Source: an optimization exercise on an open RTL-to-GDS flow (aim: a short achievable clock period and few clock cycles). Production flows keep margins and buffers that such runs may drop. Where RTL was checked, it was by simulation tests only, not by an equivalence proof against the original. Some runs may be left out. An edit can pass the tests and still lose a function that they never use. Function not checked in runs 6 and 7: the RTL went through the layout flow alone.

==> flow/design.v <==
module ALU(
	input  [31:0] A,
	input  [31:0] B,
	input  [4:0]  Shamt,
	input  [1:0]  ShiftOp,
	input         Signed,
	input  [7:0]  ResSel,    
	output [31:0] Out
);
	wire [31:0] s_add = A + B;
	wire [31:0] s_sub = A - B;
	wire lt = Signed ? ($signed(A) < $signed(B)) : (A < B);
	wire [31:0] s_shl = B << Shamt;
	wire [31:0] s_shr = $signed({ShiftOp[0] & B[31], B}) >>> Shamt;
	wire [31:0] s_sh  = ShiftOp[1] ? s_shr : s_shl;
	assign Out = ({32{ResSel[0]}} & s_add)
	           | ({32{ResSel[1]}} & s_sub)
	           | ({32{ResSel[2]}} & (A & B))
	           | ({32{ResSel[3]}} & (A | B))
	           | ({32{ResSel[4]}} & (A ^ B))
	           | ({32{ResSel[5]}} & ~(A | B))
	           | ({32{ResSel[6]}} & {31'b0, lt})
	           | ({32{ResSel[7]}} & s_sh);
endmodule
module ALUControl(
	input  [31:0] Instr,
	output        Signed,      
	output [1:0]  ShiftOp      
);
	wire [5:0] op = Instr[31:26];
	wire [5:0] fn = Instr[5:0];
	assign Signed = (op == 6'h00) ? (fn == 6'h2a | fn == 6'h03) : (op == 6'h0a);
	assign ShiftOp = fn[1:0];
endmodule
module Control(
	input  [31:0] Instr,
	output        RegWrite,    
	output [4:0]  Dest,        
	output        UsesRs,
	output        UsesRt,
	output        UseImm,      
	output [31:0] Imm,         
	output        MemRead,
	output        MemWrite,
	output        Beq,
	output        JumpReg,     
	output        Link,        
	output [7:0]  ResSel       
);
	wire [5:0] op = Instr[31:26];
	wire [5:0] fn = Instr[5:0];
	wire [4:0] rt = Instr[20:16];
	wire [4:0] rd = Instr[15:11];
	wire [15:0] imm = Instr[15:0];
	wire rtype  = (op == 6'h00);
	wire r_add  = rtype & (fn == 6'h20 | fn == 6'h21);
	wire r_sub  = rtype & (fn == 6'h22 | fn == 6'h23);
	wire r_and  = rtype & (fn == 6'h24);
	wire r_or   = rtype & (fn == 6'h25);
	wire r_xor  = rtype & (fn == 6'h26);
	wire r_nor  = rtype & (fn == 6'h27);
	wire r_slt  = rtype & (fn == 6'h2a);
	wire r_sltu = rtype & (fn == 6'h2b);
	wire r_sll  = rtype & (fn == 6'h00);
	wire r_srl  = rtype & (fn == 6'h02);
	wire r_sra  = rtype & (fn == 6'h03);
	wire r_jr   = rtype & (fn == 6'h08);
	wire r_jalr = rtype & (fn == 6'h09);
	wire i_addi = (op == 6'h08) | (op == 6'h09);
	wire i_andi = (op == 6'h0c);
	wire i_slti = (op == 6'h0a);
	wire i_sltiu= (op == 6'h0b);
	wire i_lui  = (op == 6'h0f);
	wire i_lw   = (op == 6'h23);
	wire i_sw   = (op == 6'h2b);
	wire i_beq  = (op == 6'h04);
	wire i_jal  = (op == 6'h03);
	wire r_alu = r_add | r_sub | r_and | r_or | r_xor | r_nor | r_slt | r_sltu | r_sll | r_srl | r_sra;
	wire i_alu = i_addi | i_andi | i_slti | i_sltiu | i_lui | i_lw;
	assign RegWrite = r_alu | r_jalr | i_alu | i_jal;
	assign Dest = (r_alu | r_jalr) ? rd : i_alu ? rt : i_jal ? 5'd31 : 5'd0;
	assign UsesRs = ~(op == 6'h02 | i_jal);
	assign UsesRt = rtype | i_beq | i_sw;
	assign UseImm = i_addi | i_andi | i_slti | i_sltiu | i_lui | i_lw | i_sw;
	assign Imm = i_lui ? {imm, 16'h0000} : i_andi ? {16'h0000, imm} : {{16{imm[15]}}, imm};
	assign MemRead = i_lw;
	assign MemWrite = i_sw;
	assign Beq = i_beq;
	assign JumpReg = r_jr | r_jalr;
	assign Link = r_jalr | i_jal;
	assign ResSel = {r_sll | r_srl | r_sra,
	                 r_slt | r_sltu | i_slti | i_sltiu,
	                 r_nor, r_xor, r_or, r_and | i_andi,
	                 r_sub,
	                 r_add | i_addi | i_lui | i_lw | i_sw};
endmodule
module RegisterFile(reset, clk, RegWrite, Read_register1, Read_register2, Write_register, Write_data, Read_data1, Read_data2, v0, a0, sp, ra);
	input reset, clk;
	input RegWrite;
	input [4:0] Read_register1, Read_register2, Write_register;
	input [31:0] Write_data;
	output [31:0] Read_data1, Read_data2;
	output [31:0] v0, a0, sp, ra;
	wire [31:0] rv [1:31];
	wire [31:1] live;
	genvar g;
	generate
		for (g = 1; g < 32; g = g + 1) begin : rf
			reg [31:0] r;
			wire we = RegWrite & (Write_register == g);
			if (g == 2 || g == 4 || g == 29 || g == 31) begin : port
				always @(posedge reset or posedge clk)
					if (reset) r <= 32'h00000000;
					else if (we) r <= Write_data;
				assign live[g] = 1'b1;
			end else begin : plain
				reg written;
				always @(posedge reset or posedge clk)
					if (reset) written <= 1'b0;
					else if (we) written <= 1'b1;
				always @(posedge clk)
					if (we) r <= Write_data;
				assign live[g] = written;
			end
			assign rv[g] = r;
		end
	endgenerate
	reg [31:0] r1, r2;
	integer k;
	always @* begin
		r1 = 32'h00000000;
		r2 = 32'h00000000;
		for (k = 1; k < 32; k = k + 1) begin
			r1 = r1 | ({32{(Read_register1 == k) & live[k]}} & rv[k]);
			r2 = r2 | ({32{(Read_register2 == k) & live[k]}} & rv[k]);
		end
	end
	assign Read_data1 = r1;
	assign Read_data2 = r2;
	assign v0 = rv[2];
	assign a0 = rv[4];
	assign sp = rv[29];
	assign ra = rv[31];
endmodule
module CPU(reset, clk, PC, Instruction, MemAddr, MemWData, MemRead, MemWrite, MemRData, v0, a0, sp, ra);
	input reset, clk;
	output reg [31:0] PC;
	input [31:0] Instruction;
	output [31:0] MemAddr, MemWData;
	output MemRead, MemWrite;
	input [31:0] MemRData;
	output [31:0] v0, a0, sp, ra;
	reg        d_valid;
	reg [4:0]  d_rs, d_rt;
	reg        d_regwrite;
	reg [4:0]  d_dest;
	reg        d_usesrs, d_usesrt, d_useimm;
	reg [31:0] d_imm;
	reg        d_memread, d_memwrite, d_beq, d_predtaken, d_jumpreg, d_link;
	reg [7:0]  d_ressel;
	reg        d_signed;
	reg [1:0]  d_shiftop;
	reg [4:0]  d_shamt;
	reg        d_li;             
	reg        d_dec;            
	reg [31:0] d_pc4, d_btarget, d_pred;
	reg        x_valid;
	reg        x_regwrite;
	reg [4:0]  x_dest;
	reg        x_memread, x_memwrite, x_beq, x_predtaken, x_jumpreg, x_link;
	reg [7:0]  x_ressel;
	reg        x_signed;
	reg [1:0]  x_shiftop;
	reg [4:0]  x_shamt;
	reg [31:0] x_aval, x_bval, x_sval;
	reg        x_fa, x_fb, x_fs;     
	reg [31:0] x_pc4, x_btarget, x_pred;
	reg        m_rfwe;
	reg        m_alu;            
	reg [4:0]  m_dest;
	reg        m_memread, m_memwrite;
	reg [31:0] m_result, m_addr, m_sdata;
	reg [31:0] lr;               
	reg [31:1] z;                
	reg [31:1] o;                
	wire [31:0] m_wdata = m_alu ? m_result : MemRData;
	wire [31:0] rf_rs, rf_rt;
	RegisterFile myRF(reset, clk, m_rfwe, d_rs, d_rt, m_dest, m_wdata, rf_rs, rf_rt, v0, a0, sp, ra);
	wire [31:0] xa = x_fa ? m_result : x_aval;
	wire [31:0] xb = x_fb ? m_result : x_bval;
	wire [31:0] xs = x_fs ? m_result : x_sval;
	wire [31:0] alu_out;
	ALU myALU(.A(xa), .B(xb), .Shamt(x_shamt), .ShiftOp(x_shiftop), .Signed(x_signed), .ResSel(x_ressel), .Out(alu_out));
	wire [31:0] x_result = x_link ? x_pc4 : alu_out;
	wire [31:0] x_addr = xa + xb;
	wire x_eq      = (xa == xs);
	wire x_bmiss   = x_valid & x_beq & (x_predtaken ^ x_eq);
	wire x_jrmiss  = x_valid & x_jumpreg & (xa != x_pred);
	wire redirect  = x_bmiss | x_jrmiss;
	wire [31:0] redirect_pc = x_beq ? (x_predtaken ? x_pc4 : x_btarget) : xa;
	wire [31:0] d_rsval = (m_rfwe && m_dest == d_rs && d_rs != 5'd0) ? m_wdata : rf_rs;
	wire [31:0] d_rtval = (m_rfwe && m_dest == d_rt && d_rt != 5'd0) ? m_wdata : rf_rt;
	wire x_wr = x_valid & x_regwrite;
	wire d_fa = x_wr & (x_dest == d_rs) & (d_rs != 5'd0);
	wire d_fb = x_wr & (x_dest == d_rt) & (d_rt != 5'd0);
	wire stall = d_valid & x_valid & x_memread & (x_dest != 5'd0) &
	             ((d_usesrs & (x_dest == d_rs)) | (d_usesrt & (x_dest == d_rt)));
	wire [31:0] pc4 = PC + 32'd4;
	wire [5:0] f_op = Instruction[31:26];
	wire [4:0] f_rs = Instruction[25:21];
	wire [4:0] f_rt = Instruction[20:16];
	wire [15:0] f_immf = Instruction[15:0];
	wire f_j    = (f_op[5:1] == 5'b00001);
	wire f_jal  = f_j & f_op[0];
	wire f_jr   = (f_op == 6'h00) & (Instruction[5:0] == 6'h08);
	wire f_jalr = (f_op == 6'h00) & (Instruction[5:0] == 6'h09);
	wire f_isbeq = (f_op == 6'h04);
	wire f_addi = (f_op == 6'h08) | (f_op == 6'h09);
	wire f_li   = (f_addi | (f_op == 6'h0f)) & (f_rs == 5'd0);
	wire f_dec  = f_addi & (f_rs == f_rt) & (f_immf == 16'hFFFF);
	wire d_wr = d_valid & d_regwrite;
	wire pend_xm_rs = (x_wr & (x_dest == f_rs)) | (m_rfwe & (m_dest == f_rs));
	wire pend_xm_rt = (x_wr & (x_dest == f_rt)) | (m_rfwe & (m_dest == f_rt));
	wire pend_d_rs = d_wr & (d_dest == f_rs);
	wire pend_d_rt = d_wr & (d_dest == f_rt);
	wire f_zs = (f_rs == 5'd0) | z[f_rs];
	wire f_zt = (f_rt == 5'd0) | z[f_rt];
	wire f_beqs = f_isbeq & (f_rs == f_rt);
	wire f_beqz = f_isbeq & f_zs & f_zt & ~pend_xm_rs & ~pend_xm_rt & ~pend_d_rs & ~pend_d_rt;
	wire f_beql = f_isbeq & (f_rt == 5'd0) & (f_rs != 5'd0) & o[f_rs] & ~pend_xm_rs &
	              d_valid & d_dec & (d_dest == f_rs);
	wire f_beqt = f_beqs | f_beqz | f_beql;
	wire f_jalr_li = f_jalr & d_valid & d_li & (d_dest == f_rs);
	wire [31:0] f_btarget = pc4 + {{14{f_immf[15]}}, f_immf, 2'b00};
	wire [31:0] f_pred = f_j ? {pc4[31:28], Instruction[25:0], 2'b00} : f_jr ? lr : f_beqt ? f_btarget :
	                     f_jalr_li ? d_imm : pc4;
	wire f_regwrite, f_usesrs, f_usesrt, f_useimm, f_memread, f_memwrite, f_beq, f_jumpreg, f_link;
	wire [4:0] f_dest;
	wire [31:0] f_imm;
	wire [7:0] f_ressel;
	wire f_signed;
	wire [1:0] f_shiftop;
	Control myCont(.Instr(Instruction), .RegWrite(f_regwrite), .Dest(f_dest), .UsesRs(f_usesrs), .UsesRt(f_usesrt),
		.UseImm(f_useimm), .Imm(f_imm), .MemRead(f_memread), .MemWrite(f_memwrite), .Beq(f_beq),
		.JumpReg(f_jumpreg), .Link(f_link), .ResSel(f_ressel));
	ALUControl myALUC(.Instr(Instruction), .Signed(f_signed), .ShiftOp(f_shiftop));
	always @(posedge reset or posedge clk) begin
		if (reset) begin
			PC <= 32'd0;
			lr <= 32'd0;
			z <= {31{1'b1}};
			o <= 31'd0;
			d_valid <= 1'b0;
			x_valid <= 1'b0;
			m_rfwe <= 1'b0; m_memread <= 1'b0; m_memwrite <= 1'b0;
		end else begin
			if (redirect) begin
				PC <= redirect_pc;
				d_valid <= 1'b0;
			end else if (!stall) begin
				PC <= f_pred;
				d_valid <= 1'b1;
				if (f_jal | f_jalr) lr <= pc4;
			end
			x_valid <= d_valid & ~redirect & ~stall;
			m_rfwe <= x_valid & x_regwrite;
			m_memread <= x_valid & x_memread;
			m_memwrite <= x_valid & x_memwrite;
			if (m_rfwe && m_dest != 5'd0) begin
				z[m_dest] <= (m_wdata == 32'd0);
				o[m_dest] <= (m_wdata == 32'd1);
			end
		end
	end
	always @(posedge clk) begin
		if (!redirect && !stall) begin
			d_rs <= f_rs; d_rt <= f_rt;
			d_regwrite <= f_regwrite; d_dest <= f_dest;
			d_usesrs <= f_usesrs; d_usesrt <= f_usesrt;
			d_useimm <= f_useimm; d_imm <= f_imm;
			d_memread <= f_memread; d_memwrite <= f_memwrite;
			d_beq <= f_beq; d_predtaken <= f_beqt;
			d_jumpreg <= f_jumpreg; d_link <= f_link;
			d_ressel <= f_ressel; d_signed <= f_signed; d_shiftop <= f_shiftop;
			d_shamt <= Instruction[10:6];
			d_li <= f_li; d_dec <= f_dec;
			d_pc4 <= pc4; d_btarget <= f_btarget; d_pred <= f_pred;
		end
		x_regwrite <= d_regwrite; x_dest <= d_dest;
		x_memread <= d_memread; x_memwrite <= d_memwrite;
		x_beq <= d_beq; x_predtaken <= d_predtaken;
		x_jumpreg <= d_jumpreg; x_link <= d_link;
		x_ressel <= d_ressel; x_signed <= d_signed; x_shiftop <= d_shiftop; x_shamt <= d_shamt;
		x_aval <= d_rsval;
		x_fa <= d_fa;
		x_bval <= d_useimm ? d_imm : d_rtval;
		x_fb <= d_fb & ~d_useimm;
		x_sval <= d_rtval;
		x_fs <= d_fb;
		x_pc4 <= d_pc4; x_btarget <= d_btarget; x_pred <= d_pred;
		m_alu <= ~x_memread;
		m_dest <= x_dest;
		m_result <= x_result;
		m_addr <= x_addr;
		m_sdata <= xs;
	end
	assign MemAddr = m_addr;
	assign MemWData = m_sdata;
	assign MemRead = m_memread;
	assign MemWrite = m_memwrite;
endmodule
==> flow/flow/run.sh <==
#!/bin/bash
export SETUP_SLACK_MARGIN=9.8
export TNS_END_PERCENT=100
bash standard.sh > standard.log 2>&1
==> flow/standard.sh <==
#!/bin/bash
# synth_recipe.tcl (not shown) runs the flow's synth.tcl, then flattens the netlist and writes it again
# the make line also repeats each setting of config.mk as NAME=value (left out here)
make -C /OpenROAD-flow-scripts/flow DESIGN_CONFIG=/design/flow/config.mk WORK_HOME=/design/flow/orfs CLKGATE_MAP_FILE= SYNTH_SCRIPT=/design/flow/synth_recipe.tcl "${@:-finish}"
==> flow/config.mk <==
export PLATFORM = sky130hd
export DESIGN_NAME = CPU
export DESIGN_NICKNAME = CPU
export VERILOG_FILES = /design/flow/design.v
export SDC_FILE = /design/flow/constraint.sdc
export NUM_CORES = 4
export LEC_CHECK = 0
export ABC_CLOCK_PERIOD_IN_PS = 3500
export CAP_MARGIN = 20
export CORE_MARGIN = 2
export CORE_UTILIZATION = 40
export SLEW_MARGIN = 20
==> flow/constraint.sdc <==
create_clock -name core_clock -period 14.0 [get_ports {clk}]
set_input_delay 2.8000 -clock core_clock [delete_from_list [all_inputs] [get_ports {clk}]]
set_output_delay 2.8000 -clock core_clock [all_outputs]
set_load 0.01 [all_outputs]
run_1/m2.png
The bar under the picture is 100 um long.
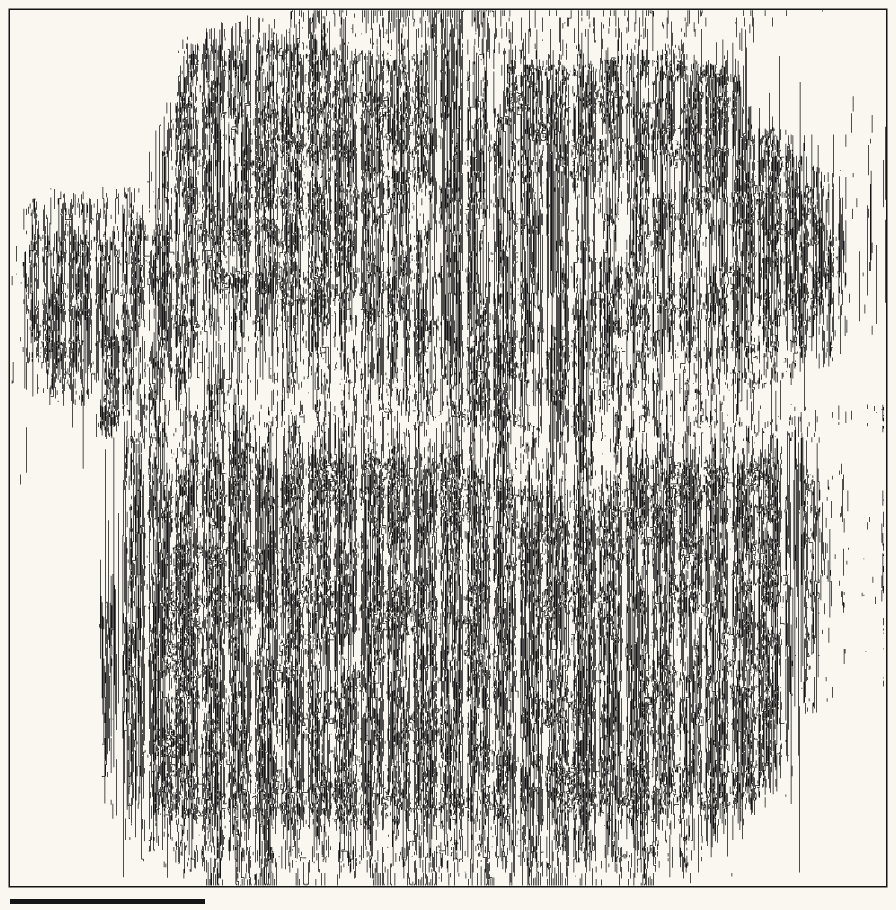
nets with wire on the layer: 6524
wire length on this layer: 167 mm
share of all routed wire: 39%
met2 global-route usage: 55.5%
final WL: 428000 um
via count: 72700

run_1/routed.png
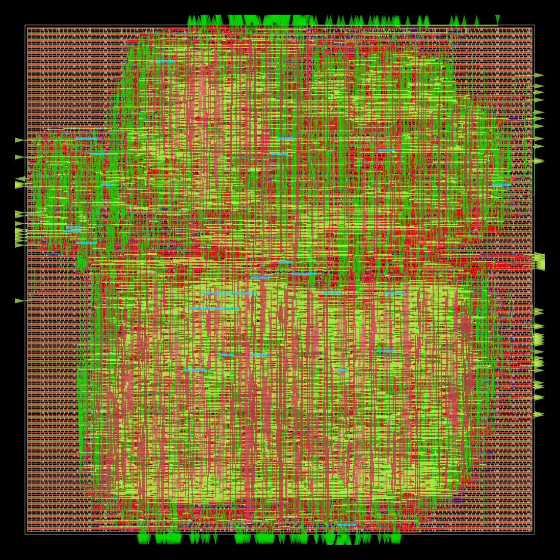
wire per inst: 42.0 um
highest metal used: met5

==> impl_metrics.py, run 1 <==
metrics = {
    "yosys": {
        "synth_edf_count": 1033,
        "netlist_top_cells_count": "edfxtp_1 (1033), nand2_1 (517), clkbuf_1 (443), o21ai_0 (407), a221oi_1 (378)",
        "synth_seq_cells": 1642,
        "yosysMostFrequentCell": "edfxtp_1",
        "synth_seq_area_share_pct": 56.5,
        "netlist_instances": 6783,
        "synth_nets": 6993,
    },
    "placement": {
        "dp_hpwl_um": 258000,
        "place_inst": 9388,
    },
    "critical_path": {
        "worstSetupPathType": "input pin to flip-flop",
        "required_ns": 14.63,
        "endpoint_kind": "flip-flop",
    },
    "routing": {
        "vias_per_cell": 7.13,
        "wl_met1_um": 148000,
        "route.met2.wl_um": 167000,
    },
    "floorplanning": {
        "core_area_um2": 197000,
        "n_tap_cell": 2640,
        "die_area_um2": 201000,
    },
    "layout": {
        "layout_common_cells": "edfxtp_1 (1033), buf_4 (537), nand2_1 (505)",
        "largest_reg_flops": 992,
        "largest_class": "sequential cells",
        "bufAreaShareNonClock_pct": 8.55,
        "nNonClkBuffers": 930,
        "regArea_um2": 44900,
        "top_register": "myRF.rf.r",
        "final_common_cell": "edfxtp_1",
        "comb.multi_input.count": 4411,
    },
    "clock_network": {
        "post_cts_resized": 1739,
        "insertion_delay_ns": 0.89,
        "h-tree-depth": 4,
        "cts_buffer_depth": 3,
        "cts-buffers-inserted": 176,
    },
    "sta": {
        "setup_viol": 0,
        "fmax_mhz": 203,
        "relSlewSlack_pct": 15.8,
    },
    "outcome": {
        "status": "no timing/DRC/antenna violations",
    },
    "global_routing": {
        "busiest_layer": "met2",
        "antenna_found_initial": 44,
    },
}
Testbench counts for the RTL of run 1, summed over its fixed seeds: cycles 120,534.
run_1/closeup.png
The bar under the picture is 5 um long. Region (326, 102) to (346, 122) um. Cells in gray, sequential cells in the stronger gray; small squares are vias.
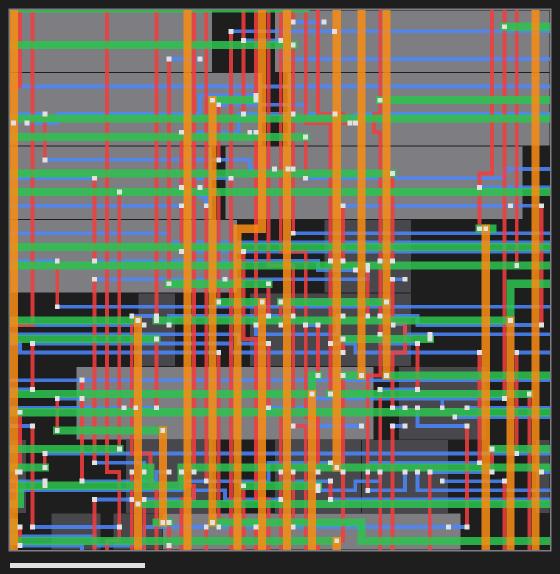
legend:
  blue:
    layer: M1
  orange:
    layer: M4
  red:
    layer: M2
  green:
    layer: M3
most frequent: edfxtp_1 (9), a221oi_1 (4), a22o_1 (2)
netlist names of flops here include: myRF.rf.r (9)
cells with their middle in the window: 19
sequential cells in the window: 9

## run 1: worst paths after layout
check                                          start  depth (start not counted)                       endpoint  slack, ns
min in group asynchronous                      reset                          2              o[22]$_DFFE_PP0P_       2.45
worst min-delay path            d_shamt[1]$_DFFE_PP_                          0             x_shamt[1]$_DFF_P_       0.29
worst max register to register     PC[3]$_DFFE_PP0P_                         18             PC[15]$_DFFE_PP0P_       9.08
worst min register to register  d_shamt[1]$_DFFE_PP_                          0             x_shamt[1]$_DFF_P_       0.29
max in group asynchronous                      reset                          5  myRF.rf[31].r[21]$_DFFE_PP0P_      10.06
worst max-delay path                  Instruction[0]                         16           d_pred[28]$_DFFE_PP_       9.08
## run 1: cell families after synthesis
family / count (synthesis) / share of synthesized area [%]
compound gates: 1998 / 18.4
flops: 1642 / 56.5
simple gates: 1548 / 9.53
buf+inv: 744 / 3.64
mux: 448 / 6.75
xor+xnor: 259 / 2.87
fa+ha+maj: 144 / 2.31
run_1/floorplan.png
Pins as bars on the die edge.
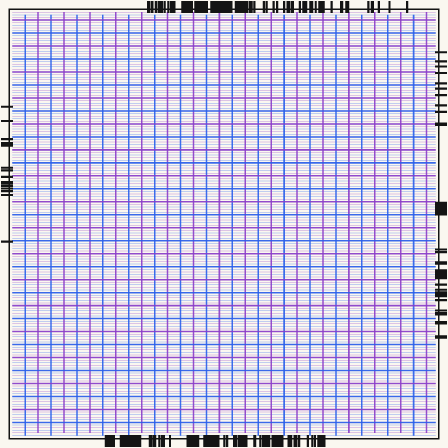

==> run 2: a larger rewrite; changed files in full <==
==> flow/design.v <==
module Adder32(
	input  [31:0] a,
	input  [31:0] b,
	input         cin,
	output [31:0] s,
	output        cout
);
	wire [31:0] p0 = a ^ b;
	reg  [31:0] g [0:5];
	reg  [31:0] p [0:5];
	integer k, i;
	always @* begin
		g[0] = a & b;
		g[0][0] = (a[0] & b[0]) | (p0[0] & cin);
		p[0] = p0;
		for (k = 1; k <= 5; k = k + 1)
			for (i = 0; i < 32; i = i + 1)
				if (i >= (1 << (k - 1))) begin
					g[k][i] = g[k-1][i] | (p[k-1][i] & g[k-1][i - (1 << (k - 1))]);
					p[k][i] = p[k-1][i] & p[k-1][i - (1 << (k - 1))];
				end else begin
					g[k][i] = g[k-1][i];
					p[k][i] = p[k-1][i];
				end
	end
	wire [32:0] c = {g[5], cin};
	assign s = p0 ^ c[31:0];
	assign cout = c[32];
endmodule
module ALU(
	input  [31:0] A,
	input  [31:0] B,
	input  [4:0]  Shamt,
	input  [1:0]  ShiftOp,
	input         Signed,
	input  [7:0]  ResSel,    
	output [31:0] Sum,       
	output [31:0] Out
);
	wire c_add, c_sub;
	wire [31:0] s_sub;
	Adder32 add(.a(A), .b(B), .cin(1'b0), .s(Sum), .cout(c_add));
	Adder32 sub(.a(A), .b(~B), .cin(1'b1), .s(s_sub), .cout(c_sub));
	wire lt = Signed ? ((A[31] ^ B[31]) ? A[31] : s_sub[31]) : ~c_sub;
	wire [31:0] s_shl = B << Shamt;
	wire [31:0] s_shr = $signed({ShiftOp[0] & B[31], B}) >>> Shamt;
	wire [31:0] s_sh  = ShiftOp[1] ? s_shr : s_shl;
	wire [31:0] s_log = ({32{ResSel[2]}} & (A & B))
	                  | ({32{ResSel[3]}} & (A | B))
	                  | ({32{ResSel[4]}} & (A ^ B))
	                  | ({32{ResSel[5]}} & ~(A | B));
	assign Out = ({32{ResSel[0]}} & Sum)
	           | ({32{ResSel[1]}} & s_sub)
	           | s_log
	           | ({32{ResSel[6]}} & {31'b0, lt})
	           | ({32{ResSel[7]}} & s_sh);
endmodule
module ALUControl(
	input  [31:0] Instr,
	output        Signed,      
	output [1:0]  ShiftOp      
);
	wire [5:0] op = Instr[31:26];
	wire [5:0] fn = Instr[5:0];
	assign Signed = (op == 6'h00) ? (fn == 6'h2a | fn == 6'h03) : (op == 6'h0a);
	assign ShiftOp = fn[1:0];
endmodule
module Control(
	input  [31:0] Instr,
	output        RegWrite,    
	output [4:0]  Dest,        
	output        UsesRs,
	output        UsesRt,
	output        UseImm,      
	output [31:0] Imm,         
	output        MemRead,
	output        MemWrite,
	output        Beq,
	output        JumpReg,     
	output        Link,        
	output [7:0]  ResSel       
);
	wire [5:0] op = Instr[31:26];
	wire [5:0] fn = Instr[5:0];
	wire [4:0] rt = Instr[20:16];
	wire [4:0] rd = Instr[15:11];
	wire [15:0] imm = Instr[15:0];
	wire rtype  = (op == 6'h00);
	wire r_add  = rtype & (fn == 6'h20 | fn == 6'h21);
	wire r_sub  = rtype & (fn == 6'h22 | fn == 6'h23);
	wire r_and  = rtype & (fn == 6'h24);
	wire r_or   = rtype & (fn == 6'h25);
	wire r_xor  = rtype & (fn == 6'h26);
	wire r_nor  = rtype & (fn == 6'h27);
	wire r_slt  = rtype & (fn == 6'h2a);
	wire r_sltu = rtype & (fn == 6'h2b);
	wire r_sll  = rtype & (fn == 6'h00);
	wire r_srl  = rtype & (fn == 6'h02);
	wire r_sra  = rtype & (fn == 6'h03);
	wire r_jr   = rtype & (fn == 6'h08);
	wire r_jalr = rtype & (fn == 6'h09);
	wire i_addi = (op == 6'h08) | (op == 6'h09);
	wire i_andi = (op == 6'h0c);
	wire i_slti = (op == 6'h0a);
	wire i_sltiu= (op == 6'h0b);
	wire i_lui  = (op == 6'h0f);
	wire i_lw   = (op == 6'h23);
	wire i_sw   = (op == 6'h2b);
	wire i_beq  = (op == 6'h04);
	wire i_jal  = (op == 6'h03);
	wire r_alu = r_add | r_sub | r_and | r_or | r_xor | r_nor | r_slt | r_sltu | r_sll | r_srl | r_sra;
	wire i_alu = i_addi | i_andi | i_slti | i_sltiu | i_lui | i_lw;
	assign RegWrite = r_alu | r_jalr | i_alu | i_jal;
	assign Dest = (r_alu | r_jalr) ? rd : i_alu ? rt : i_jal ? 5'd31 : 5'd0;
	assign UsesRs = ~(op == 6'h02 | i_jal);
	assign UsesRt = rtype | i_beq | i_sw;
	assign UseImm = i_addi | i_andi | i_slti | i_sltiu | i_lui | i_lw | i_sw;
	assign Imm = i_lui ? {imm, 16'h0000} : i_andi ? {16'h0000, imm} : {{16{imm[15]}}, imm};
	assign MemRead = i_lw;
	assign MemWrite = i_sw;
	assign Beq = i_beq;
	assign JumpReg = r_jr | r_jalr;
	assign Link = r_jalr | i_jal;
	assign ResSel = {r_sll | r_srl | r_sra,
	                 r_slt | r_sltu | i_slti | i_sltiu,
	                 r_nor, r_xor, r_or, r_and | i_andi,
	                 r_sub,
	                 r_add | i_addi | i_lui | i_lw | i_sw | r_jalr | i_jal};
endmodule
module RegisterFile(reset, clk, RegWrite, Read_onehot1, Read_onehot2, Write_register, Write_data, Read_data1, Read_data2, v0, a0, sp, ra);
	input reset, clk;
	input RegWrite;
	input [31:0] Read_onehot1, Read_onehot2;
	input [4:0] Write_register;
	input [31:0] Write_data;
	output [31:0] Read_data1, Read_data2;
	output reg [31:0] v0, a0, sp, ra;
	wire [31:0] rv [1:31];
	reg [31:1] written;
	always @(posedge reset or posedge clk)
		if (reset) written <= 31'd0;
		else if (RegWrite && Write_register != 5'd0) written[Write_register] <= 1'b1;
	genvar g;
	generate
		for (g = 1; g < 32; g = g + 1) begin : rf
			reg [31:0] r;
			always @(posedge clk)
				if (RegWrite && Write_register == g) r <= Write_data;
			assign rv[g] = r;
		end
	endgenerate
	reg [31:0] r1, r2;
	integer k;
	always @* begin
		r1 = 32'h00000000;
		r2 = 32'h00000000;
		for (k = 1; k < 32; k = k + 1) begin
			r1 = r1 | ({32{Read_onehot1[k] & written[k]}} & rv[k]);
			r2 = r2 | ({32{Read_onehot2[k] & written[k]}} & rv[k]);
		end
	end
	assign Read_data1 = r1;
	assign Read_data2 = r2;
	always @(posedge clk) begin
		v0 <= written[2] ? rv[2] : 32'h00000000;
		a0 <= written[4] ? rv[4] : 32'h00000000;
		sp <= written[29] ? rv[29] : 32'h00000000;
		ra <= written[31] ? rv[31] : 32'h00000000;
	end
endmodule
module CPU(reset, clk, PC, Instruction, MemAddr, MemWData, MemRead, MemWrite, MemRData, v0, a0, sp, ra);
	input reset, clk;
	output [31:0] PC;
	input [31:0] Instruction;
	output [31:0] MemAddr, MemWData;
	output MemRead, MemWrite;
	input [31:0] MemRData;
	output [31:0] v0, a0, sp, ra;
	reg [31:0] pc;               
	reg [31:0] pc_out;           
	reg        d_valid;
	reg [4:0]  d_rs, d_rt;
	reg [31:0] d_rs_oh, d_rt_oh;   
	reg        d_byp_rs, d_byp_rt;  
	reg        d_hiwrong;        
	reg        d_regwrite;
	reg [4:0]  d_dest;
	reg        d_usesrs, d_usesrt, d_useimm;
	reg [31:0] d_imm;
	reg        d_memread, d_memwrite, d_beq, d_predtaken, d_jumpreg, d_link;
	reg [7:0]  d_ressel;
	reg        d_signed;
	reg [1:0]  d_shiftop;
	reg [4:0]  d_shamt;
	reg        d_li;             
	reg        d_dec;            
	reg [31:0] d_pc4, d_pred;
	reg        x_valid;
	reg        x_regwrite;
	reg [4:0]  x_dest;
	reg        x_memread, x_memwrite, x_beq, x_predtaken, x_jumpreg, x_link;
	reg [7:0]  x_ressel;
	reg        x_signed;
	reg [1:0]  x_shiftop;
	reg [4:0]  x_shamt;
	reg [31:0] x_aval, x_bval, x_sval;
	reg        x_fa, x_fb, x_fs;     
	reg [31:0] x_pc4, x_btarget, x_pred;
	reg        x_hiwrong;
	reg        m_rfwe;
	reg        m_alu;            
	reg [4:0]  m_dest;
	reg        m_memread, m_memwrite;
	reg [31:0] m_result, m_addr, m_sdata;
	reg [31:0] lr;               
	reg [31:1] z;                
	reg [31:1] o;                
	wire [31:0] m_wdata = m_alu ? m_result : MemRData;
	wire [31:0] rf_rs, rf_rt;
	RegisterFile myRF(reset, clk, m_rfwe, d_rs_oh, d_rt_oh, m_dest, m_wdata, rf_rs, rf_rt, v0, a0, sp, ra);
	wire m_zero = m_alu ? (m_result == 32'd0) : (MemRData == 32'd0);
	wire m_one  = m_alu & (m_result == 32'd1);
	wire [31:0] xa = x_fa ? m_result : x_aval;
	wire [31:0] xb = x_fb ? m_result : x_bval;
	wire [31:0] xs = x_fs ? m_result : x_sval;
	wire [31:0] x_result, x_addr;
	ALU myALU(.A(xa), .B(xb), .Shamt(x_shamt), .ShiftOp(x_shiftop), .Signed(x_signed), .ResSel(x_ressel),
		.Sum(x_addr), .Out(x_result));
	wire x_eq      = (xa == xs);
	wire x_bmiss   = x_valid & x_beq & ((x_predtaken ^ x_eq) | (x_predtaken & x_hiwrong));
	wire x_jrmiss  = x_valid & x_jumpreg & (xs != x_pred);
	wire redirect  = x_bmiss | x_jrmiss;
	wire [31:0] redirect_pc = x_beq ? (x_eq ? x_btarget : x_pc4) : xs;
	wire x_wr = x_valid & x_regwrite;
	wire [31:0] d_rsval = d_byp_rs ? m_wdata : rf_rs;
	wire [31:0] d_rtval = d_byp_rt ? m_wdata : rf_rt;
	wire d_fa = x_wr & (x_dest == d_rs) & (d_rs != 5'd0);
	wire d_fb = x_wr & (x_dest == d_rt) & (d_rt != 5'd0);
	wire stall = d_valid & x_valid & x_memread & (x_dest != 5'd0) &
	             ((d_usesrs & (x_dest == d_rs)) | (d_usesrt & (x_dest == d_rt)));
	wire [31:0] pc4 = pc + 32'd4;
	wire [5:0] f_op = Instruction[31:26];
	wire [4:0] f_rs = Instruction[25:21];
	wire [4:0] f_rt = Instruction[20:16];
	wire [15:0] f_immf = Instruction[15:0];
	wire f_j    = f_op[1] & ~f_op[3] & ~f_op[5];                   
	wire f_jal  = f_j & f_op[0];
	wire f_rtyp = ~f_op[5] & (f_op[3:0] == 4'd0);                  
	wire f_jreg = f_rtyp & ~Instruction[5] & Instruction[3];       
	wire f_jr   = f_jreg & ~Instruction[0];
	wire f_jalr = f_jreg & Instruction[0];
	wire f_isbeq = f_op[2] & ~f_op[3];                             
	wire f_addi = (f_op == 6'h08) | (f_op == 6'h09);
	wire f_li   = (f_addi | (f_op == 6'h0f)) & (f_rs == 5'd0);
	wire f_dec  = f_addi & (f_rs == f_rt) & (f_immf == 16'hFFFF);
	wire d_wr = d_valid & d_regwrite;
	reg [31:0] zok, lok, jl;
	integer r;
	always @* begin
		zok[0] = 1'b1; lok[0] = 1'b0; jl[0] = 1'b0;
		for (r = 1; r < 32; r = r + 1) begin
			zok[r] = z[r] & ~(x_wr & (x_dest == r)) & ~(m_rfwe & (m_dest == r)) & ~(d_wr & (d_dest == r));
			lok[r] = o[r] & ~(x_wr & (x_dest == r)) & ~(m_rfwe & (m_dest == r)) & d_valid & d_dec & (d_dest == r);
			jl[r]  = d_valid & d_li & (d_dest == r);
		end
	end
	wire f_beqt = f_isbeq & ((f_rs == f_rt) | (zok[f_rs] & zok[f_rt]) | ((f_rt == 5'd0) & lok[f_rs]));
	wire f_jalr_li = f_jalr & jl[f_rs];
	wire [8:0] f_blo = {1'b0, pc4[9:2]} + {1'b0, f_immf[7:0]};
	wire [31:0] f_btarget = {pc4[31:10], f_blo[7:0], 2'b00};
	wire f_hiwrong = f_blo[8] ? (f_immf[15:8] != 8'hFF) : (f_immf[15:8] != 8'h00);
	wire [31:0] f_jtarget = {pc4[31:28], Instruction[25:0], 2'b00};
	wire [31:0] f_other = f_j ? f_jtarget : f_jr ? lr : f_jalr_li ? d_imm : pc4;
	wire [31:0] f_pred = f_beqt ? f_btarget : f_other;
	wire [31:0] f_jpred = f_jr ? lr : f_jalr_li ? d_imm : pc4;
	wire f_regwrite, f_usesrs, f_usesrt, f_useimm, f_memread, f_memwrite, f_beq, f_jumpreg, f_link;
	wire [4:0] f_dest;
	wire [31:0] f_imm;
	wire [7:0] f_ressel;
	wire f_signed;
	wire [1:0] f_shiftop;
	Control myCont(.Instr(Instruction), .RegWrite(f_regwrite), .Dest(f_dest), .UsesRs(f_usesrs), .UsesRt(f_usesrt),
		.UseImm(f_useimm), .Imm(f_imm), .MemRead(f_memread), .MemWrite(f_memwrite), .Beq(f_beq),
		.JumpReg(f_jumpreg), .Link(f_link), .ResSel(f_ressel));
	ALUControl myALUC(.Instr(Instruction), .Signed(f_signed), .ShiftOp(f_shiftop));
	always @(posedge reset or posedge clk) begin
		if (reset) begin
			pc <= 32'd0;
			lr <= 32'd0;
			z <= {31{1'b1}};
			o <= 31'd0;
			d_valid <= 1'b0;
			x_valid <= 1'b0;
		end else begin
			if (redirect) begin
				pc <= redirect_pc;
				d_valid <= 1'b0;
			end else if (!stall) begin
				pc <= f_pred;
				d_valid <= 1'b1;
				if (f_jal | f_jalr) lr <= pc4;
			end
			x_valid <= d_valid & ~redirect & ~stall;
			if (m_rfwe && m_dest != 5'd0) begin
				z[m_dest] <= m_zero;
				o[m_dest] <= m_one;
			end
		end
	end
	always @(posedge clk) begin
		m_rfwe <= x_valid & x_regwrite;
		m_memread <= x_valid & x_memread;
		m_memwrite <= x_valid & x_memwrite;
		pc_out <= reset ? 32'd0 : redirect ? redirect_pc : stall ? pc : f_pred;
	end
	assign PC = pc_out;
	always @(posedge clk) begin
		if (!redirect && !stall) begin
			d_rs <= f_rs; d_rt <= f_rt;
			d_rs_oh <= (32'd1 << f_rs) & ~32'd1;
			d_rt_oh <= (32'd1 << f_rt) & ~32'd1;
			d_byp_rs <= x_wr & (x_dest == f_rs) & (f_rs != 5'd0);
			d_byp_rt <= x_wr & (x_dest == f_rt) & (f_rt != 5'd0);
			d_hiwrong <= f_hiwrong;
			d_regwrite <= f_regwrite; d_dest <= f_dest;
			d_usesrs <= f_usesrs; d_usesrt <= f_usesrt;
			d_useimm <= f_useimm; d_imm <= f_imm;
			d_memread <= f_memread; d_memwrite <= f_memwrite;
			d_beq <= f_beq; d_predtaken <= f_beqt;
			d_jumpreg <= f_jumpreg; d_link <= f_link;
			d_ressel <= f_ressel; d_signed <= f_signed; d_shiftop <= f_shiftop;
			d_shamt <= Instruction[10:6];
			d_li <= f_li; d_dec <= f_dec;
			d_pc4 <= pc4; d_pred <= f_jpred;
		end else begin
			d_byp_rs <= x_wr & (x_dest == d_rs) & (d_rs != 5'd0);
			d_byp_rt <= x_wr & (x_dest == d_rt) & (d_rt != 5'd0);
		end
		x_regwrite <= d_regwrite; x_dest <= d_dest;
		x_memread <= d_memread; x_memwrite <= d_memwrite;
		x_beq <= d_beq; x_predtaken <= d_predtaken;
		x_jumpreg <= d_jumpreg; x_link <= d_link;
		x_ressel <= d_ressel; x_signed <= d_signed; x_shiftop <= d_shiftop; x_shamt <= d_shamt;
		x_aval <= d_link ? d_pc4 : d_rsval;
		x_fa <= d_fa & ~d_link;
		x_bval <= d_link ? 32'd0 : d_useimm ? d_imm : d_rtval;
		x_fb <= d_fb & ~d_useimm & ~d_link;
		x_sval <= d_jumpreg ? d_rsval : d_rtval;
		x_fs <= d_jumpreg ? d_fa : d_fb;
		x_pc4 <= d_pc4; x_btarget <= d_pc4 + {d_imm[29:0], 2'b00}; x_pred <= d_pred;
		x_hiwrong <= d_hiwrong;
		m_alu <= ~x_memread;
		m_dest <= x_dest;
		m_result <= x_result;
		m_addr <= x_addr;
		m_sdata <= xs;
	end
	assign MemAddr = m_addr;
	assign MemWData = m_sdata;
	assign MemRead = m_memread;
	assign MemWrite = m_memwrite;
endmodule
run_2/floorplan.png
Pins as bars on the die edge.
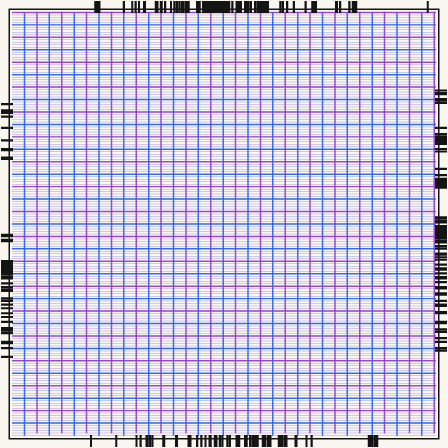
legend:
  blue:
    net: VSS
  purple:
    net: VDD
met5 straps: 34
met1 rails: 171
Die X-Extent: 468 um
DIE HEIGHT: 468 um
core footprint: 214000 um^2

run_2/closeup.png
The bar under the picture is 5 um long. Region (341, 107) to (361, 127) um. Cells in gray, sequential cells in the stronger gray; small squares are vias.
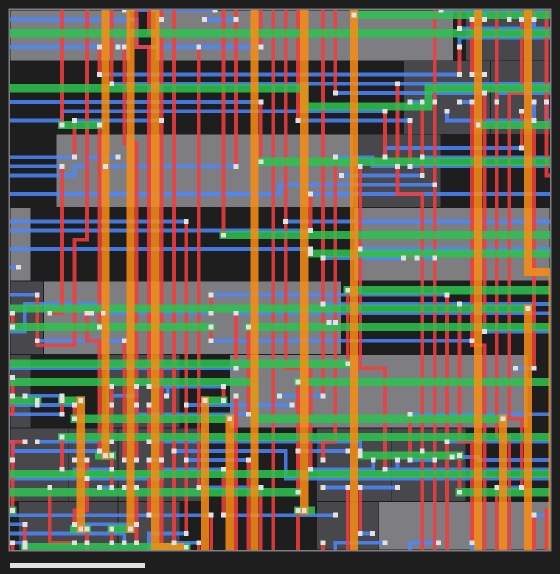
legend:
  orange:
    layer: M4
  blue:
    layer: M1
  green:
    layer: M3
  red:
    layer: M2
netlist names of flops here include: myRF.rf.r (6)
cells with their middle in the window: 19
sequential cells in the window: 6
most frequent: edfxtp_1 (6)

==> run 2 against run 1 <==
Effect of this change:
- still clean on timing, DRC and antenna
- global-route usage fell by 2.3 points
- sequential cell count up 199
- via count up 3.8%
- area after synthesis grew 8.9%
- synthesized cell count increased by 6.6%
- setup slack improved by 0.085 ns
- hold slack improved by 0.051 ns
- critical path type unchanged
==> impl_metrics.py, run 2 <==
metrics = {
    "yosys": {
        "netlist_top_cells_count": "edfxtp_1 (1194), nor2_1 (502), dfxtp_1 (488), clkbuf_1 (439), a221oi_1 (350)",
        "yosysMostFrequentCell": "edfxtp_1",
        "yosys-top-cells-area": "edfxtp_1 (42%), dfxtp_1 (11%), dfrtp_1 (3.7%)",
        "syn_area_um2": 86000,
        "synth_seq_area_share_pct": 57.7,
        "netlist_instances": 7230,
        "synth_cell_types": 99,
        "syn_area_per_cell_um2": 11.9,
        "synth_edf_count": 1194,
        "synth_seq_cells": 1841,
        "synth_nets": 7447,
        "ys_warn_count": 5,
        "ys.flop_type": "edfxtp_1",
        "yosys.area.top_type": "edfxtp_1",
    },
    "critical_path": {
        "rr_endpoint": "m_result[31]$_DFF_P_",
        "r2r_start": "x_fb$_DFF_P_",
        "r2r_slack_ns": 9.30,
        "required_ns": 14.74,
        "cp_common_cell": "buf_12",
        "cpPeakStageDelay_ns": 0.48,
        "critPathTopFamily": "simple AND/OR/NAND/NOR gates",
        "cp-endpoint": "pc_out[26]$_SDFF_PP0_",
        "worstPathCellList": "buf_8 > buf_12 > buf_12 > buf_12 > and4b_2 > nand3_2 > nor2_1 > or4_4 > a31oi_4 > buf_6 > nand3_4 > clkbuf_16 > a21oi_2 > o311ai_4 > o41ai_1",
        "worstSetupPathType": "input pin to flip-flop",
        "path_buf_inv": 6,
        "critPathLaunchType": "input pin",
        "endpoint_kind": "flip-flop",
        "rr_worst_depth": 17,
        "crit_start": "Instruction[21]",
        "cp.depth": 15,
    },
    "routing": {
        "routed.top_layer": "met5",
        "drc": 0,
        "vias_per_cell": 7.12,
        "drtAntennaViolNets": 0,
        "wl_met1_um": 154000,
        "route.met2.wl_um": 172000,
        "wire_per_inst_um": 41.3,
        "firstDrtPassIters": 11,
    },
    "layout": {
        "drive_above_1_share_pct": 24.4,
        "bufAreaShareNonClock_pct": 5.85,
        "fillers": 18800,
        "regArea_um2": 49800,
        "layout_common_cells": "edfxtp_1 (1194), nor2_1 (423), dfxtp_1 (422)",
        "final_common_cell": "edfxtp_1",
        "seq_share_pct": 47.7,
        "top_register": "myRF.rf.r",
        "antennaDiodeCount": 11,
        "multi_input_area_um2": 37200,
        "largest_reg_flops": 992,
        "comb.multi_input.count": 4652,
        "largest_class": "sequential cells",
        "nNonClkBuffers": 694,
    },
    "clock_network": {
        "insertion_delay_ns": 0.90,
        "cts-buffers-inserted": 195,
        "h-tree-depth": 4,
        "cts-hold-fix-buffers": 0,
        "cts_root_buffer": "clkbuf_16",
        "cts_buffer_depth": 3,
    },
    "floorplanning": {
        "io-pin-count": 292,
        "initial_core_util_pct": 40.2,
        "n_tap_cell": 2838,
        "rows": 170,
        "die_area_um2": 219000,
    },
    "sta": {
        "fmax_mhz": 207,
        "relSlewSlack_pct": 5.91,
        "hold_viol": 0,
        "worstMarginPinSlew_ns": 1.40,
        "finalWorstSetupSlack_ns": 9.16,
        "setup_viol": 0,
    },
    "placement": {
        "place.port_buffers": 291,
        "dp_slack_ns": 7.03,
        "dp_hpwl_um": 270000,
    },
    "flow_run": {
        "maxCapViolCount": 0,
    },
    "global_routing": {
        "antenna_found_initial": 28,
        "grt_pass1_vias": 70500,
        "grt_usage_pct": 38.5,
        "busiest_layer": "met2",
        "grt_pass1_wl_um": 584000,
    },
    "min_path": {
        "whs_path_depth": 0,
        "min_from": "d_ressel[4]$_DFFE_PP_",
        "worstHoldPathType": "flip-flop to flip-flop",
        "hold_path_end": "x_ressel[4]$_DFF_P_",
    },
    "outcome": {
        "status": "no timing/DRC/antenna violations",
    },
}
Testbench counts for the RTL of run 2, summed over its fixed seeds: cycles 120,502.
run_2/m2.png
The bar under the picture is 100 um long.
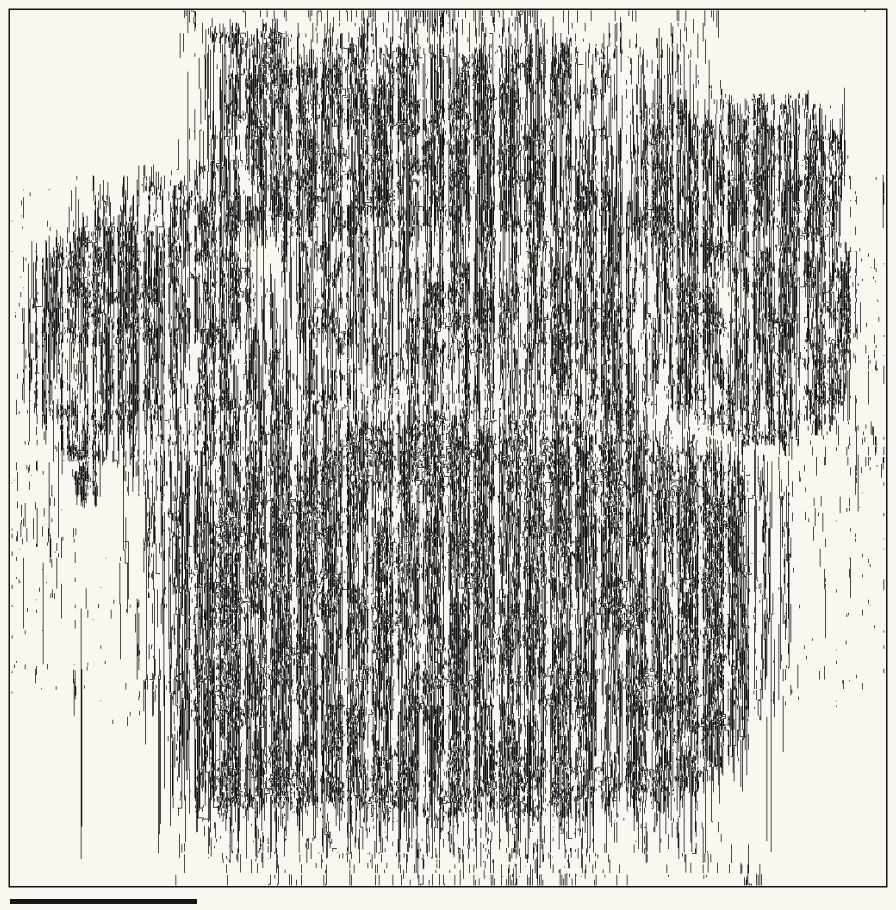
share of all routed wire: 39%
wire length on this layer: 172 mm
met2 global-route usage: 52.9%
final WL: 438000 um
via count: 75500

-- run 2: cell types whose count changed after synthesis, sizes merged, moves of 151 or more --
cell / change
edfxtp: +161
nand2: -205
dfxtp: +165
nor2: +230
and2: +151
o21ai: -242
-- run 2: metrics by stage --
| step | utilization, % | cells | hold slack (ns) |
|---|---|---|---|
| 3_5_place_dp | 43.4 | 10000 | 0.327 |
| 4_1_cts | 47.9 | 10500 | 0.339 |
| 2_1_floorplan | - | 7230 | 0.323 |
| 6_report | 48.7 | 10600 | 0.340 |
| 5_1_grt | 48.7 | 10600 | 0.346 |
| 3_3_place_gp | 43.4 | 10000 | 0.324 |
-- run 2: timing repair --
action	in CTS	in global routing
cloned	20	9
buffers inserted	138	49
endpoints found under the setup margin	1143	684
pin swaps	110	84
gates resized for setup	1472	222
endpoints found under the hold margin	0	0
-- run 2: kinds of logic after synthesis --
family	after synthesis	share of synthesized area (%)
xor+xnor	214	2.19
flops	1841	57.7
compound gates	1977	17.0
simple gates	1777	10.4
buf+inv	738	3.40
fa+ha+maj	151	2.24
mux	532	7.05
run_2/clock_wires.png
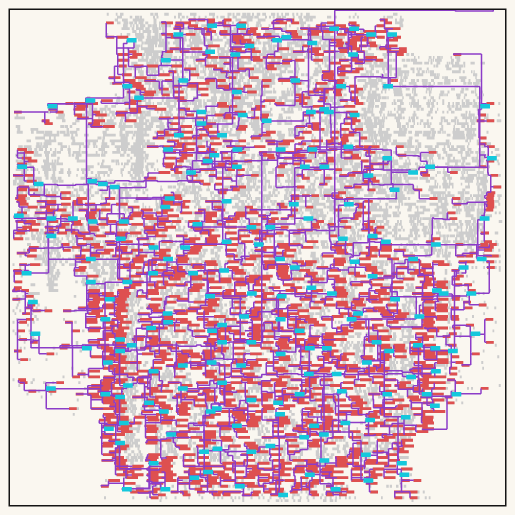

## Run 3: what changed since run 2
--- a/flow/design.v
+++ b/flow/design.v
@@ -209,2 +209,3 @@
 	reg        x_hiwrong;
+	reg        x_dec;
 	reg        m_rfwe;
@@ -220,3 +221,3 @@
 	RegisterFile myRF(reset, clk, m_rfwe, d_rs_oh, d_rt_oh, m_dest, m_wdata, rf_rs, rf_rt, v0, a0, sp, ra);
-	wire m_zero = m_alu ? (m_result == 32'd0) : (MemRData == 32'd0);
+	wire m_zero = m_alu & (m_result == 32'd0);
 	wire m_one  = m_alu & (m_result == 32'd1);
@@ -240,2 +241,17 @@
 	             ((d_usesrs & (x_dest == d_rs)) | (d_usesrt & (x_dest == d_rt)));
+	reg [31:0] zok, lok;
+	integer r;
+	always @* begin
+		zok[0] = 1'b0; lok[0] = 1'b0;
+		for (r = 1; r < 32; r = r + 1) begin
+			zok[r] = z[r] & ~(x_wr & (x_dest == r)) & ~(m_rfwe & (m_dest == r));
+			lok[r] = o[r] & ~(m_rfwe & (m_dest == r)) & x_valid & x_dec & (x_dest == r);
+		end
+	end
+	wire d_zs = (d_rs == 5'd0) | (|(zok & d_rs_oh));
+	wire d_zt = (d_rt == 5'd0) | (|(zok & d_rt_oh));
+	wire d_ls = |(lok & d_rs_oh);
+	wire d_predz = d_valid & d_beq & ~d_predtaken & ((d_zs & d_zt) | ((d_rt == 5'd0) & d_ls));
+	wire d_redirect = d_predz & ~stall & ~redirect;
+	wire [31:0] d_btarget = d_pc4 + {d_imm[29:0], 2'b00};
 	wire [31:0] pc4 = pc + 32'd4;
@@ -256,14 +272,4 @@
 	wire d_wr = d_valid & d_regwrite;
-	reg [31:0] zok, lok, jl;
-	integer r;
-	always @* begin
-		zok[0] = 1'b1; lok[0] = 1'b0; jl[0] = 1'b0;
-		for (r = 1; r < 32; r = r + 1) begin
-			zok[r] = z[r] & ~(x_wr & (x_dest == r)) & ~(m_rfwe & (m_dest == r)) & ~(d_wr & (d_dest == r));
-			lok[r] = o[r] & ~(x_wr & (x_dest == r)) & ~(m_rfwe & (m_dest == r)) & d_valid & d_dec & (d_dest == r);
-			jl[r]  = d_valid & d_li & (d_dest == r);
-		end
-	end
-	wire f_beqt = f_isbeq & ((f_rs == f_rt) | (zok[f_rs] & zok[f_rt]) | ((f_rt == 5'd0) & lok[f_rs]));
-	wire f_jalr_li = f_jalr & jl[f_rs];
+	wire f_beqt = f_isbeq & (f_rs == f_rt);
+	wire f_jalr_li = f_jalr & d_valid & d_li & (d_dest == f_rs);
 	wire [8:0] f_blo = {1'b0, pc4[9:2]} + {1'b0, f_immf[7:0]};
@@ -297,2 +303,5 @@
 				d_valid <= 1'b0;
+			end else if (d_redirect) begin
+				pc <= d_btarget;
+				d_valid <= 1'b0;
 			end else if (!stall) begin
@@ -313,3 +322,3 @@
 		m_memwrite <= x_valid & x_memwrite;
-		pc_out <= reset ? 32'd0 : redirect ? redirect_pc : stall ? pc : f_pred;
+		pc_out <= reset ? 32'd0 : redirect ? redirect_pc : stall ? pc : d_redirect ? d_btarget : f_pred;
 	end
@@ -317,3 +326,3 @@
 	always @(posedge clk) begin
-		if (!redirect && !stall) begin
+		if (!redirect && !stall && !d_redirect) begin
 			d_rs <= f_rs; d_rt <= f_rt;
@@ -334,3 +343,3 @@
 			d_pc4 <= pc4; d_pred <= f_jpred;
-		end else begin
+		end else if (!d_redirect) begin
 			d_byp_rs <= x_wr & (x_dest == d_rs) & (d_rs != 5'd0);
@@ -340,3 +349,3 @@
 		x_memread <= d_memread; x_memwrite <= d_memwrite;
-		x_beq <= d_beq; x_predtaken <= d_predtaken;
+		x_beq <= d_beq; x_predtaken <= d_predtaken | d_predz;
 		x_jumpreg <= d_jumpreg; x_link <= d_link;
@@ -349,4 +358,5 @@
 		x_fs <= d_jumpreg ? d_fa : d_fb;
-		x_pc4 <= d_pc4; x_btarget <= d_pc4 + {d_imm[29:0], 2'b00}; x_pred <= d_pred;
-		x_hiwrong <= d_hiwrong;
+		x_pc4 <= d_pc4; x_btarget <= d_btarget; x_pred <= d_pred;
+		x_hiwrong <= d_hiwrong & d_predtaken;
+		x_dec <= d_dec;
 		m_alu <= ~x_memread;
run_3/clock_wires.png
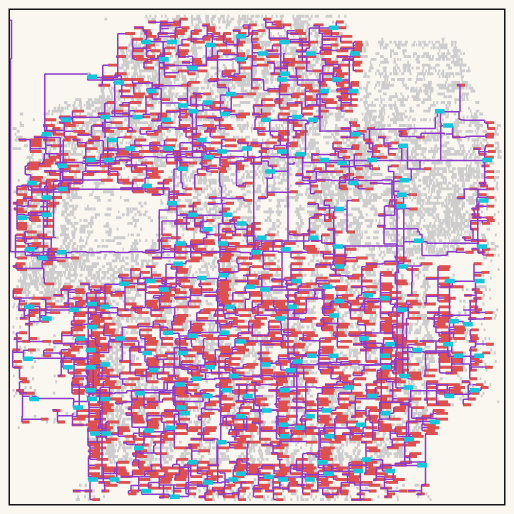
legend:
  cyan:
    item: clock-net drivers
    count: 198
  red:
    item: flip-flops
    count: 1842
  purple:
    item: clock wires
    length: 24.1 mm
routed clock nets: 199
clk_skew: 0.0748 ns
later-pin clock latency in the skew report: 0.91 ns

run_3/m2.png
The bar under the picture is 100 um long.
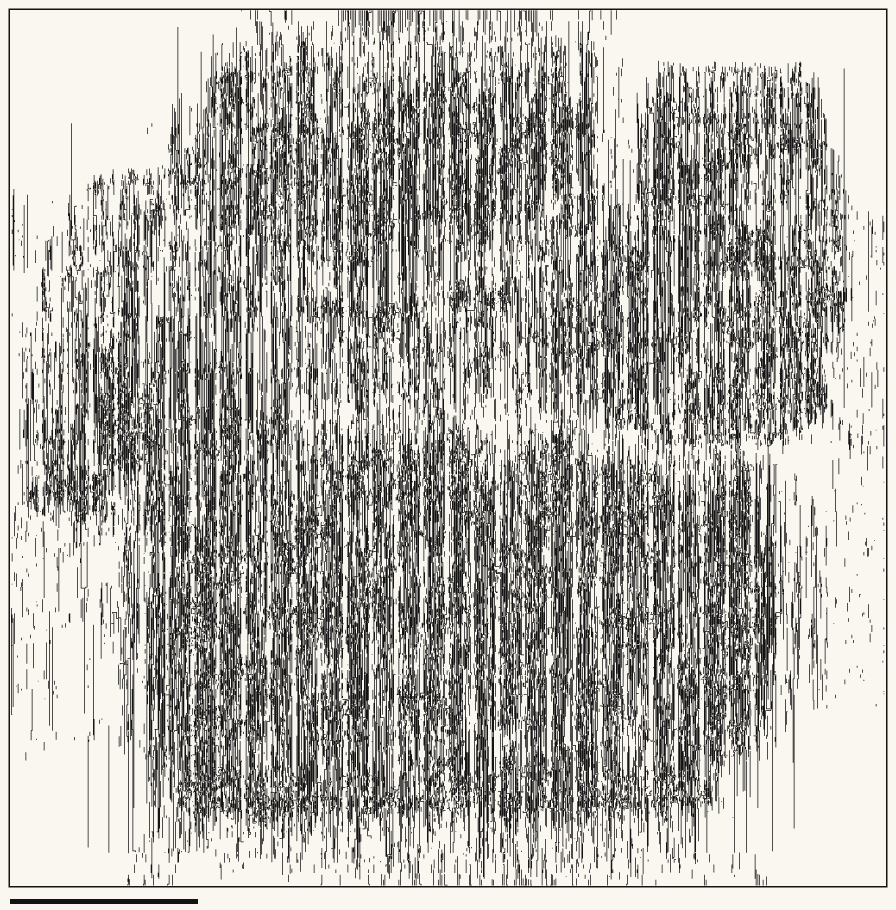
wire length on this layer: 172 mm
share of all routed wire: 39%
main direction: vertical
final WL: 441000 um
met2 global-route usage: 52.9%
via count: 74300

run_3/floorplan.png
Pins as bars on the die edge.
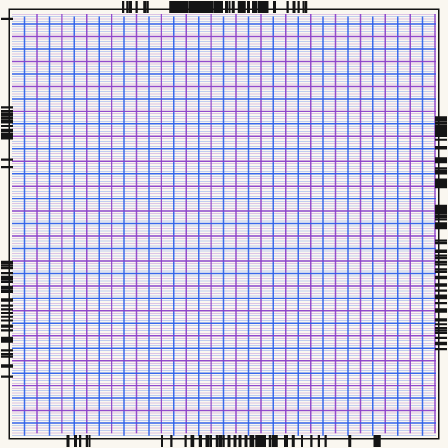
legend:
  purple:
    net: VDD
  blue:
    net: VSS
rows: 169
met1 rails: 170
Die X-Extent: 467 um
core footprint: 213000 um^2
DIE HEIGHT: 467 um

==> run 3 against run 2 <==
Effect of this change:
- setup slack improved by 0.37 ns
- hold slack worse by 0.031 ns
- cell count down 0.78%
- routed wire length rose by 0.85%
- register-to-register slack improved by 0.26 ns
- design area down 2.0%
- core utilization down 0.58 points
- critical endpoint is now pc_out[9]$_SDFF_PP0_
- non-clock buffer count shrank 55
- via count decreased by 1.7%
==> impl_metrics.py, run 3 <==
metrics = {
    "clock_network": {
        "post_cts_buffers": 92,
        "post_cts_resized": 1505,
        "cts_buffer_depth": 3,
        "cts-buffers-inserted": 198,
        "cts_root_buffer": "clkbuf_16",
    },
    "critical_path": {
        "cpPeakStageDelay_ns": 0.48,
        "crit_start": "Instruction[5]",
        "critPathTopFamily": "simple AND/OR/NAND/NOR gates",
        "required_ns": 14.78,
        "r2r_start": "x_fa$_DFF_P_",
        "rr_worst_depth": 17,
        "cp-endpoint": "pc_out[9]$_SDFF_PP0_",
        "critPathLaunchType": "input pin",
        "r2r_slack_ns": 9.56,
        "cp.depth": 13,
        "rr_endpoint": "m_result[31]$_DFF_P_",
    },
    "routing": {
        "drtAntennaViolNets": 0,
        "firstDrtPassIters": 9,
        "vias_per_cell": 7.06,
    },
    "yosys": {
        "synth_top_family_by_area": "compound AO/OA/AOI/OAI gates",
        "yosysMostFrequentCell": "edfxtp_1",
        "synth_edf_count": 1196,
        "syn_area_per_cell_um2": 11.9,
        "synth_fa_ha_area_share_pct": 2.25,
        "yosys-top-cells-area": "edfxtp_1 (42%), dfxtp_1 (11%), dfrtp_1 (3.7%)",
        "syn_area_um2": 85700,
        "synth_nets": 7413,
        "ys.flop_type": "edfxtp_1",
        "netlist_top_cells_count": "edfxtp_1 (1196), dfxtp_1 (487), clkbuf_1 (449), nor2_1 (406), a221oi_1 (347)",
        "synthSimpleGateAreaFrac_pct": 9.89,
        "synth-xor-area-share_pct": 2.35,
        "synth_seq_cells": 1842,
        "synthMuxAreaShare_pct": 6.79,
        "netlist_instances": 7196,
        "yosys.area.top_type": "edfxtp_1",
        "synth_cell_types": 91,
        "synth-compound-area-share_pct": 17.3,
    },
    "floorplanning": {
        "die_area_um2": 218000,
        "io-pin-count": 292,
        "rows": 169,
    },
    "layout": {
        "top_register": "myRF.rf.r",
        "largest_reg_flops": 992,
        "fin_util_pct": 48.1,
        "layout_common_cells": "edfxtp_1 (1196), dfxtp_1 (411), a221oi_1 (345)",
        "drive_above_1_share_pct": 22.6,
        "final_common_cell": "edfxtp_1",
    },
    "outcome": {
        "status": "no timing/DRC/antenna violations",
    },
    "sta": {
        "fmax_mhz": 224,
        "finalWorstSetupSlack_ns": 9.53,
        "worstMarginPinSlew_ns": 1.31,
        "holdWs_ns": 0.309,
        "setup_viol": 0,
    },
    "placement": {
        "dp_hpwl_um": 277000,
        "place.port_buffers": 291,
        "dp_slack_ns": 6.87,
    },
    "min_path": {
        "min_from": "d_memread$_DFFE_PP_",
        "hold_path_end": "x_memread$_DFF_P_",
        "whs_path_depth": 0,
        "worstHoldPathType": "flip-flop to flip-flop",
    },
    "flow_run": {
        "maxCapViolCount": 0,
    },
}
Testbench counts for the RTL of run 3, summed over its fixed seeds: cycles 123,039.
run 3: cell types whose count changed in the layout (fill, tap and decap cells not counted), sizes merged, moves of 18 or more:
cell / previous run / this run
o41ai: 28 / 6
nor2: 502 / 406
buf: 619 / 572
xor2: 73 / 99
a21o: 45 / 63
diode: 11 / 31
clkdlybuf4s50: 25 / 43
o21ai: 169 / 230
o31ai: 58 / 27
nand2: 313 / 272
inv: 198 / 230
dlygate4sd2: 20 / 2
run 3: cell type report:
type                    count  area, um^2
diodes                     31        77.6
well taps                2821        3530
clock buffers             261        5500
clock inverters           110        1210
repair inverters            6        37.5
flip-flops and latches   1842       49900
fillers                 18900      110000
inverters                 228         910
repair buffers            639        5560
multi-input cells        4579       35600
run 3: metal layers:
layer	GRT usage [%]	vias to the layer above	wire, um
met1	50.9	36500	161000
met5	0.110	-	191
met4	26.5	20	40100
met2	52.9	7320	172000
li1	-	28500	-
met3	14.9	1933	68300
run 3: logic make-up after synthesis:
group | after synthesis
XOR/XNOR | 230
buffers and inverters | 777
adder cells (fa/ha/maj) | 151
flip-flops | 1842
AO/OA/AOI/OAI | 2013
multiplexers | 527
AND/OR/NAND/NOR | 1656
run_3/routed.png
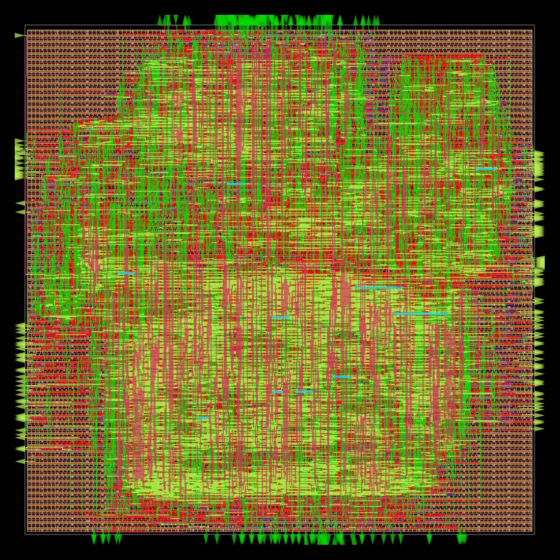

## Run 4: what changed since run 3
--- a/flow/design.v
+++ b/flow/design.v
@@ -116,4 +116,4 @@
 	assign UsesRt = rtype | i_beq | i_sw;
-	assign UseImm = i_addi | i_andi | i_slti | i_sltiu | i_lui | i_lw | i_sw;
-	assign Imm = i_lui ? {imm, 16'h0000} : i_andi ? {16'h0000, imm} : {{16{imm[15]}}, imm};
+	assign UseImm = i_addi | i_andi | i_slti | i_sltiu | i_lui | i_lw | i_sw | i_jal | r_jalr;
+	assign Imm = (i_jal | r_jalr) ? 32'h00000000 : i_lui ? {imm, 16'h0000} : i_andi ? {16'h0000, imm} : {{16{imm[15]}}, imm};
 	assign MemRead = i_lw;
@@ -183,4 +183,2 @@
 	reg [31:0] d_rs_oh, d_rt_oh;   
-	reg        d_byp_rs, d_byp_rt;  
-	reg        d_hiwrong;        
 	reg        d_regwrite;
@@ -235,2 +233,4 @@
 	wire x_wr = x_valid & x_regwrite;
+	wire d_byp_rs = m_rfwe & (m_dest == d_rs) & (d_rs != 5'd0);
+	wire d_byp_rt = m_rfwe & (m_dest == d_rt) & (d_rt != 5'd0);
 	wire [31:0] d_rsval = d_byp_rs ? m_wdata : rf_rs;
@@ -272,3 +272,5 @@
 	wire d_wr = d_valid & d_regwrite;
-	wire f_beqt = f_isbeq & (f_rs == f_rt);
+	wire d_oneok = d_valid & d_dec & (d_dest != 5'd0) & o[d_dest] &
+	               ~(x_wr & (x_dest == d_dest)) & ~(m_rfwe & (m_dest == d_dest));
+	wire f_beqt = f_isbeq & ((f_rs == f_rt) | (d_oneok & (f_rt == 5'd0) & (f_rs == d_dest)));
 	wire f_jalr_li = f_jalr & d_valid & d_li & (d_dest == f_rs);
@@ -276,6 +278,5 @@
 	wire [31:0] f_btarget = {pc4[31:10], f_blo[7:0], 2'b00};
-	wire f_hiwrong = f_blo[8] ? (f_immf[15:8] != 8'hFF) : (f_immf[15:8] != 8'h00);
 	wire [31:0] f_jtarget = {pc4[31:28], Instruction[25:0], 2'b00};
-	wire [31:0] f_other = f_j ? f_jtarget : f_jr ? lr : f_jalr_li ? d_imm : pc4;
-	wire [31:0] f_pred = f_beqt ? f_btarget : f_other;
+	wire [31:0] f_pred = pc4 ^ (({32{f_j}} & (f_jtarget ^ pc4)) | ({32{f_jr}} & (lr ^ pc4)) |
+	                            ({32{f_jalr_li}} & (d_imm ^ pc4)) | ({32{f_beqt}} & (f_btarget ^ pc4)));
 	wire [31:0] f_jpred = f_jr ? lr : f_jalr_li ? d_imm : pc4;
@@ -330,5 +331,2 @@
 			d_rt_oh <= (32'd1 << f_rt) & ~32'd1;
-			d_byp_rs <= x_wr & (x_dest == f_rs) & (f_rs != 5'd0);
-			d_byp_rt <= x_wr & (x_dest == f_rt) & (f_rt != 5'd0);
-			d_hiwrong <= f_hiwrong;
 			d_regwrite <= f_regwrite; d_dest <= f_dest;
@@ -343,5 +341,2 @@
 			d_pc4 <= pc4; d_pred <= f_jpred;
-		end else if (!d_redirect) begin
-			d_byp_rs <= x_wr & (x_dest == d_rs) & (d_rs != 5'd0);
-			d_byp_rt <= x_wr & (x_dest == d_rt) & (d_rt != 5'd0);
 		end
@@ -354,4 +349,4 @@
 		x_fa <= d_fa & ~d_link;
-		x_bval <= d_link ? 32'd0 : d_useimm ? d_imm : d_rtval;
-		x_fb <= d_fb & ~d_useimm & ~d_link;
+		x_bval <= d_useimm ? d_imm : d_rtval;
+		x_fb <= d_fb & ~d_useimm;
 		x_sval <= d_jumpreg ? d_rsval : d_rtval;
@@ -359,3 +354,3 @@
 		x_pc4 <= d_pc4; x_btarget <= d_btarget; x_pred <= d_pred;
-		x_hiwrong <= d_hiwrong & d_predtaken;
+		x_hiwrong <= d_predtaken & (d_btarget[31:10] != d_pc4[31:10]);
 		x_dec <= d_dec;
run_4/routed.png
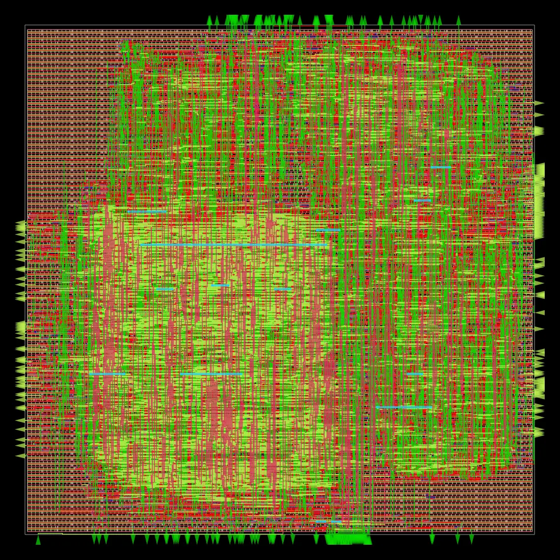
final WL: 446000 um
WL met3: 62700 um

run_4/floorplan.png
Pins as bars on the die edge.
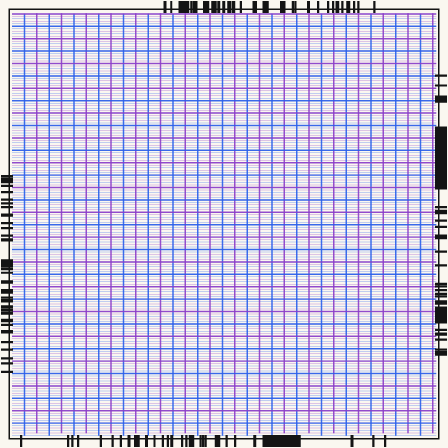
legend:
  blue:
    net: VSS
  purple:
    net: VDD
met1 rails: 171
rows: 170
signal pins: 292
met5 straps: 34
core footprint: 215000 um^2
DIE HEIGHT: 469 um
Die X-Extent: 469 um

run_4/clock_wires.png
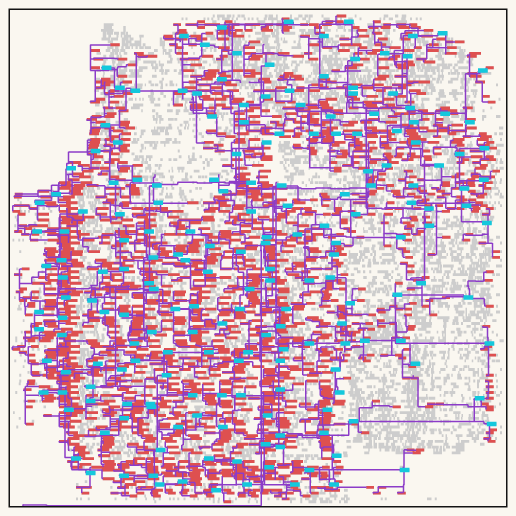
legend:
  purple:
    item: clock wires
    length: 23.6 mm
  red:
    item: flip-flops
    count: 1839
  cyan:
    item: clock-net drivers
    count: 194
routed clock nets: 195
clk_skew: 0.0846 ns

==> run 4 against run 3 <==
Effect of this change:
- cell count up 1.7%
- sequential share of layout area up 0.23 points
- hold slack better by 0.029 ns
- critical path type is now flip-flop to flip-flop
==> impl_metrics.py, run 4 <==
metrics = {
    "layout": {
        "fin_util_pct": 47.2,
        "antennaDiodeCount": 26,
        "clkbuf_count": 249,
        "regArea_um2": 49800,
        "final_common_cell": "edfxtp_1",
        "largest_class": "sequential cells",
        "comb.multi_input.count": 4840,
        "fin_cells": 10700,
        "multi_input_area_share_pct": 35.3,
        "fillers": 19400,
        "drive_above_1_share_pct": 20.1,
        "multi_input_area_um2": 35900,
        "nNonClkBuffers": 584,
        "bufAreaShareNonClock_pct": 4.76,
        "inv_count": 203,
        "largest_reg_flops": 992,
        "top_register": "myRF.rf.r",
        "clock_cell_area_share_pct": 6.52,
    },
    "routing": {
        "via_count": 75800,
        "drtAntennaViolNets": 0,
        "wire_per_inst_um": 41.7,
        "vias_per_cell": 7.09,
        "firstDrtPassIters": 14,
        "drc": 0,
    },
    "sta": {
        "relSlewSlack_pct": 17.9,
        "holdWs_ns": 0.339,
        "finalWorstSetupSlack_ns": 9.39,
        "fmax_mhz": 217,
        "post-route-period-util_pct": 32.9,
        "hold_viol": 0,
        "worstMarginPinSlew_ns": 1.23,
        "setup_viol": 0,
    },
    "yosys": {
        "ys_warn_count": 5,
        "synth_cell_types": 102,
        "synth_seq_cells": 1839,
        "syn_area_um2": 86600,
        "yosys-top-cells-area": "edfxtp_1 (41%), dfxtp_1 (11%), a22oi_1 (5.6%)",
        "synth-compound-area-share_pct": 16.8,
        "yosys.area.top_type": "edfxtp_1",
        "netlist_instances": 7438,
        "synth_seq_area_share_pct": 57.2,
        "synth_fa_ha_area_share_pct": 2.22,
        "synth_top_family_by_area": "compound AO/OA/AOI/OAI gates",
        "synth-xor-area-share_pct": 2.74,
        "synth_edf_count": 1193,
    },
    "min_path": {
        "worstHoldPathType": "flip-flop to flip-flop",
        "min_from": "d_shamt[4]$_DFFE_PP_",
        "whs_path_depth": 0,
        "hold_path_end": "x_shamt[4]$_DFF_P_",
    },
    "critical_path": {
        "r2r_slack_ns": 9.39,
        "worstPathCellList": "buf_6 > buf_16 > mux2_4 > inv_4 > ha_4 > or4_4 > o2bb2a_4 > o31ai_4 > nor2_2 > o41ai_4 > buf_4 > a21oi_4 > buf_12 > o21ai_4 > o2111ai_2 > o211ai_1 > a221o_1 > fa_2 > a222oi_1 > nand3_1 > a21o_1",
        "cp-endpoint": "m_result[31]$_DFF_P_",
        "worstSetupPathType": "flip-flop to flip-flop",
        "required_ns": 14.78,
        "path_buf_inv": 5,
        "critPathTopFamily": "compound AO/OA/AOI/OAI gates",
        "cpPeakStageDelay_ns": 0.51,
        "crit_start": "x_fb$_DFF_P_",
        "critPathLaunchType": "flip-flop",
        "cp.depth": 21,
        "endpoint_kind": "flip-flop",
        "r2r_start": "x_fb$_DFF_P_",
        "rr_endpoint": "m_result[31]$_DFF_P_",
        "crit_fanout": 5,
    },
    "clock_network": {
        "post_cts_buffers": 68,
        "cts_root_buffer": "clkbuf_16",
        "post_cts_resized": 1355,
        "cts-hold-fix-buffers": 0,
        "h-tree-depth": 4,
        "insertion_delay_ns": 0.91,
        "cts_buffer_depth": 3,
    },
    "global_routing": {
        "grt_pass1_vias": 71000,
        "grt_pass1_wl_um": 597000,
        "grt_usage_pct": 38.8,
        "antenna_found_initial": 31,
    },
    "floorplanning": {
        "rows": 170,
        "initial_core_util_pct": 40.3,
        "die_area_um2": 220000,
        "io-pin-count": 292,
    },
    "placement": {
        "place.port_buffers": 291,
        "dp_hpwl_um": 283000,
        "dp_slack_ns": 7.56,
        "place_inst": 10200,
        "finalWeightedCongestion": 0.985,
    },
    "flow_run": {
        "maxCapViolCount": 0,
    },
    "outcome": {
        "status": "no timing/DRC/antenna violations",
    },
}
Testbench counts for the RTL of run 4, summed over its fixed seeds: cycles 120,856.
-- run 4: changes by cell type after synthesis, moves of 37 or more --
| cell | before | now |
|---|---|---|
| a21oi_1 | 313 | 223 |
| a222oi_1 | 1 | 65 |
| mux2_2 | 226 | 189 |
| nand2_1 | 272 | 429 |
| o21ai_0 | 226 | 361 |
| a22oi_1 | 343 | 645 |
| a221oi_1 | 347 | 176 |
| nand4_1 | 175 | 280 |
| a21o_1 | 63 | 23 |
| mux2i_1 | 280 | 227 |
| a22o_1 | 322 | 142 |
| nor2_1 | 406 | 361 |
-- run 4: metal layers --
| layer | wire length [um] | part of all wire, % | track usage (%) |
|---|---|---|---|
| met5 | 460 | 0.10 | 0.260 |
| met3 | 62700 | 14 | 13.8 |
| met4 | 42500 | 9.5 | 28.4 |
| met1 | 156000 | 35 | 47.6 |
| met2 | 184000 | 41 | 56.3 |
run_4/m2.png
The bar under the picture is 100 um long.
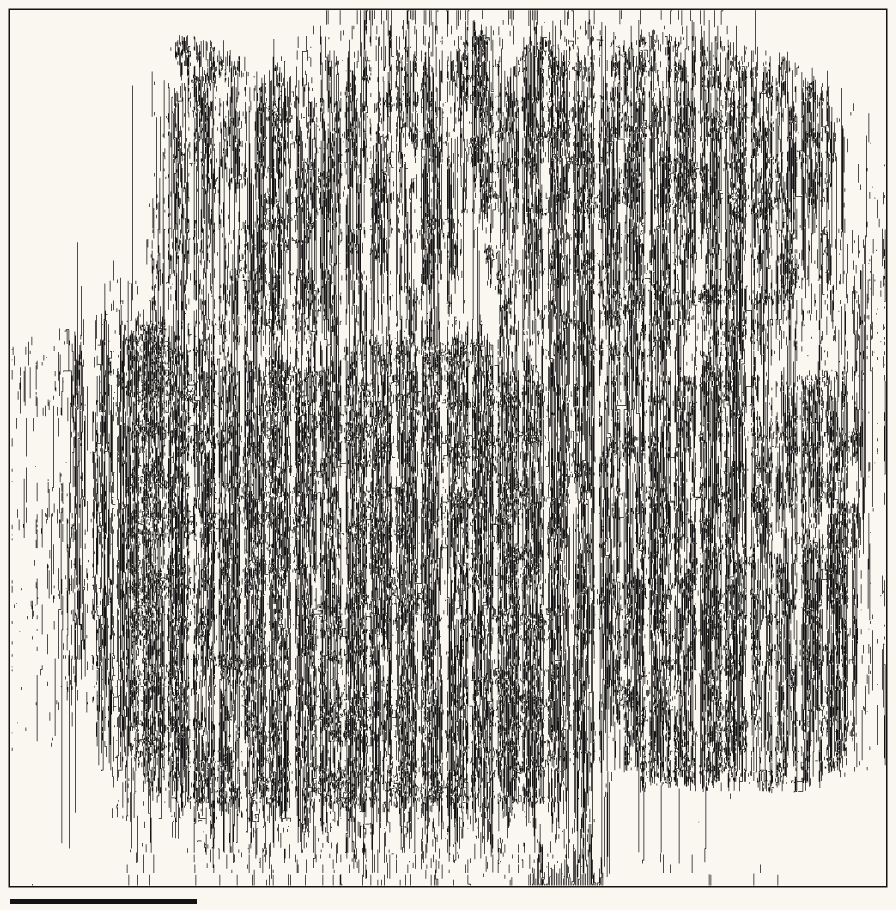

## Run 5: what changed since run 4
--- a/flow/config.mk
+++ b/flow/config.mk
@@ -10,3 +10,3 @@
 export CORE_MARGIN = 2
-export CORE_UTILIZATION = 40
+export CORE_UTILIZATION = 35
 export SLEW_MARGIN = 20
run_5/m2.png
The bar under the picture is 200 um long.
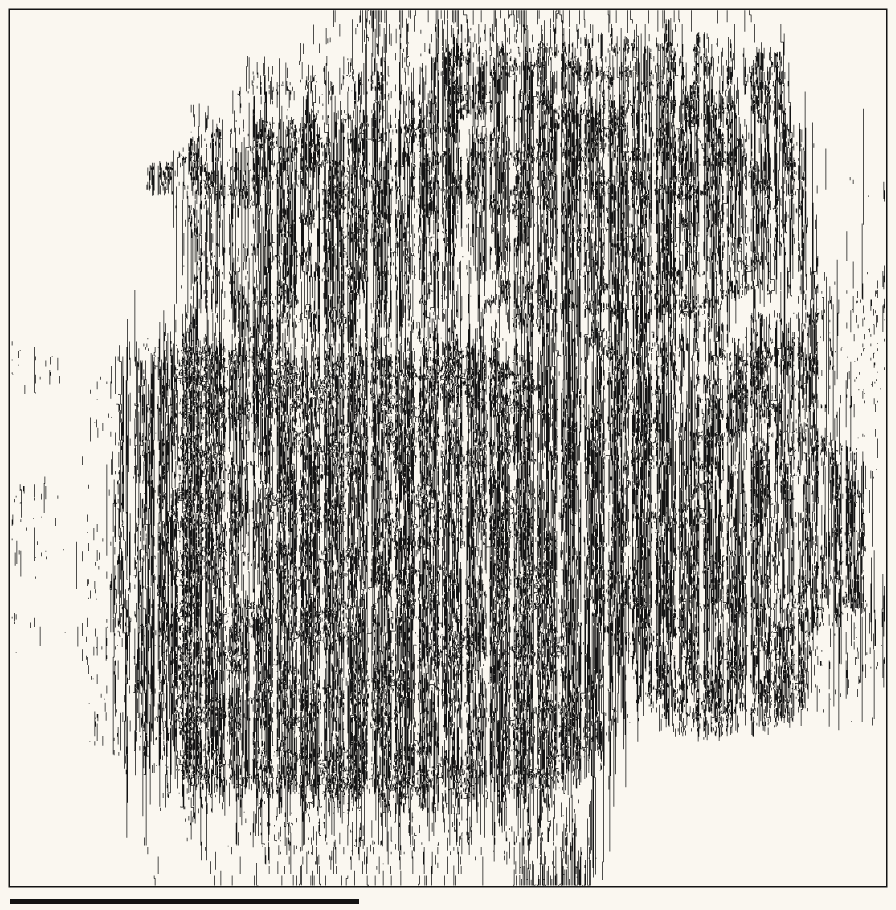
share of all routed wire: 41%
main direction: vertical
wire length on this layer: 187 mm
final WL: 453000 um
via count: 76300
met2 global-route usage: 50.2%

run_5/clock_wires.png
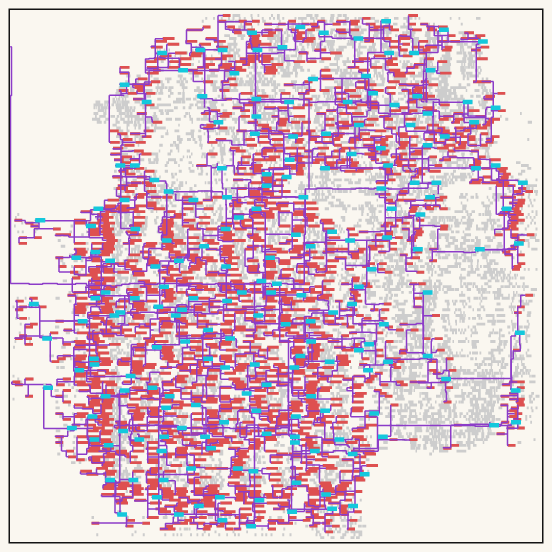
legend:
  red:
    item: flip-flops
    count: 1839
  cyan:
    item: clock-net drivers
    count: 198
  purple:
    item: clock wires
    length: 24.2 mm
routed clock nets: 199
clk_skew: 0.0780 ns
later-pin clock latency in the skew report: 0.95 ns

==> run 5 against run 4 <==
Effect of this change:
- still clean on timing, DRC and antenna
- critical path depth fell by 4
- non-clock buffer count rose by 47
- global-route usage fell by 4.2 points
- hold slack improved by 0.0034 ns
- count of clock-buffer cells in the layout rose by 23
- sequential cell count did not move
- routed wire length rose by 1.4%
- maximum frequency fell by 4.5%
- cell count rose by 4.2%
- sequential share of layout area fell by 0.53 points
- critical path type unchanged
==> impl_metrics.py, run 5 <==
metrics = {
    "outcome": {
        "status": "no timing/DRC/antenna violations",
    },
    "critical_path": {
        "required_ns": 14.81,
        "crit_fanout": 9,
        "critPathLaunchType": "flip-flop",
        "worstSetupPathType": "flip-flop to flip-flop",
        "r2r_slack_ns": 9.17,
    },
    "layout": {
        "final_common_cell": "edfxtp_1",
        "fin_cells": 11100,
        "seq_share_pct": 48.4,
        "clock_cell_area_share_pct": 6.68,
        "fin_util_pct": 41.8,
        "seq_cells": 1839,
        "fillers": 23000,
        "multi_input_area_um2": 35700,
        "clkbuf_count": 272,
        "multi_input_area_share_pct": 34.8,
        "post-route-cell-area_um2": 103000,
        "bufAreaShareNonClock_pct": 5.25,
        "antennaDiodeCount": 40,
        "inv_count": 202,
        "largest_class": "sequential cells",
        "regArea_um2": 49700,
        "drive_above_1_share_pct": 20.7,
        "layout_common_cells": "edfxtp_1 (1193), a22oi_1 (645), nand2_1 (423)",
        "largest_reg_flops": 992,
        "top_register": "myRF.rf.r",
        "nNonClkBuffers": 631,
        "comb.multi_input.count": 4840,
    },
    "clock_network": {
        "cts_buffer_depth": 3,
        "h-tree-depth": 4,
        "cts-buffers-inserted": 198,
        "cts-hold-fix-buffers": 0,
        "cts_root_buffer": "clkbuf_16",
    },
    "routing": {
        "firstDrtPassIters": 14,
        "route.met2.wl_um": 187000,
        "drc": 0,
        "wire_per_inst_um": 40.6,
        "drtAntennaViolNets": 0,
        "vias_per_cell": 6.85,
        "routed.top_layer": "met5",
        "routed-wl-met3_um": 64100,
        "wl_met1_um": 155000,
    },
    "floorplanning": {
        "die_h_um": 502,
        "die_w_um": 502,
        "io-pin-count": 292,
        "initial_core_util_pct": 35.2,
        "rows": 182,
    },
    "yosys": {
        "netlist_instances": 7438,
        "yosys-top-cells-area": "edfxtp_1 (41%), dfxtp_1 (11%), a22oi_1 (5.6%)",
        "synth-xor-area-share_pct": 2.74,
        "yosys.area.top_type": "edfxtp_1",
        "syn_area_per_cell_um2": 11.6,
        "synthMuxAreaShare_pct": 6.26,
        "synth_fa_ha_area_share_pct": 2.22,
        "ys.flop_type": "edfxtp_1",
        "syn_area_um2": 86600,
        "synth_nets": 7655,
        "yosysMostFrequentCell": "edfxtp_1",
        "synth-compound-area-share_pct": 16.8,
        "ys_warn_count": 5,
        "synth_top_family_by_area": "compound AO/OA/AOI/OAI gates",
        "netlist_top_cells_count": "edfxtp_1 (1193), a22oi_1 (645), dfxtp_1 (487), clkbuf_1 (452), nand2_1 (429)",
        "synth_edf_count": 1193,
        "synth_cell_types": 102,
        "synth_seq_cells": 1839,
    },
    "min_path": {
        "worstHoldPathType": "flip-flop to flip-flop",
    },
    "placement": {
        "finalWeightedCongestion": 1.01,
        "dp_hpwl_um": 288000,
        "place_area_um2": 93400,
        "dp_slack_ns": 7.56,
    },
    "sta": {
        "relSlewSlack_pct": 16.3,
        "worstMarginPinSlew_ns": 1.26,
        "fmax_mhz": 207,
        "post-route-period-util_pct": 34.5,
        "finalWorstSetupSlack_ns": 9.17,
        "setup_viol": 0,
        "holdWs_ns": 0.342,
        "hold_viol": 0,
    },
    "global_routing": {
        "antenna_found_initial": 47,
        "met1_usage_pct": 41.0,
        "grt_usage_pct": 34.6,
        "use_met3_pct": 13.5,
        "grt_pass1_wl_um": 603000,
    },
    "flow_run": {
        "maxCapViolCount": 0,
    },
}
run_5/closeup.png
The bar under the picture is 5 um long. Region (366, 115) to (386, 135) um. Cells in gray, sequential cells in the stronger gray; small squares are vias.
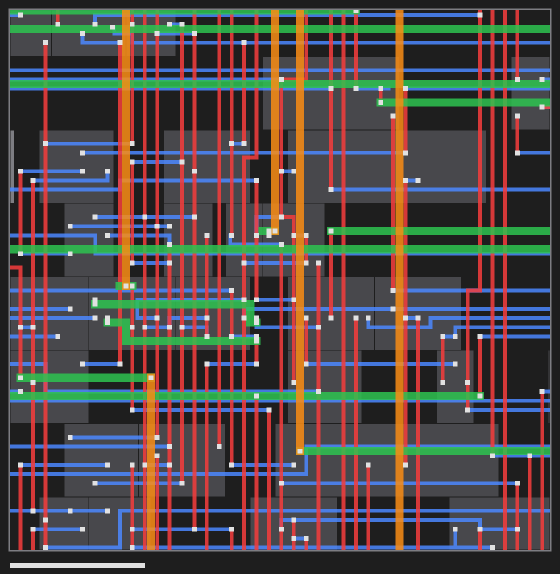
legend:
  red:
    layer: M2
  blue:
    layer: M1
  green:
    layer: M3
  orange:
    layer: M4
cells with their middle in the window: 26
sequential cells in the window: 0
most frequent: a21oi_1 (5), xnor2_1 (5)

[run 5: final timing paths]
path / start / cells past startpoint / to
hold reg to reg: d_shamt[0]$_DFFE_PP_ / 0 / x_shamt[0]$_DFF_P_
setup reg to reg: m_result[17]$_DFF_P_ / 17 / m_result[31]$_DFF_P_
hold / removal: d_shamt[0]$_DFFE_PP_ / 0 / x_shamt[0]$_DFF_P_
max in group asynchronous: reset / 3 / myRF.written[29]$_DFFE_PP0P_
setup / recovery: m_result[17]$_DFF_P_ / 17 / m_result[31]$_DFF_P_
min in group asynchronous: reset / 2 / lr[14]$_DFFE_PP0P_
[run 5: worst max-delay path: stages, from the launching register on]
cell       delay (ns)
dfxtp_1          0.83
mux2_2           0.42
inv_1            0.12
ha_1             0.28
nor2b_1          0.16
o21ai_0          0.15
a21oi_1          0.08
nor2_1           0.27
o31ai_2          0.15
a21oi_4          0.29
o21ai_2          0.12
o2111ai_2        0.20
o211ai_1         0.13
a221o_1          0.39
fa_2             0.47
a222oi_1         0.35
nand3_1          0.12
a21o_1           0.18
[run 5: repair_timing]
item,in CTS,in global routing
buffers inserted,65,75
gates cloned,14,7
gates resized for setup,1280,225
pin swaps,51,65
endpoints found under the setup margin,778,407
run_5/floorplan.png
Pins as bars on the die edge.
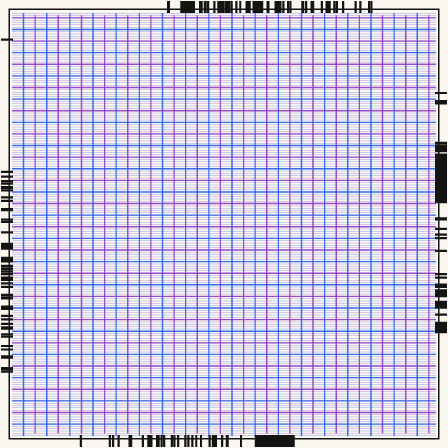

==> run 6: a larger rewrite; changed files in full <==
==> flow/design.v <==
module ALU(
	input  [31:0] A,
	input  [31:0] B,
	input  [4:0]  Shamt,
	input  [1:0]  ShiftOp,
	input         Signed,
	input  [7:0]  ResSel,    
	output [31:0] Out
);
	wire [31:0] s_add = A + B;
	wire [31:0] s_sub = A - B;
	wire lt = Signed ? ($signed(A) < $signed(B)) : (A < B);
	wire [31:0] s_shl = B << Shamt;
	wire [31:0] s_shr = $signed({ShiftOp[0] & B[31], B}) >>> Shamt;
	wire [31:0] s_sh  = ShiftOp[1] ? s_shr : s_shl;
	assign Out = ({32{ResSel[0]}} & s_add)
	           | ({32{ResSel[1]}} & s_sub)
	           | ({32{ResSel[2]}} & (A & B))
	           | ({32{ResSel[3]}} & (A | B))
	           | ({32{ResSel[4]}} & (A ^ B))
	           | ({32{ResSel[5]}} & ~(A | B))
	           | ({32{ResSel[6]}} & {31'b0, lt})
	           | ({32{ResSel[7]}} & s_sh);
endmodule
module ALUControl(
	input  [31:0] Instr,
	output        Signed,      
	output [1:0]  ShiftOp      
);
	wire [5:0] op = Instr[31:26];
	wire [5:0] fn = Instr[5:0];
	assign Signed = (op == 6'h00) ? (fn == 6'h2a | fn == 6'h03) : (op == 6'h0a);
	assign ShiftOp = fn[1:0];
endmodule
module Control(
	input  [31:0] Instr,
	output        RegWrite,    
	output [4:0]  Dest,        
	output        UsesRs,
	output        UsesRt,
	output        UseImm,      
	output [31:0] Imm,         
	output        MemRead,
	output        MemWrite,
	output        Beq,
	output        JumpReg,     
	output        Link,        
	output [7:0]  ResSel       
);
	wire [5:0] op = Instr[31:26];
	wire [5:0] fn = Instr[5:0];
	wire [4:0] rs = Instr[25:21];
	wire [4:0] rt = Instr[20:16];
	wire [4:0] rd = Instr[15:11];
	wire [15:0] imm = Instr[15:0];
	wire rtype  = (op == 6'h00);
	wire r_add  = rtype & (fn == 6'h20 | fn == 6'h21);
	wire r_sub  = rtype & (fn == 6'h22 | fn == 6'h23);
	wire r_and  = rtype & (fn == 6'h24);
	wire r_or   = rtype & (fn == 6'h25);
	wire r_xor  = rtype & (fn == 6'h26);
	wire r_nor  = rtype & (fn == 6'h27);
	wire r_slt  = rtype & (fn == 6'h2a);
	wire r_sltu = rtype & (fn == 6'h2b);
	wire r_sll  = rtype & (fn == 6'h00);
	wire r_srl  = rtype & (fn == 6'h02);
	wire r_sra  = rtype & (fn == 6'h03);
	wire r_jr   = rtype & (fn == 6'h08);
	wire r_jalr = rtype & (fn == 6'h09);
	wire i_addi = (op == 6'h08) | (op == 6'h09);
	wire i_andi = (op == 6'h0c);
	wire i_slti = (op == 6'h0a);
	wire i_sltiu= (op == 6'h0b);
	wire i_lui  = (op == 6'h0f);
	wire i_lw   = (op == 6'h23);
	wire i_sw   = (op == 6'h2b);
	wire i_beq  = (op == 6'h04);
	wire i_jal  = (op == 6'h03);
	wire r_alu = r_add | r_sub | r_and | r_or | r_xor | r_nor | r_slt | r_sltu | r_sll | r_srl | r_sra;
	wire i_alu = i_addi | i_andi | i_slti | i_sltiu | i_lui | i_lw;
	assign RegWrite = r_alu | r_jalr | i_alu | i_jal;
	assign Dest = (r_alu | r_jalr) ? rd : i_alu ? rt : i_jal ? 5'd31 : 5'd0;
	assign UsesRs = ~(op == 6'h02 | i_jal);
	assign UsesRt = rtype | i_beq | i_sw;
	assign UseImm = i_addi | i_andi | i_slti | i_sltiu | i_lui | i_lw | i_sw;
	assign Imm = i_lui ? {imm, 16'h0000} : i_andi ? {16'h0000, imm} : {{16{imm[15]}}, imm};
	assign MemRead = i_lw;
	assign MemWrite = i_sw;
	assign Beq = i_beq;
	assign JumpReg = r_jr | r_jalr;
	assign Link = r_jalr | i_jal;
	assign ResSel = {r_sll | r_srl | r_sra,
	                 r_slt | r_sltu | i_slti | i_sltiu,
	                 r_nor, r_xor, r_or, r_and | i_andi,
	                 r_sub,
	                 r_add | i_addi | i_lui | i_lw | i_sw};
endmodule
module RegisterFile(reset, clk, RegWrite, Read_register1, Read_register2, Write_register, Write_data, Read_data1, Read_data2, v0, a0, sp, ra);
	input reset, clk;
	input RegWrite;
	input [4:0] Read_register1, Read_register2, Write_register;
	input [31:0] Write_data;
	output [31:0] Read_data1, Read_data2;
	output [31:0] v0, a0, sp, ra;
	reg [31:0] RF_data[31:1];
	assign Read_data1 = (Read_register1 == 5'b00000)? 32'h00000000: RF_data[Read_register1];
	assign Read_data2 = (Read_register2 == 5'b00000)? 32'h00000000: RF_data[Read_register2];
	assign v0 = RF_data[2];
	assign a0 = RF_data[4];
	assign sp = RF_data[29];
	assign ra = RF_data[31];
	integer i;
	always @(posedge reset or posedge clk)
		if (reset)
			for (i = 1; i < 32; i = i + 1)
				RF_data[i] <= 32'h00000000;
		else if (RegWrite && (Write_register != 5'b00000))
			RF_data[Write_register] <= Write_data;
endmodule
module CPU(reset, clk, PC, Instruction, MemAddr, MemWData, MemRead, MemWrite, MemRData, v0, a0, sp, ra);
	input reset, clk;
	output reg [31:0] PC;
	input [31:0] Instruction;
	output [31:0] MemAddr, MemWData;
	output MemRead, MemWrite;
	input [31:0] MemRData;
	output [31:0] v0, a0, sp, ra;
	reg        d_valid;
	reg [31:0] d_instr;
	reg [31:0] d_pc4;
	reg [31:0] d_pred;       
	reg        e_valid;
	reg        e_regwrite;
	reg [4:0]  e_dest;
	reg        e_memread, e_memwrite, e_beq, e_jumpreg, e_link;
	reg [7:0]  e_ressel;
	reg        e_signed;
	reg [1:0]  e_shiftop;
	reg [4:0]  e_shamt;
	reg [31:0] e_aval, e_bval, e_sval;
	reg [2:0]  e_fa, e_fb, e_fs;   
	reg [31:0] e_pc4, e_btarget, e_pred;
	reg        m_regwrite;
	reg [4:0]  m_dest;
	reg        m_memread, m_memwrite;
	reg [31:0] m_result, m_sdata;
	reg        w_regwrite;
	reg [4:0]  w_dest;
	reg [31:0] w_result;
	reg [31:0] lr;
	wire [31:0] ea = ({32{e_fa[0]}} & e_aval) | ({32{e_fa[1]}} & m_result) | ({32{e_fa[2]}} & w_result);
	wire [31:0] eb = ({32{e_fb[0]}} & e_bval) | ({32{e_fb[1]}} & m_result) | ({32{e_fb[2]}} & w_result);
	wire [31:0] es = ({32{e_fs[0]}} & e_sval) | ({32{e_fs[1]}} & m_result) | ({32{e_fs[2]}} & w_result);
	wire [31:0] alu_out;
	ALU myALU(.A(ea), .B(eb), .Shamt(e_shamt), .ShiftOp(e_shiftop), .Signed(e_signed), .ResSel(e_ressel), .Out(alu_out));
	wire [31:0] e_result = e_link ? e_pc4 : alu_out;
	wire e_taken   = e_valid & e_beq & (ea == eb);
	wire e_jrmiss  = e_valid & e_jumpreg & (ea != e_pred);
	wire redirect  = e_taken | e_jrmiss;
	wire [31:0] redirect_pc = e_beq ? e_btarget : ea;
	wire [5:0] d_op = d_instr[31:26];
	wire [4:0] d_rs = d_instr[25:21];
	wire [4:0] d_rt = d_instr[20:16];
	wire d_regwrite_c, d_usesrs, d_usesrt, d_useimm, d_memread_c, d_memwrite_c, d_beq_c, d_jumpreg_c, d_link_c;
	wire [4:0] d_dest_c;
	wire [31:0] d_imm;
	wire [7:0] d_ressel_c;
	wire d_signed_c;
	wire [1:0] d_shiftop_c;
	Control myCont(.Instr(d_instr), .RegWrite(d_regwrite_c), .Dest(d_dest_c), .UsesRs(d_usesrs), .UsesRt(d_usesrt),
		.UseImm(d_useimm), .Imm(d_imm), .MemRead(d_memread_c), .MemWrite(d_memwrite_c), .Beq(d_beq_c),
		.JumpReg(d_jumpreg_c), .Link(d_link_c), .ResSel(d_ressel_c));
	ALUControl myALUC(.Instr(d_instr), .Signed(d_signed_c), .ShiftOp(d_shiftop_c));
	wire [31:0] rf_rs, rf_rt;
	RegisterFile myRF(reset, clk, w_regwrite, d_rs, d_rt, w_dest, w_result, rf_rs, rf_rt, v0, a0, sp, ra);
	wire [31:0] d_rsval = (w_regwrite && w_dest == d_rs && d_rs != 5'd0) ? w_result : rf_rs;
	wire [31:0] d_rtval = (w_regwrite && w_dest == d_rt && d_rt != 5'd0) ? w_result : rf_rt;
	wire e_wr = e_valid & e_regwrite;
	wire rs_from_m = e_wr & (e_dest == d_rs) & (d_rs != 5'd0);
	wire rs_from_w = ~rs_from_m & m_regwrite & (m_dest == d_rs) & (d_rs != 5'd0);
	wire rt_from_m = e_wr & (e_dest == d_rt) & (d_rt != 5'd0);
	wire rt_from_w = ~rt_from_m & m_regwrite & (m_dest == d_rt) & (d_rt != 5'd0);
	wire stall = d_valid & e_valid & e_memread & (e_dest != 5'd0) &
	             ((d_usesrs & (e_dest == d_rs)) | (d_usesrt & (e_dest == d_rt)));
	wire [31:0] pc4 = PC + 32'd4;
	wire [5:0] f_op = Instruction[31:26];
	wire f_j   = (f_op[5:1] == 5'b00001);
	wire f_jal = f_j & f_op[0];
	wire f_jr  = (f_op == 6'h00) & (Instruction[5:0] == 6'h08);
	wire [31:0] f_pred = f_j ? {pc4[31:28], Instruction[25:0], 2'b00} : f_jr ? lr : pc4;
	always @(posedge reset or posedge clk) begin
		if (reset) begin
			PC <= 32'd0;
			lr <= 32'd0;
			d_valid <= 1'b0; d_instr <= 32'd0; d_pc4 <= 32'd0; d_pred <= 32'd0;
			e_valid <= 1'b0; e_regwrite <= 1'b0; e_dest <= 5'd0;
			e_memread <= 1'b0; e_memwrite <= 1'b0; e_beq <= 1'b0; e_jumpreg <= 1'b0; e_link <= 1'b0;
			e_ressel <= 8'd0; e_signed <= 1'b0; e_shiftop <= 2'd0; e_shamt <= 5'd0;
			e_aval <= 32'd0; e_bval <= 32'd0; e_sval <= 32'd0;
			e_fa <= 3'b001; e_fb <= 3'b001; e_fs <= 3'b001;
			e_pc4 <= 32'd0; e_btarget <= 32'd0; e_pred <= 32'd0;
			m_regwrite <= 1'b0; m_dest <= 5'd0; m_memread <= 1'b0; m_memwrite <= 1'b0;
			m_result <= 32'd0; m_sdata <= 32'd0;
			w_regwrite <= 1'b0; w_dest <= 5'd0; w_result <= 32'd0;
		end else begin
			if (redirect) PC <= redirect_pc;
			else if (!stall) PC <= f_pred;
			if (redirect) d_valid <= 1'b0;
			else if (!stall) begin
				d_valid <= 1'b1;
				d_instr <= Instruction;
				d_pc4 <= pc4;
				d_pred <= f_pred;
			end
			if (e_valid & e_jumpreg & e_link) lr <= e_pc4;
			else if (!redirect && !stall && f_jal) lr <= pc4;
			e_valid <= d_valid & ~redirect & ~stall;
			e_regwrite <= d_regwrite_c & d_valid & ~redirect & ~stall;
			e_dest <= d_dest_c;
			e_memread <= d_memread_c & d_valid & ~redirect & ~stall;
			e_memwrite <= d_memwrite_c & d_valid & ~redirect & ~stall;
			e_beq <= d_beq_c;
			e_jumpreg <= d_jumpreg_c;
			e_link <= d_link_c;
			e_ressel <= d_ressel_c;
			e_signed <= d_signed_c;
			e_shiftop <= d_shiftop_c;
			e_shamt <= d_instr[10:6];
			e_aval <= d_rsval;
			e_fa <= {rs_from_w, rs_from_m, ~(rs_from_w | rs_from_m)};
			if (d_useimm) begin
				e_bval <= d_imm;
				e_fb <= 3'b001;
			end else begin
				e_bval <= d_rtval;
				e_fb <= {rt_from_w, rt_from_m, ~(rt_from_w | rt_from_m)};
			end
			e_sval <= d_rtval;
			e_fs <= {rt_from_w, rt_from_m, ~(rt_from_w | rt_from_m)};
			e_pc4 <= d_pc4;
			e_btarget <= d_pc4 + {d_imm[29:0], 2'b00};
			e_pred <= d_pred;
			m_regwrite <= e_valid & e_regwrite;
			m_dest <= e_dest;
			m_memread <= e_valid & e_memread;
			m_memwrite <= e_valid & e_memwrite;
			m_result <= e_result;
			m_sdata <= es;
			w_regwrite <= m_regwrite;
			w_dest <= m_dest;
			w_result <= m_memread ? MemRData : m_result;
		end
	end
	assign MemAddr = m_result;
	assign MemWData = m_sdata;
	assign MemRead = m_memread;
	assign MemWrite = m_memwrite;
endmodule
==> flow/config.mk <==
export PLATFORM = sky130hd
export DESIGN_NAME = CPU
export DESIGN_NICKNAME = CPU
export VERILOG_FILES = /design/flow/design.v
export SDC_FILE = /design/flow/constraint.sdc
export NUM_CORES = 4
export LEC_CHECK = 0
export ABC_CLOCK_PERIOD_IN_PS = 3500
export CAP_MARGIN = 20
export CORE_MARGIN = 2
export CORE_UTILIZATION = 40
export SLEW_MARGIN = 20
run_6/floorplan.png
Pins as bars on the die edge.
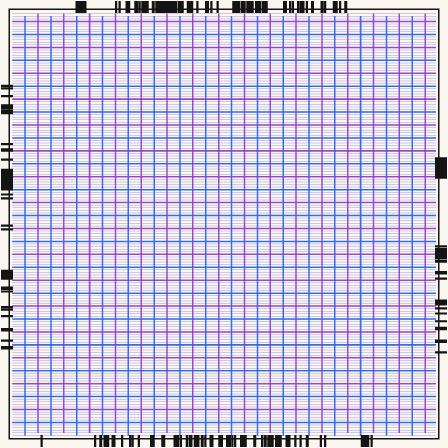
legend:
  purple:
    net: VDD
  blue:
    net: VSS
signal pins: 292
met4 straps: 32
Die X-Extent: 450 um
core footprint: 198000 um^2
DIE HEIGHT: 450 um

run_6/routed.png
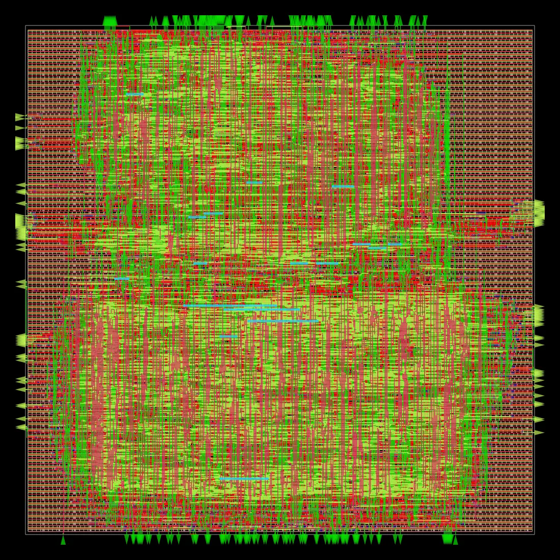
M1 wire length: 155000 um
final WL: 432000 um
Total Routing Usage GR: 40.5%

run_6/closeup.png
The bar under the picture is 5 um long. Region (328, 103) to (348, 123) um. Cells in gray, sequential cells in the stronger gray; small squares are vias.
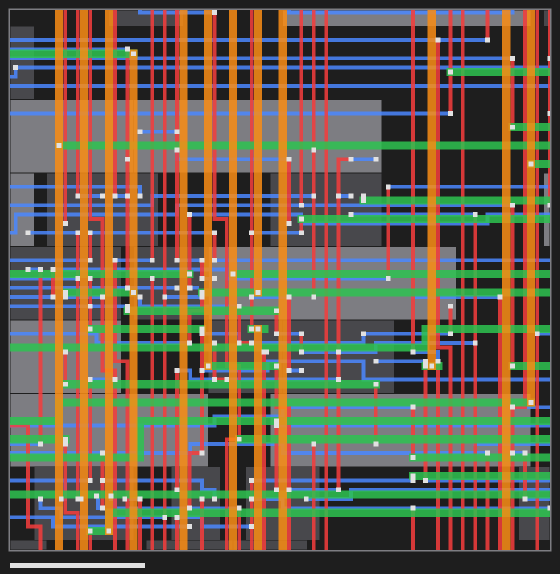
legend:
  green:
    layer: M3
  blue:
    layer: M1
  orange:
    layer: M4
  red:
    layer: M2
netlist names of flops here include: myRF.RF_data (4)
cells with their middle in the window: 13
sequential cells in the window: 4
most frequent: mux2_2 (4), a22oi_1 (3), dfrtp_1 (3)

==> run 6 against run 5 <==
Effect of this change:
- count of clock-buffer cells in the layout decreased by 49
- maximum frequency increased by 6.8%
- still clean on timing, DRC and antenna
- first-iteration DRC count decreased by 2.9%
- sequential cell count decreased by 349
- clock skew about the same
- global-route usage increased by 5.9 points
- critical path depth decreased by 2
- area after synthesis decreased by 8.1%
- hold slack improved by 0.032 ns
- die area decreased by 19%
- design area decreased by 4.1%
==> impl_metrics.py, run 6 <==
metrics = {
    "floorplanning": {
        "rows": 163,
        "io-pin-count": 292,
        "initial_core_util_pct": 40.3,
        "n_tap_cell": 2640,
        "die_area_um2": 203000,
    },
    "critical_path": {
        "rr_endpoint": "lr[17]$_DFFE_PP0P_",
        "endpoint_kind": "flip-flop",
        "r2r_start": "e_fa[0]$_DFF_PP1_",
        "worstSetupPathType": "flip-flop to flip-flop",
        "crit_fanout": 16,
        "cp-endpoint": "lr[17]$_DFFE_PP0P_",
        "r2r_slack_ns": 9.48,
        "critPathLaunchType": "flip-flop",
        "rr_worst_depth": 15,
        "crit_start": "e_fa[0]$_DFF_PP1_",
        "required_ns": 14.74,
        "critPathArrivalTime_ns": 5.26,
    },
    "yosys": {
        "synth_seq_cells": 1490,
        "synth_nets": 7580,
        "yosys-top-cells-area": "dfrtp_1 (47%), mux2_2 (16%), a22oi_1 (7.1%)",
        "syn_area_um2": 79600,
        "ys.flop_type": "dfrtp_1",
        "yosys.area.top_type": "dfrtp_1",
        "synth_cell_types": 91,
        "async_reset_ff_share_pct": 100,
        "yosysMostFrequentCell": "dfrtp_1",
        "synth_seq_area_share_pct": 46.9,
        "syn_area_per_cell_um2": 10.8,
        "netlist_instances": 7376,
        "synth_edf_count": 0,
        "netlist_top_cells_count": "dfrtp_1 (1487), mux2_2 (1111), a22oi_1 (748), clkbuf_1 (538), nand2_1 (514)",
        "ys_warn_count": 3,
    },
    "layout": {
        "antennaDiodeCount": 21,
        "fin_cells": 10700,
        "seq_cells": 1490,
        "fillers": 17500,
        "top_register": "myRF.RF_data",
        "multi_input_area_share_pct": 42.0,
        "seq_share_pct": 38.1,
        "fin_util_pct": 49.8,
        "clkbuf_count": 223,
        "final_common_cell": "dfrtp_1",
        "regArea_um2": 37500,
        "comb.multi_input.count": 5025,
        "post-route-cell-area_um2": 98400,
        "largest_class": "multi-input gates",
        "bufAreaShareNonClock_pct": 9.99,
        "final_nets": 8058,
        "multi_input_area_um2": 41300,
        "layout_common_cells": "dfrtp_1 (1318), mux2_2 (1109), a22oi_1 (747)",
        "clock_cell_area_share_pct": 5.78,
        "drive_above_1_share_pct": 36.7,
        "inv_count": 178,
        "nNonClkBuffers": 998,
        "largest_reg_flops": 992,
    },
    "global_routing": {
        "use_met3_pct": 17.7,
        "grt_pass1_wl_um": 580000,
        "antenna_found_initial": 27,
        "met1_usage_pct": 51.2,
        "grt_use_met2_pct": 53.6,
        "busiest_layer": "met2",
        "grt_pass1_vias": 71800,
    },
    "sta": {
        "fmax_mhz": 221,
        "post-route-period-util_pct": 32.3,
        "maxSlewViolCount": 0,
        "setup_viol": 0,
        "relSlewSlack_pct": 9.59,
        "worstMarginPinSlew_ns": 1.34,
        "skew_ns": 0.0784,
        "holdWs_ns": 0.374,
        "hold_viol": 0,
        "finalWorstSetupSlack_ns": 9.48,
    },
    "min_path": {
        "hold_path_end": "e_pred[14]$_DFF_PP0_",
        "min_from": "d_pred[14]$_DFFE_PP0P_",
        "whs_path_depth": 0,
        "worstHoldPathType": "flip-flop to flip-flop",
    },
    "placement": {
        "place_inst": 9863,
        "place_area_um2": 85700,
        "dp_hpwl_um": 257000,
        "finalWeightedCongestion": 1.03,
        "dp_slack_ns": 7.58,
        "place.port_buffers": 291,
    },
    "routing": {
        "routed.top_layer": "met5",
        "vias_per_cell": 7.21,
        "via_count": 76800,
        "firstDrtPassIters": 15,
        "drtAntennaViolNets": 0,
        "route.met2.wl_um": 165000,
        "wire_per_inst_um": 40.6,
        "drc": 0,
        "routed-wl-met3_um": 67400,
        "first_iter_violations": 14000,
    },
    "clock_network": {
        "cts-hold-fix-buffers": 0,
        "cts-buffers-inserted": 161,
        "h-tree-depth": 4,
        "insertion_delay_ns": 0.88,
        "cts_tree": "built",
        "cts_buffer_depth": 3,
        "cts_root_buffer": "clkbuf_16",
    },
    "outcome": {
        "status": "no timing/DRC/antenna violations",
    },
    "flow_run": {
        "maxCapViolCount": 0,
    },
}
run 6: cells by family (layout without fill, tap and decap cells):
family	after synthesis	count (layout)	synth area share, %
xor+xnor	125	125	1.38
mux	1266	1266	18.0
other cells	0	21	0
simple gates	1496	1497	9.07
buf+inv	864	1474	4.23
flops	1490	1490	46.9
compound gates	1997	1999	18.3
fa+ha+maj	138	138	2.20
run 6: critical path, stage by stage, from the launching register on:
cell	delay, ns
dfstp_4	0.72
buf_8	0.22
nand2_1	0.08
nand2_1	0.48
inv_1	0.26
xnor2_1	0.18
nor4_1	0.37
nand4_1	0.21
nor2_4	0.39
o211ai_4	0.13
buf_12	0.17
or3_4	0.41
buf_12	0.18
buf_12	0.13
buf_16	0.15
o311ai_4	0.28
run 6: repair_timing:
item                       in CTS  in global routing
pin swaps                      39                 80
resized for setup            1462                335
buffers inserted              304                106
gates cloned                   24                 31
setup endpoints to repair    1567                944
run_6/clock_wires.png
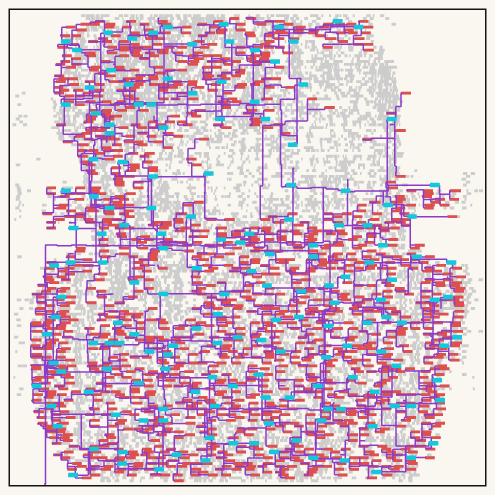

## Run 7: large edit since run 6, in outline
flow/design.v: 258 -> 625 lines; modules unchanged: 1
  ALU: edited, 24 -> 67 lines
  ALUControl: edited, 10 -> 122 lines
  Control: edited, 63 -> 340 lines
  CPU: edited, 139 -> 74 lines
==> module CPU as of run 7 <==
module CPU(reset, clk, PC, Instruction, MemAddr, MemWData, MemRead, MemWrite, MemRData, v0, a0, sp, ra);
	input reset, clk;
	output reg [31:0] PC;
	input [31:0] Instruction;
	output [31:0] MemAddr, MemWData;
	output MemRead, MemWrite;
	input [31:0] MemRData;
	output [31:0] v0, a0, sp, ra;
    wire [5:0] OpCode;
    wire [4:0] Rs;
    wire [4:0] Rt;
    wire [4:0] Rd;
    wire [4:0] Shamt;
    wire [5:0] Funct;
    wire [15:0] imm;
    wire [25:0] target;
    assign OpCode = Instruction[31:26];
    assign Rs = Instruction[25:21];
    assign Rt = Instruction[20:16];
    assign Rd = Instruction[15:11];
    assign Shamt = Instruction[10:6];
    assign Funct = Instruction[5:0];
    assign imm = Instruction[15:0];
    assign target = Instruction[25:0];
    wire [1:0] RegDst;
	wire [1:0] PCSrc;
	wire Branch;
	wire MemRead;
	wire [1:0] MemtoReg;
	wire ExtOp;
	wire LuOp;
	wire MemWrite;
	wire ALUSrc1;
	wire ALUSrc2;
	wire RegWrite;
    Control myCont(OpCode, Funct, PCSrc, Branch, RegWrite, RegDst, MemRead, MemWrite, MemtoReg, ALUSrc1, ALUSrc2, ExtOp, LuOp);
    wire [31:0] imm_ext;
    assign imm_ext = {ExtOp? {16{imm[15]}} : 16'h0000, imm};  
    wire [4:0] Write_register;
    wire [31:0] Write_reg_data;
    wire [31:0] Read_data1;
    wire [31:0] Read_data2;
    assign Write_register = RegDst == 2'b00 ? Rd:
                            RegDst == 2'b01 ? Rt: 5'b11111;  
    RegisterFile myRF(reset, clk, RegWrite, Rs, Rt, Write_register, Write_reg_data, Read_data1, Read_data2, v0, a0, sp, ra);
    wire [4:0] ALUCtrl;
    wire Sign;
    wire [31:0] in1;
    wire [31:0] in2;
    wire [31:0] out;
    wire zero;
    assign in1 = ALUSrc1 ? {17'b0, Shamt} : Read_data1;  
    assign in2 = ALUSrc2 ? (LuOp ? {imm, 16'b0} : imm_ext) : Read_data2;    
    ALUControl myALUC(OpCode, Funct, ALUCtrl, Sign);
    ALU myALU(ALUCtrl, Sign, in1, in2, out, zero);
    wire [31:0] Write_mem_data;
    wire [31:0] Read_mem_data;
    assign Write_mem_data = Read_data2;
    assign MemAddr = out;
    assign MemWData = Write_mem_data;
    assign Read_mem_data = MemRead ? MemRData : 32'h00000000;
    wire [31:0] PC_plus_4;
    assign Write_reg_data = MemtoReg == 2'b00 ? out :
                            MemtoReg == 2'b01 ? Read_mem_data : PC_plus_4;
    wire [31:0] PC_next;
    always @(posedge reset or posedge clk)
    begin
        if(reset) PC <= 32'b0;
        else PC <= PC_next;
    end
    assign PC_plus_4 = PC + 4;
    assign PC_next = PCSrc == 2'b00 ? (zero && Branch ? PC_plus_4 + {imm_ext[29:0], 2'b00} : PC_plus_4):    
                    PCSrc == 2'b10 ? {PC_plus_4[31:28], Instruction[25:0], 2'b00}: Read_data1; 
endmodule
==> flow/run.sh (new file) <==
#!/bin/bash
# synth_recipe.tcl (not shown) runs the flow's synth.tcl, then flattens the netlist and writes it again
# the make line also repeats each setting of config.mk as NAME=value (left out here)
make -C /OpenROAD-flow-scripts/flow DESIGN_CONFIG=/design/flow/config.mk WORK_HOME=/design/flow/orfs CLKGATE_MAP_FILE= SYNTH_SCRIPT=/design/flow/synth_recipe.tcl finish
--- a/flow/config.mk
+++ b/flow/config.mk
@@ -6,7 +6,7 @@
 export NUM_CORES = 4
 export LEC_CHECK = 0
-export ABC_CLOCK_PERIOD_IN_PS = 3500
 export CAP_MARGIN = 20
 export CORE_MARGIN = 2
 export CORE_UTILIZATION = 40
+export SETUP_SLACK_MARGIN = 0.8
 export SLEW_MARGIN = 20
removed: flow/flow/run.sh
removed: flow/standard.sh
run_7/clock_wires.png
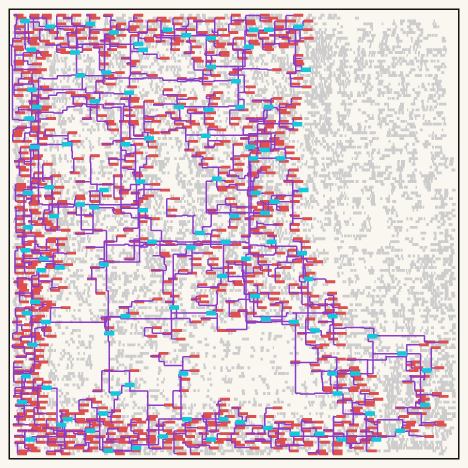
legend:
  purple:
    item: clock wires
    length: 15200 um
  red:
    item: flip-flops
    count: 1024
  cyan:
    item: clock-net drivers
    count: 113
routed clock nets: 114
flops lie: spread over the die
later-pin clock latency in the skew report: 0.85 ns
clk_skew: 0.0752 ns

run_7/m2.png
The bar under the picture is 100 um long.
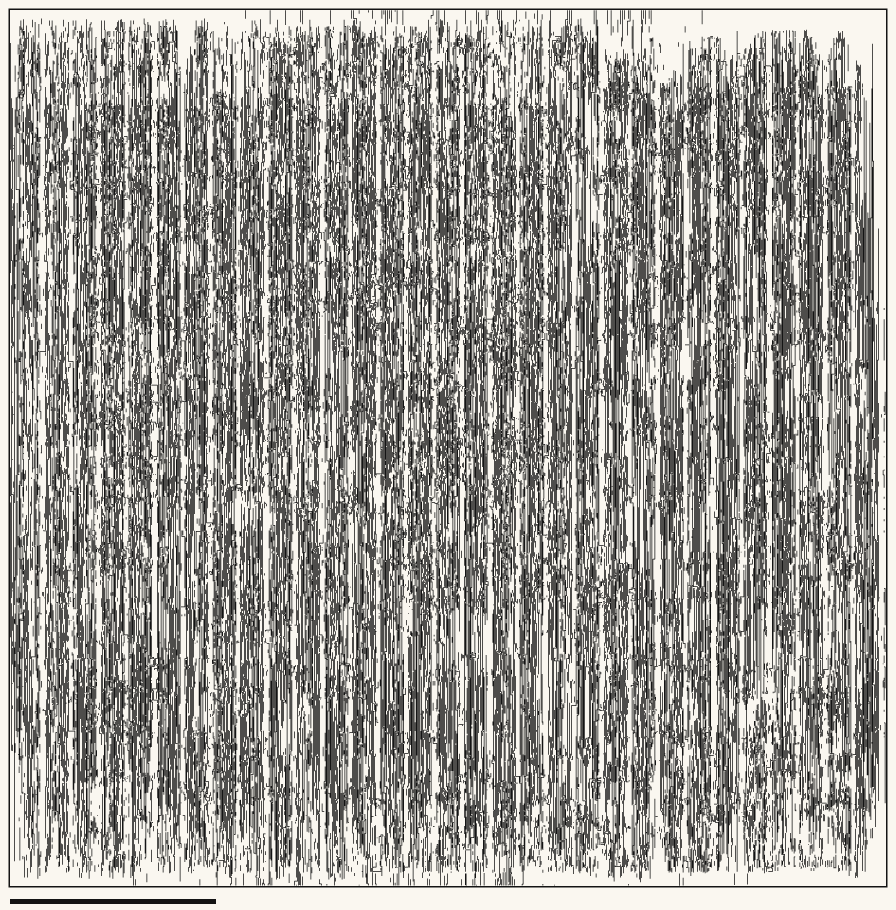
longest straight run: 178 um
share of all routed wire: 39%
met2 global-route usage: 76.6%
via count: 85900

run_7/routed.png
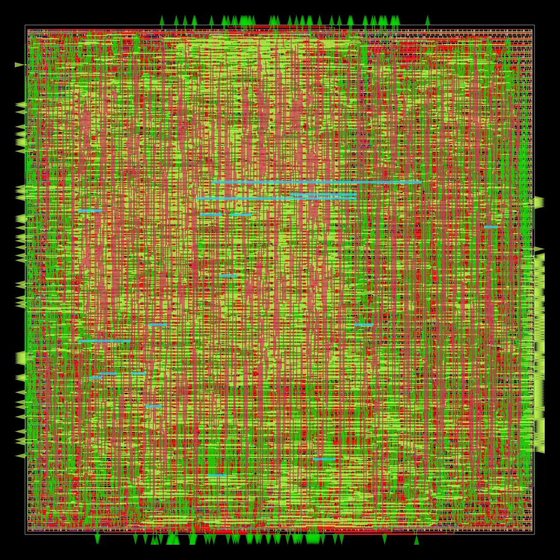
M1 wire length: 177000 um
wire per inst: 45.8 um

==> run 7 against run 6 <==
Effect of this change:
- maximum frequency is 66% lower
- hold slack better by 0.13 ns
- non-clock buffer count is 176 lower
- area after synthesis is 11% lower
- critical endpoint is now MemAddr[31]
==> impl_metrics.py, run 7 <==
metrics = {
    "routing": {
        "first_iter_violations": 17000,
        "drtAntennaViolNets": 0,
        "wl_um": 516000,
        "vias_per_cell": 7.62,
    },
    "layout": {
        "drive_above_1_share_pct": 14.6,
        "layout_common_cells": "nand3_1 (1173), dfrtp_1 (1024), nand2_1 (871)",
        "comb.multi_input.count": 6721,
        "fin_util_pct": 46.7,
        "clock_cell_area_share_pct": 4.71,
        "final_nets": 9022,
        "top_register": "myRF.RF_data",
        "seq_cells": 1024,
        "inv_count": 138,
        "fillers": 17400,
        "fin_cells": 11300,
        "largest_reg_flops": 992,
        "clkbuf_count": 163,
        "seq_share_pct": 31.1,
    },
    "sta": {
        "post-route-period-util_pct": 95.9,
        "fmax_mhz": 74.4,
        "worstMarginPinSlew_ns": 1.33,
        "maxSlewViolCount": 0,
        "relSlewSlack_pct": 10.2,
        "hold_viol": 0,
        "holdWs_ns": 0.508,
        "finalWorstSetupSlack_ns": 0.567,
        "setup_viol": 0,
    },
    "yosys": {
        "ys_warn_count": 6,
        "syn_area_per_cell_um2": 8.09,
        "async_reset_ff_share_pct": 100,
        "yosysMostFrequentCell": "nand3_1",
        "synth-compound-area-share_pct": 22.5,
        "netlist_top_cells_count": "nand3_1 (1175), dfrtp_1 (1024), nand2_1 (880), clkbuf_1 (633), nor2_1 (603)",
        "synth_nets": 8981,
        "synth-xor-area-share_pct": 0.950,
        "synth_seq_area_share_pct": 36.1,
        "synthSimpleGateAreaFrac_pct": 25.8,
        "synth_fa_ha_area_share_pct": 2.43,
        "yosys-top-cells-area": "dfrtp_1 (36%), nand3_1 (8.3%), nand2_1 (4.7%)",
    },
    "floorplanning": {
        "die_area_um2": 181000,
        "n_tap_cell": 2340,
        "initial_core_util_pct": 40.3,
        "die_h_um": 425,
    },
    "critical_path": {
        "crit_fanout": 28,
        "critPathLaunchType": "input pin",
        "cpMaxStageDelayCell": "and3b_2",
        "worstPathCellList": "buf_2 > buf_4 > and3b_2 > buf_4 > and3_1 > a2111oi_0 > nor4bb_1 > a211oi_1 > nor2_1 > ha_1 > o21bai_1 > a21oi_1 > o21ai_0 > a221oi_1 > o211ai_1 > o21ai_0 > o2111ai_1 > a2111oi_0 > nand4_1 > or2_2 > clkdlybuf4s50_1",
        "cpPeakStageDelay_ns": 0.75,
        "worstSetupPathType": "input pin to output pin",
        "rr_endpoint": "myRF.RF_data[23][14]$_DFFE_PP0P_",
        "critPathTopFamily": "compound AO/OA/AOI/OAI gates",
        "path_buf_inv": 4,
    },
    "global_routing": {
        "antenna_found_initial": 54,
        "grt_usage_pct": 55.3,
        "use_met3_pct": 23.5,
        "grt_pass1_vias": 78600,
    },
    "clock_network": {
        "cts-buffers-inserted": 113,
        "cts_root_buffer": "clkbuf_16",
    },
    "outcome": {
        "status": "no timing/DRC/antenna violations",
    },
    "placement": {
        "dp_slack_ns": 0.277,
        "place.port_buffers": 291,
    },
    "min_path": {
        "worstHoldPathType": "flip-flop to flip-flop",
        "whs_path_depth": 2,
    },
}
run 7: cell types whose count changed in the layout (fill, tap and decap cells not counted), sizes merged, moves of 314 or more:
| cell | previous run | this run |
|---|---|---|
| dfrtp | 1487 | 1024 |
| a22oi | 748 | 242 |
| nand2 | 514 | 880 |
| nor2 | 289 | 603 |
| mux2 | 1112 | 269 |
| o21ai | 233 | 598 |
| nand3 | 167 | 1175 |
| buf | 904 | 541 |
run 7: routing by layer:
metal / part of all wire, % / up-vias
met5: 0.11 / -
met4: 11 / 34
met3: 15 / 2657
met2: 39 / 8373
met1: 34 / 41900
li1: - / 32900
run 7: worst max-delay path by stage:
stage	startpoint	end	slack [ns]	cells past startpoint
2_1_floorplan	reset	PC[0]$_DFFE_PP0N_	-2.91	1
3_3_place_gp	Instruction[20]	MemAddr[26]	0.21	27
3_5_place_dp	Instruction[20]	MemAddr[26]	0.28	27
4_1_cts	Instruction[23]	MemAddr[26]	0.77	28
5_1_grt	Instruction[17]	MemAddr[30]	0.70	25
6_report	Instruction[18]	MemAddr[31]	0.57	21

==> port drivers added, routing unchanged <==
No port has a modelled driver above. Below, the same layouts with a new extraction and two added sets of constraints.
Step 1 sets driving cells, clkbuf_16 on the clock port and buf_2 on the other inputs (assumed; they add their load-dependent delay and slew).
Step 2 times the ports against the registers' clock, not the clock port: input delays grow and output delays shrink by t, the midpoint of the rising clock arrivals with the driver on.
Three values: ideal, step 1, step 2; two values: the first two.
run | t, ns | setup WS [ns] | worst hold slack (ns) | worst register clock-pin slew, ns
run 1 | 0.941 | 9.079 / 9.025 / 8.084 | 0.289 / 0.289 / 0.289 | 0.07 / 0.07
run 2 | 0.963 | 9.164 / 9.165 / 8.202 | 0.340 / 0.340 / 0.340 | 0.07 / 0.07
run 3 | 0.960 | 9.529 / 9.534 / 8.574 | 0.309 / 0.309 / 0.309 | 0.08 / 0.08
run 4 | 0.962 | 9.392 / 9.392 / 8.608 | 0.339 / 0.339 / 0.339 | 0.07 / 0.07
run 5 | 0.998 | 9.172 / 9.172 / 8.493 | 0.342 / 0.342 / 0.342 | 0.07 / 0.07
run 6 | 0.938 | 9.479 / 9.479 / 8.683 | 0.374 / 0.374 / 0.374 | 0.08 / 0.08
run 7 | 0.924 | 0.567 / 0.520 / 0.520 | 0.508 / 0.508 / 0.508 | 0.07 / 0.07
After both steps setup and hold are still met in every run listed. The setup slack of run 1, which loses most, moves by -0.054 ns with the drivers and by -0.995 ns with both steps.
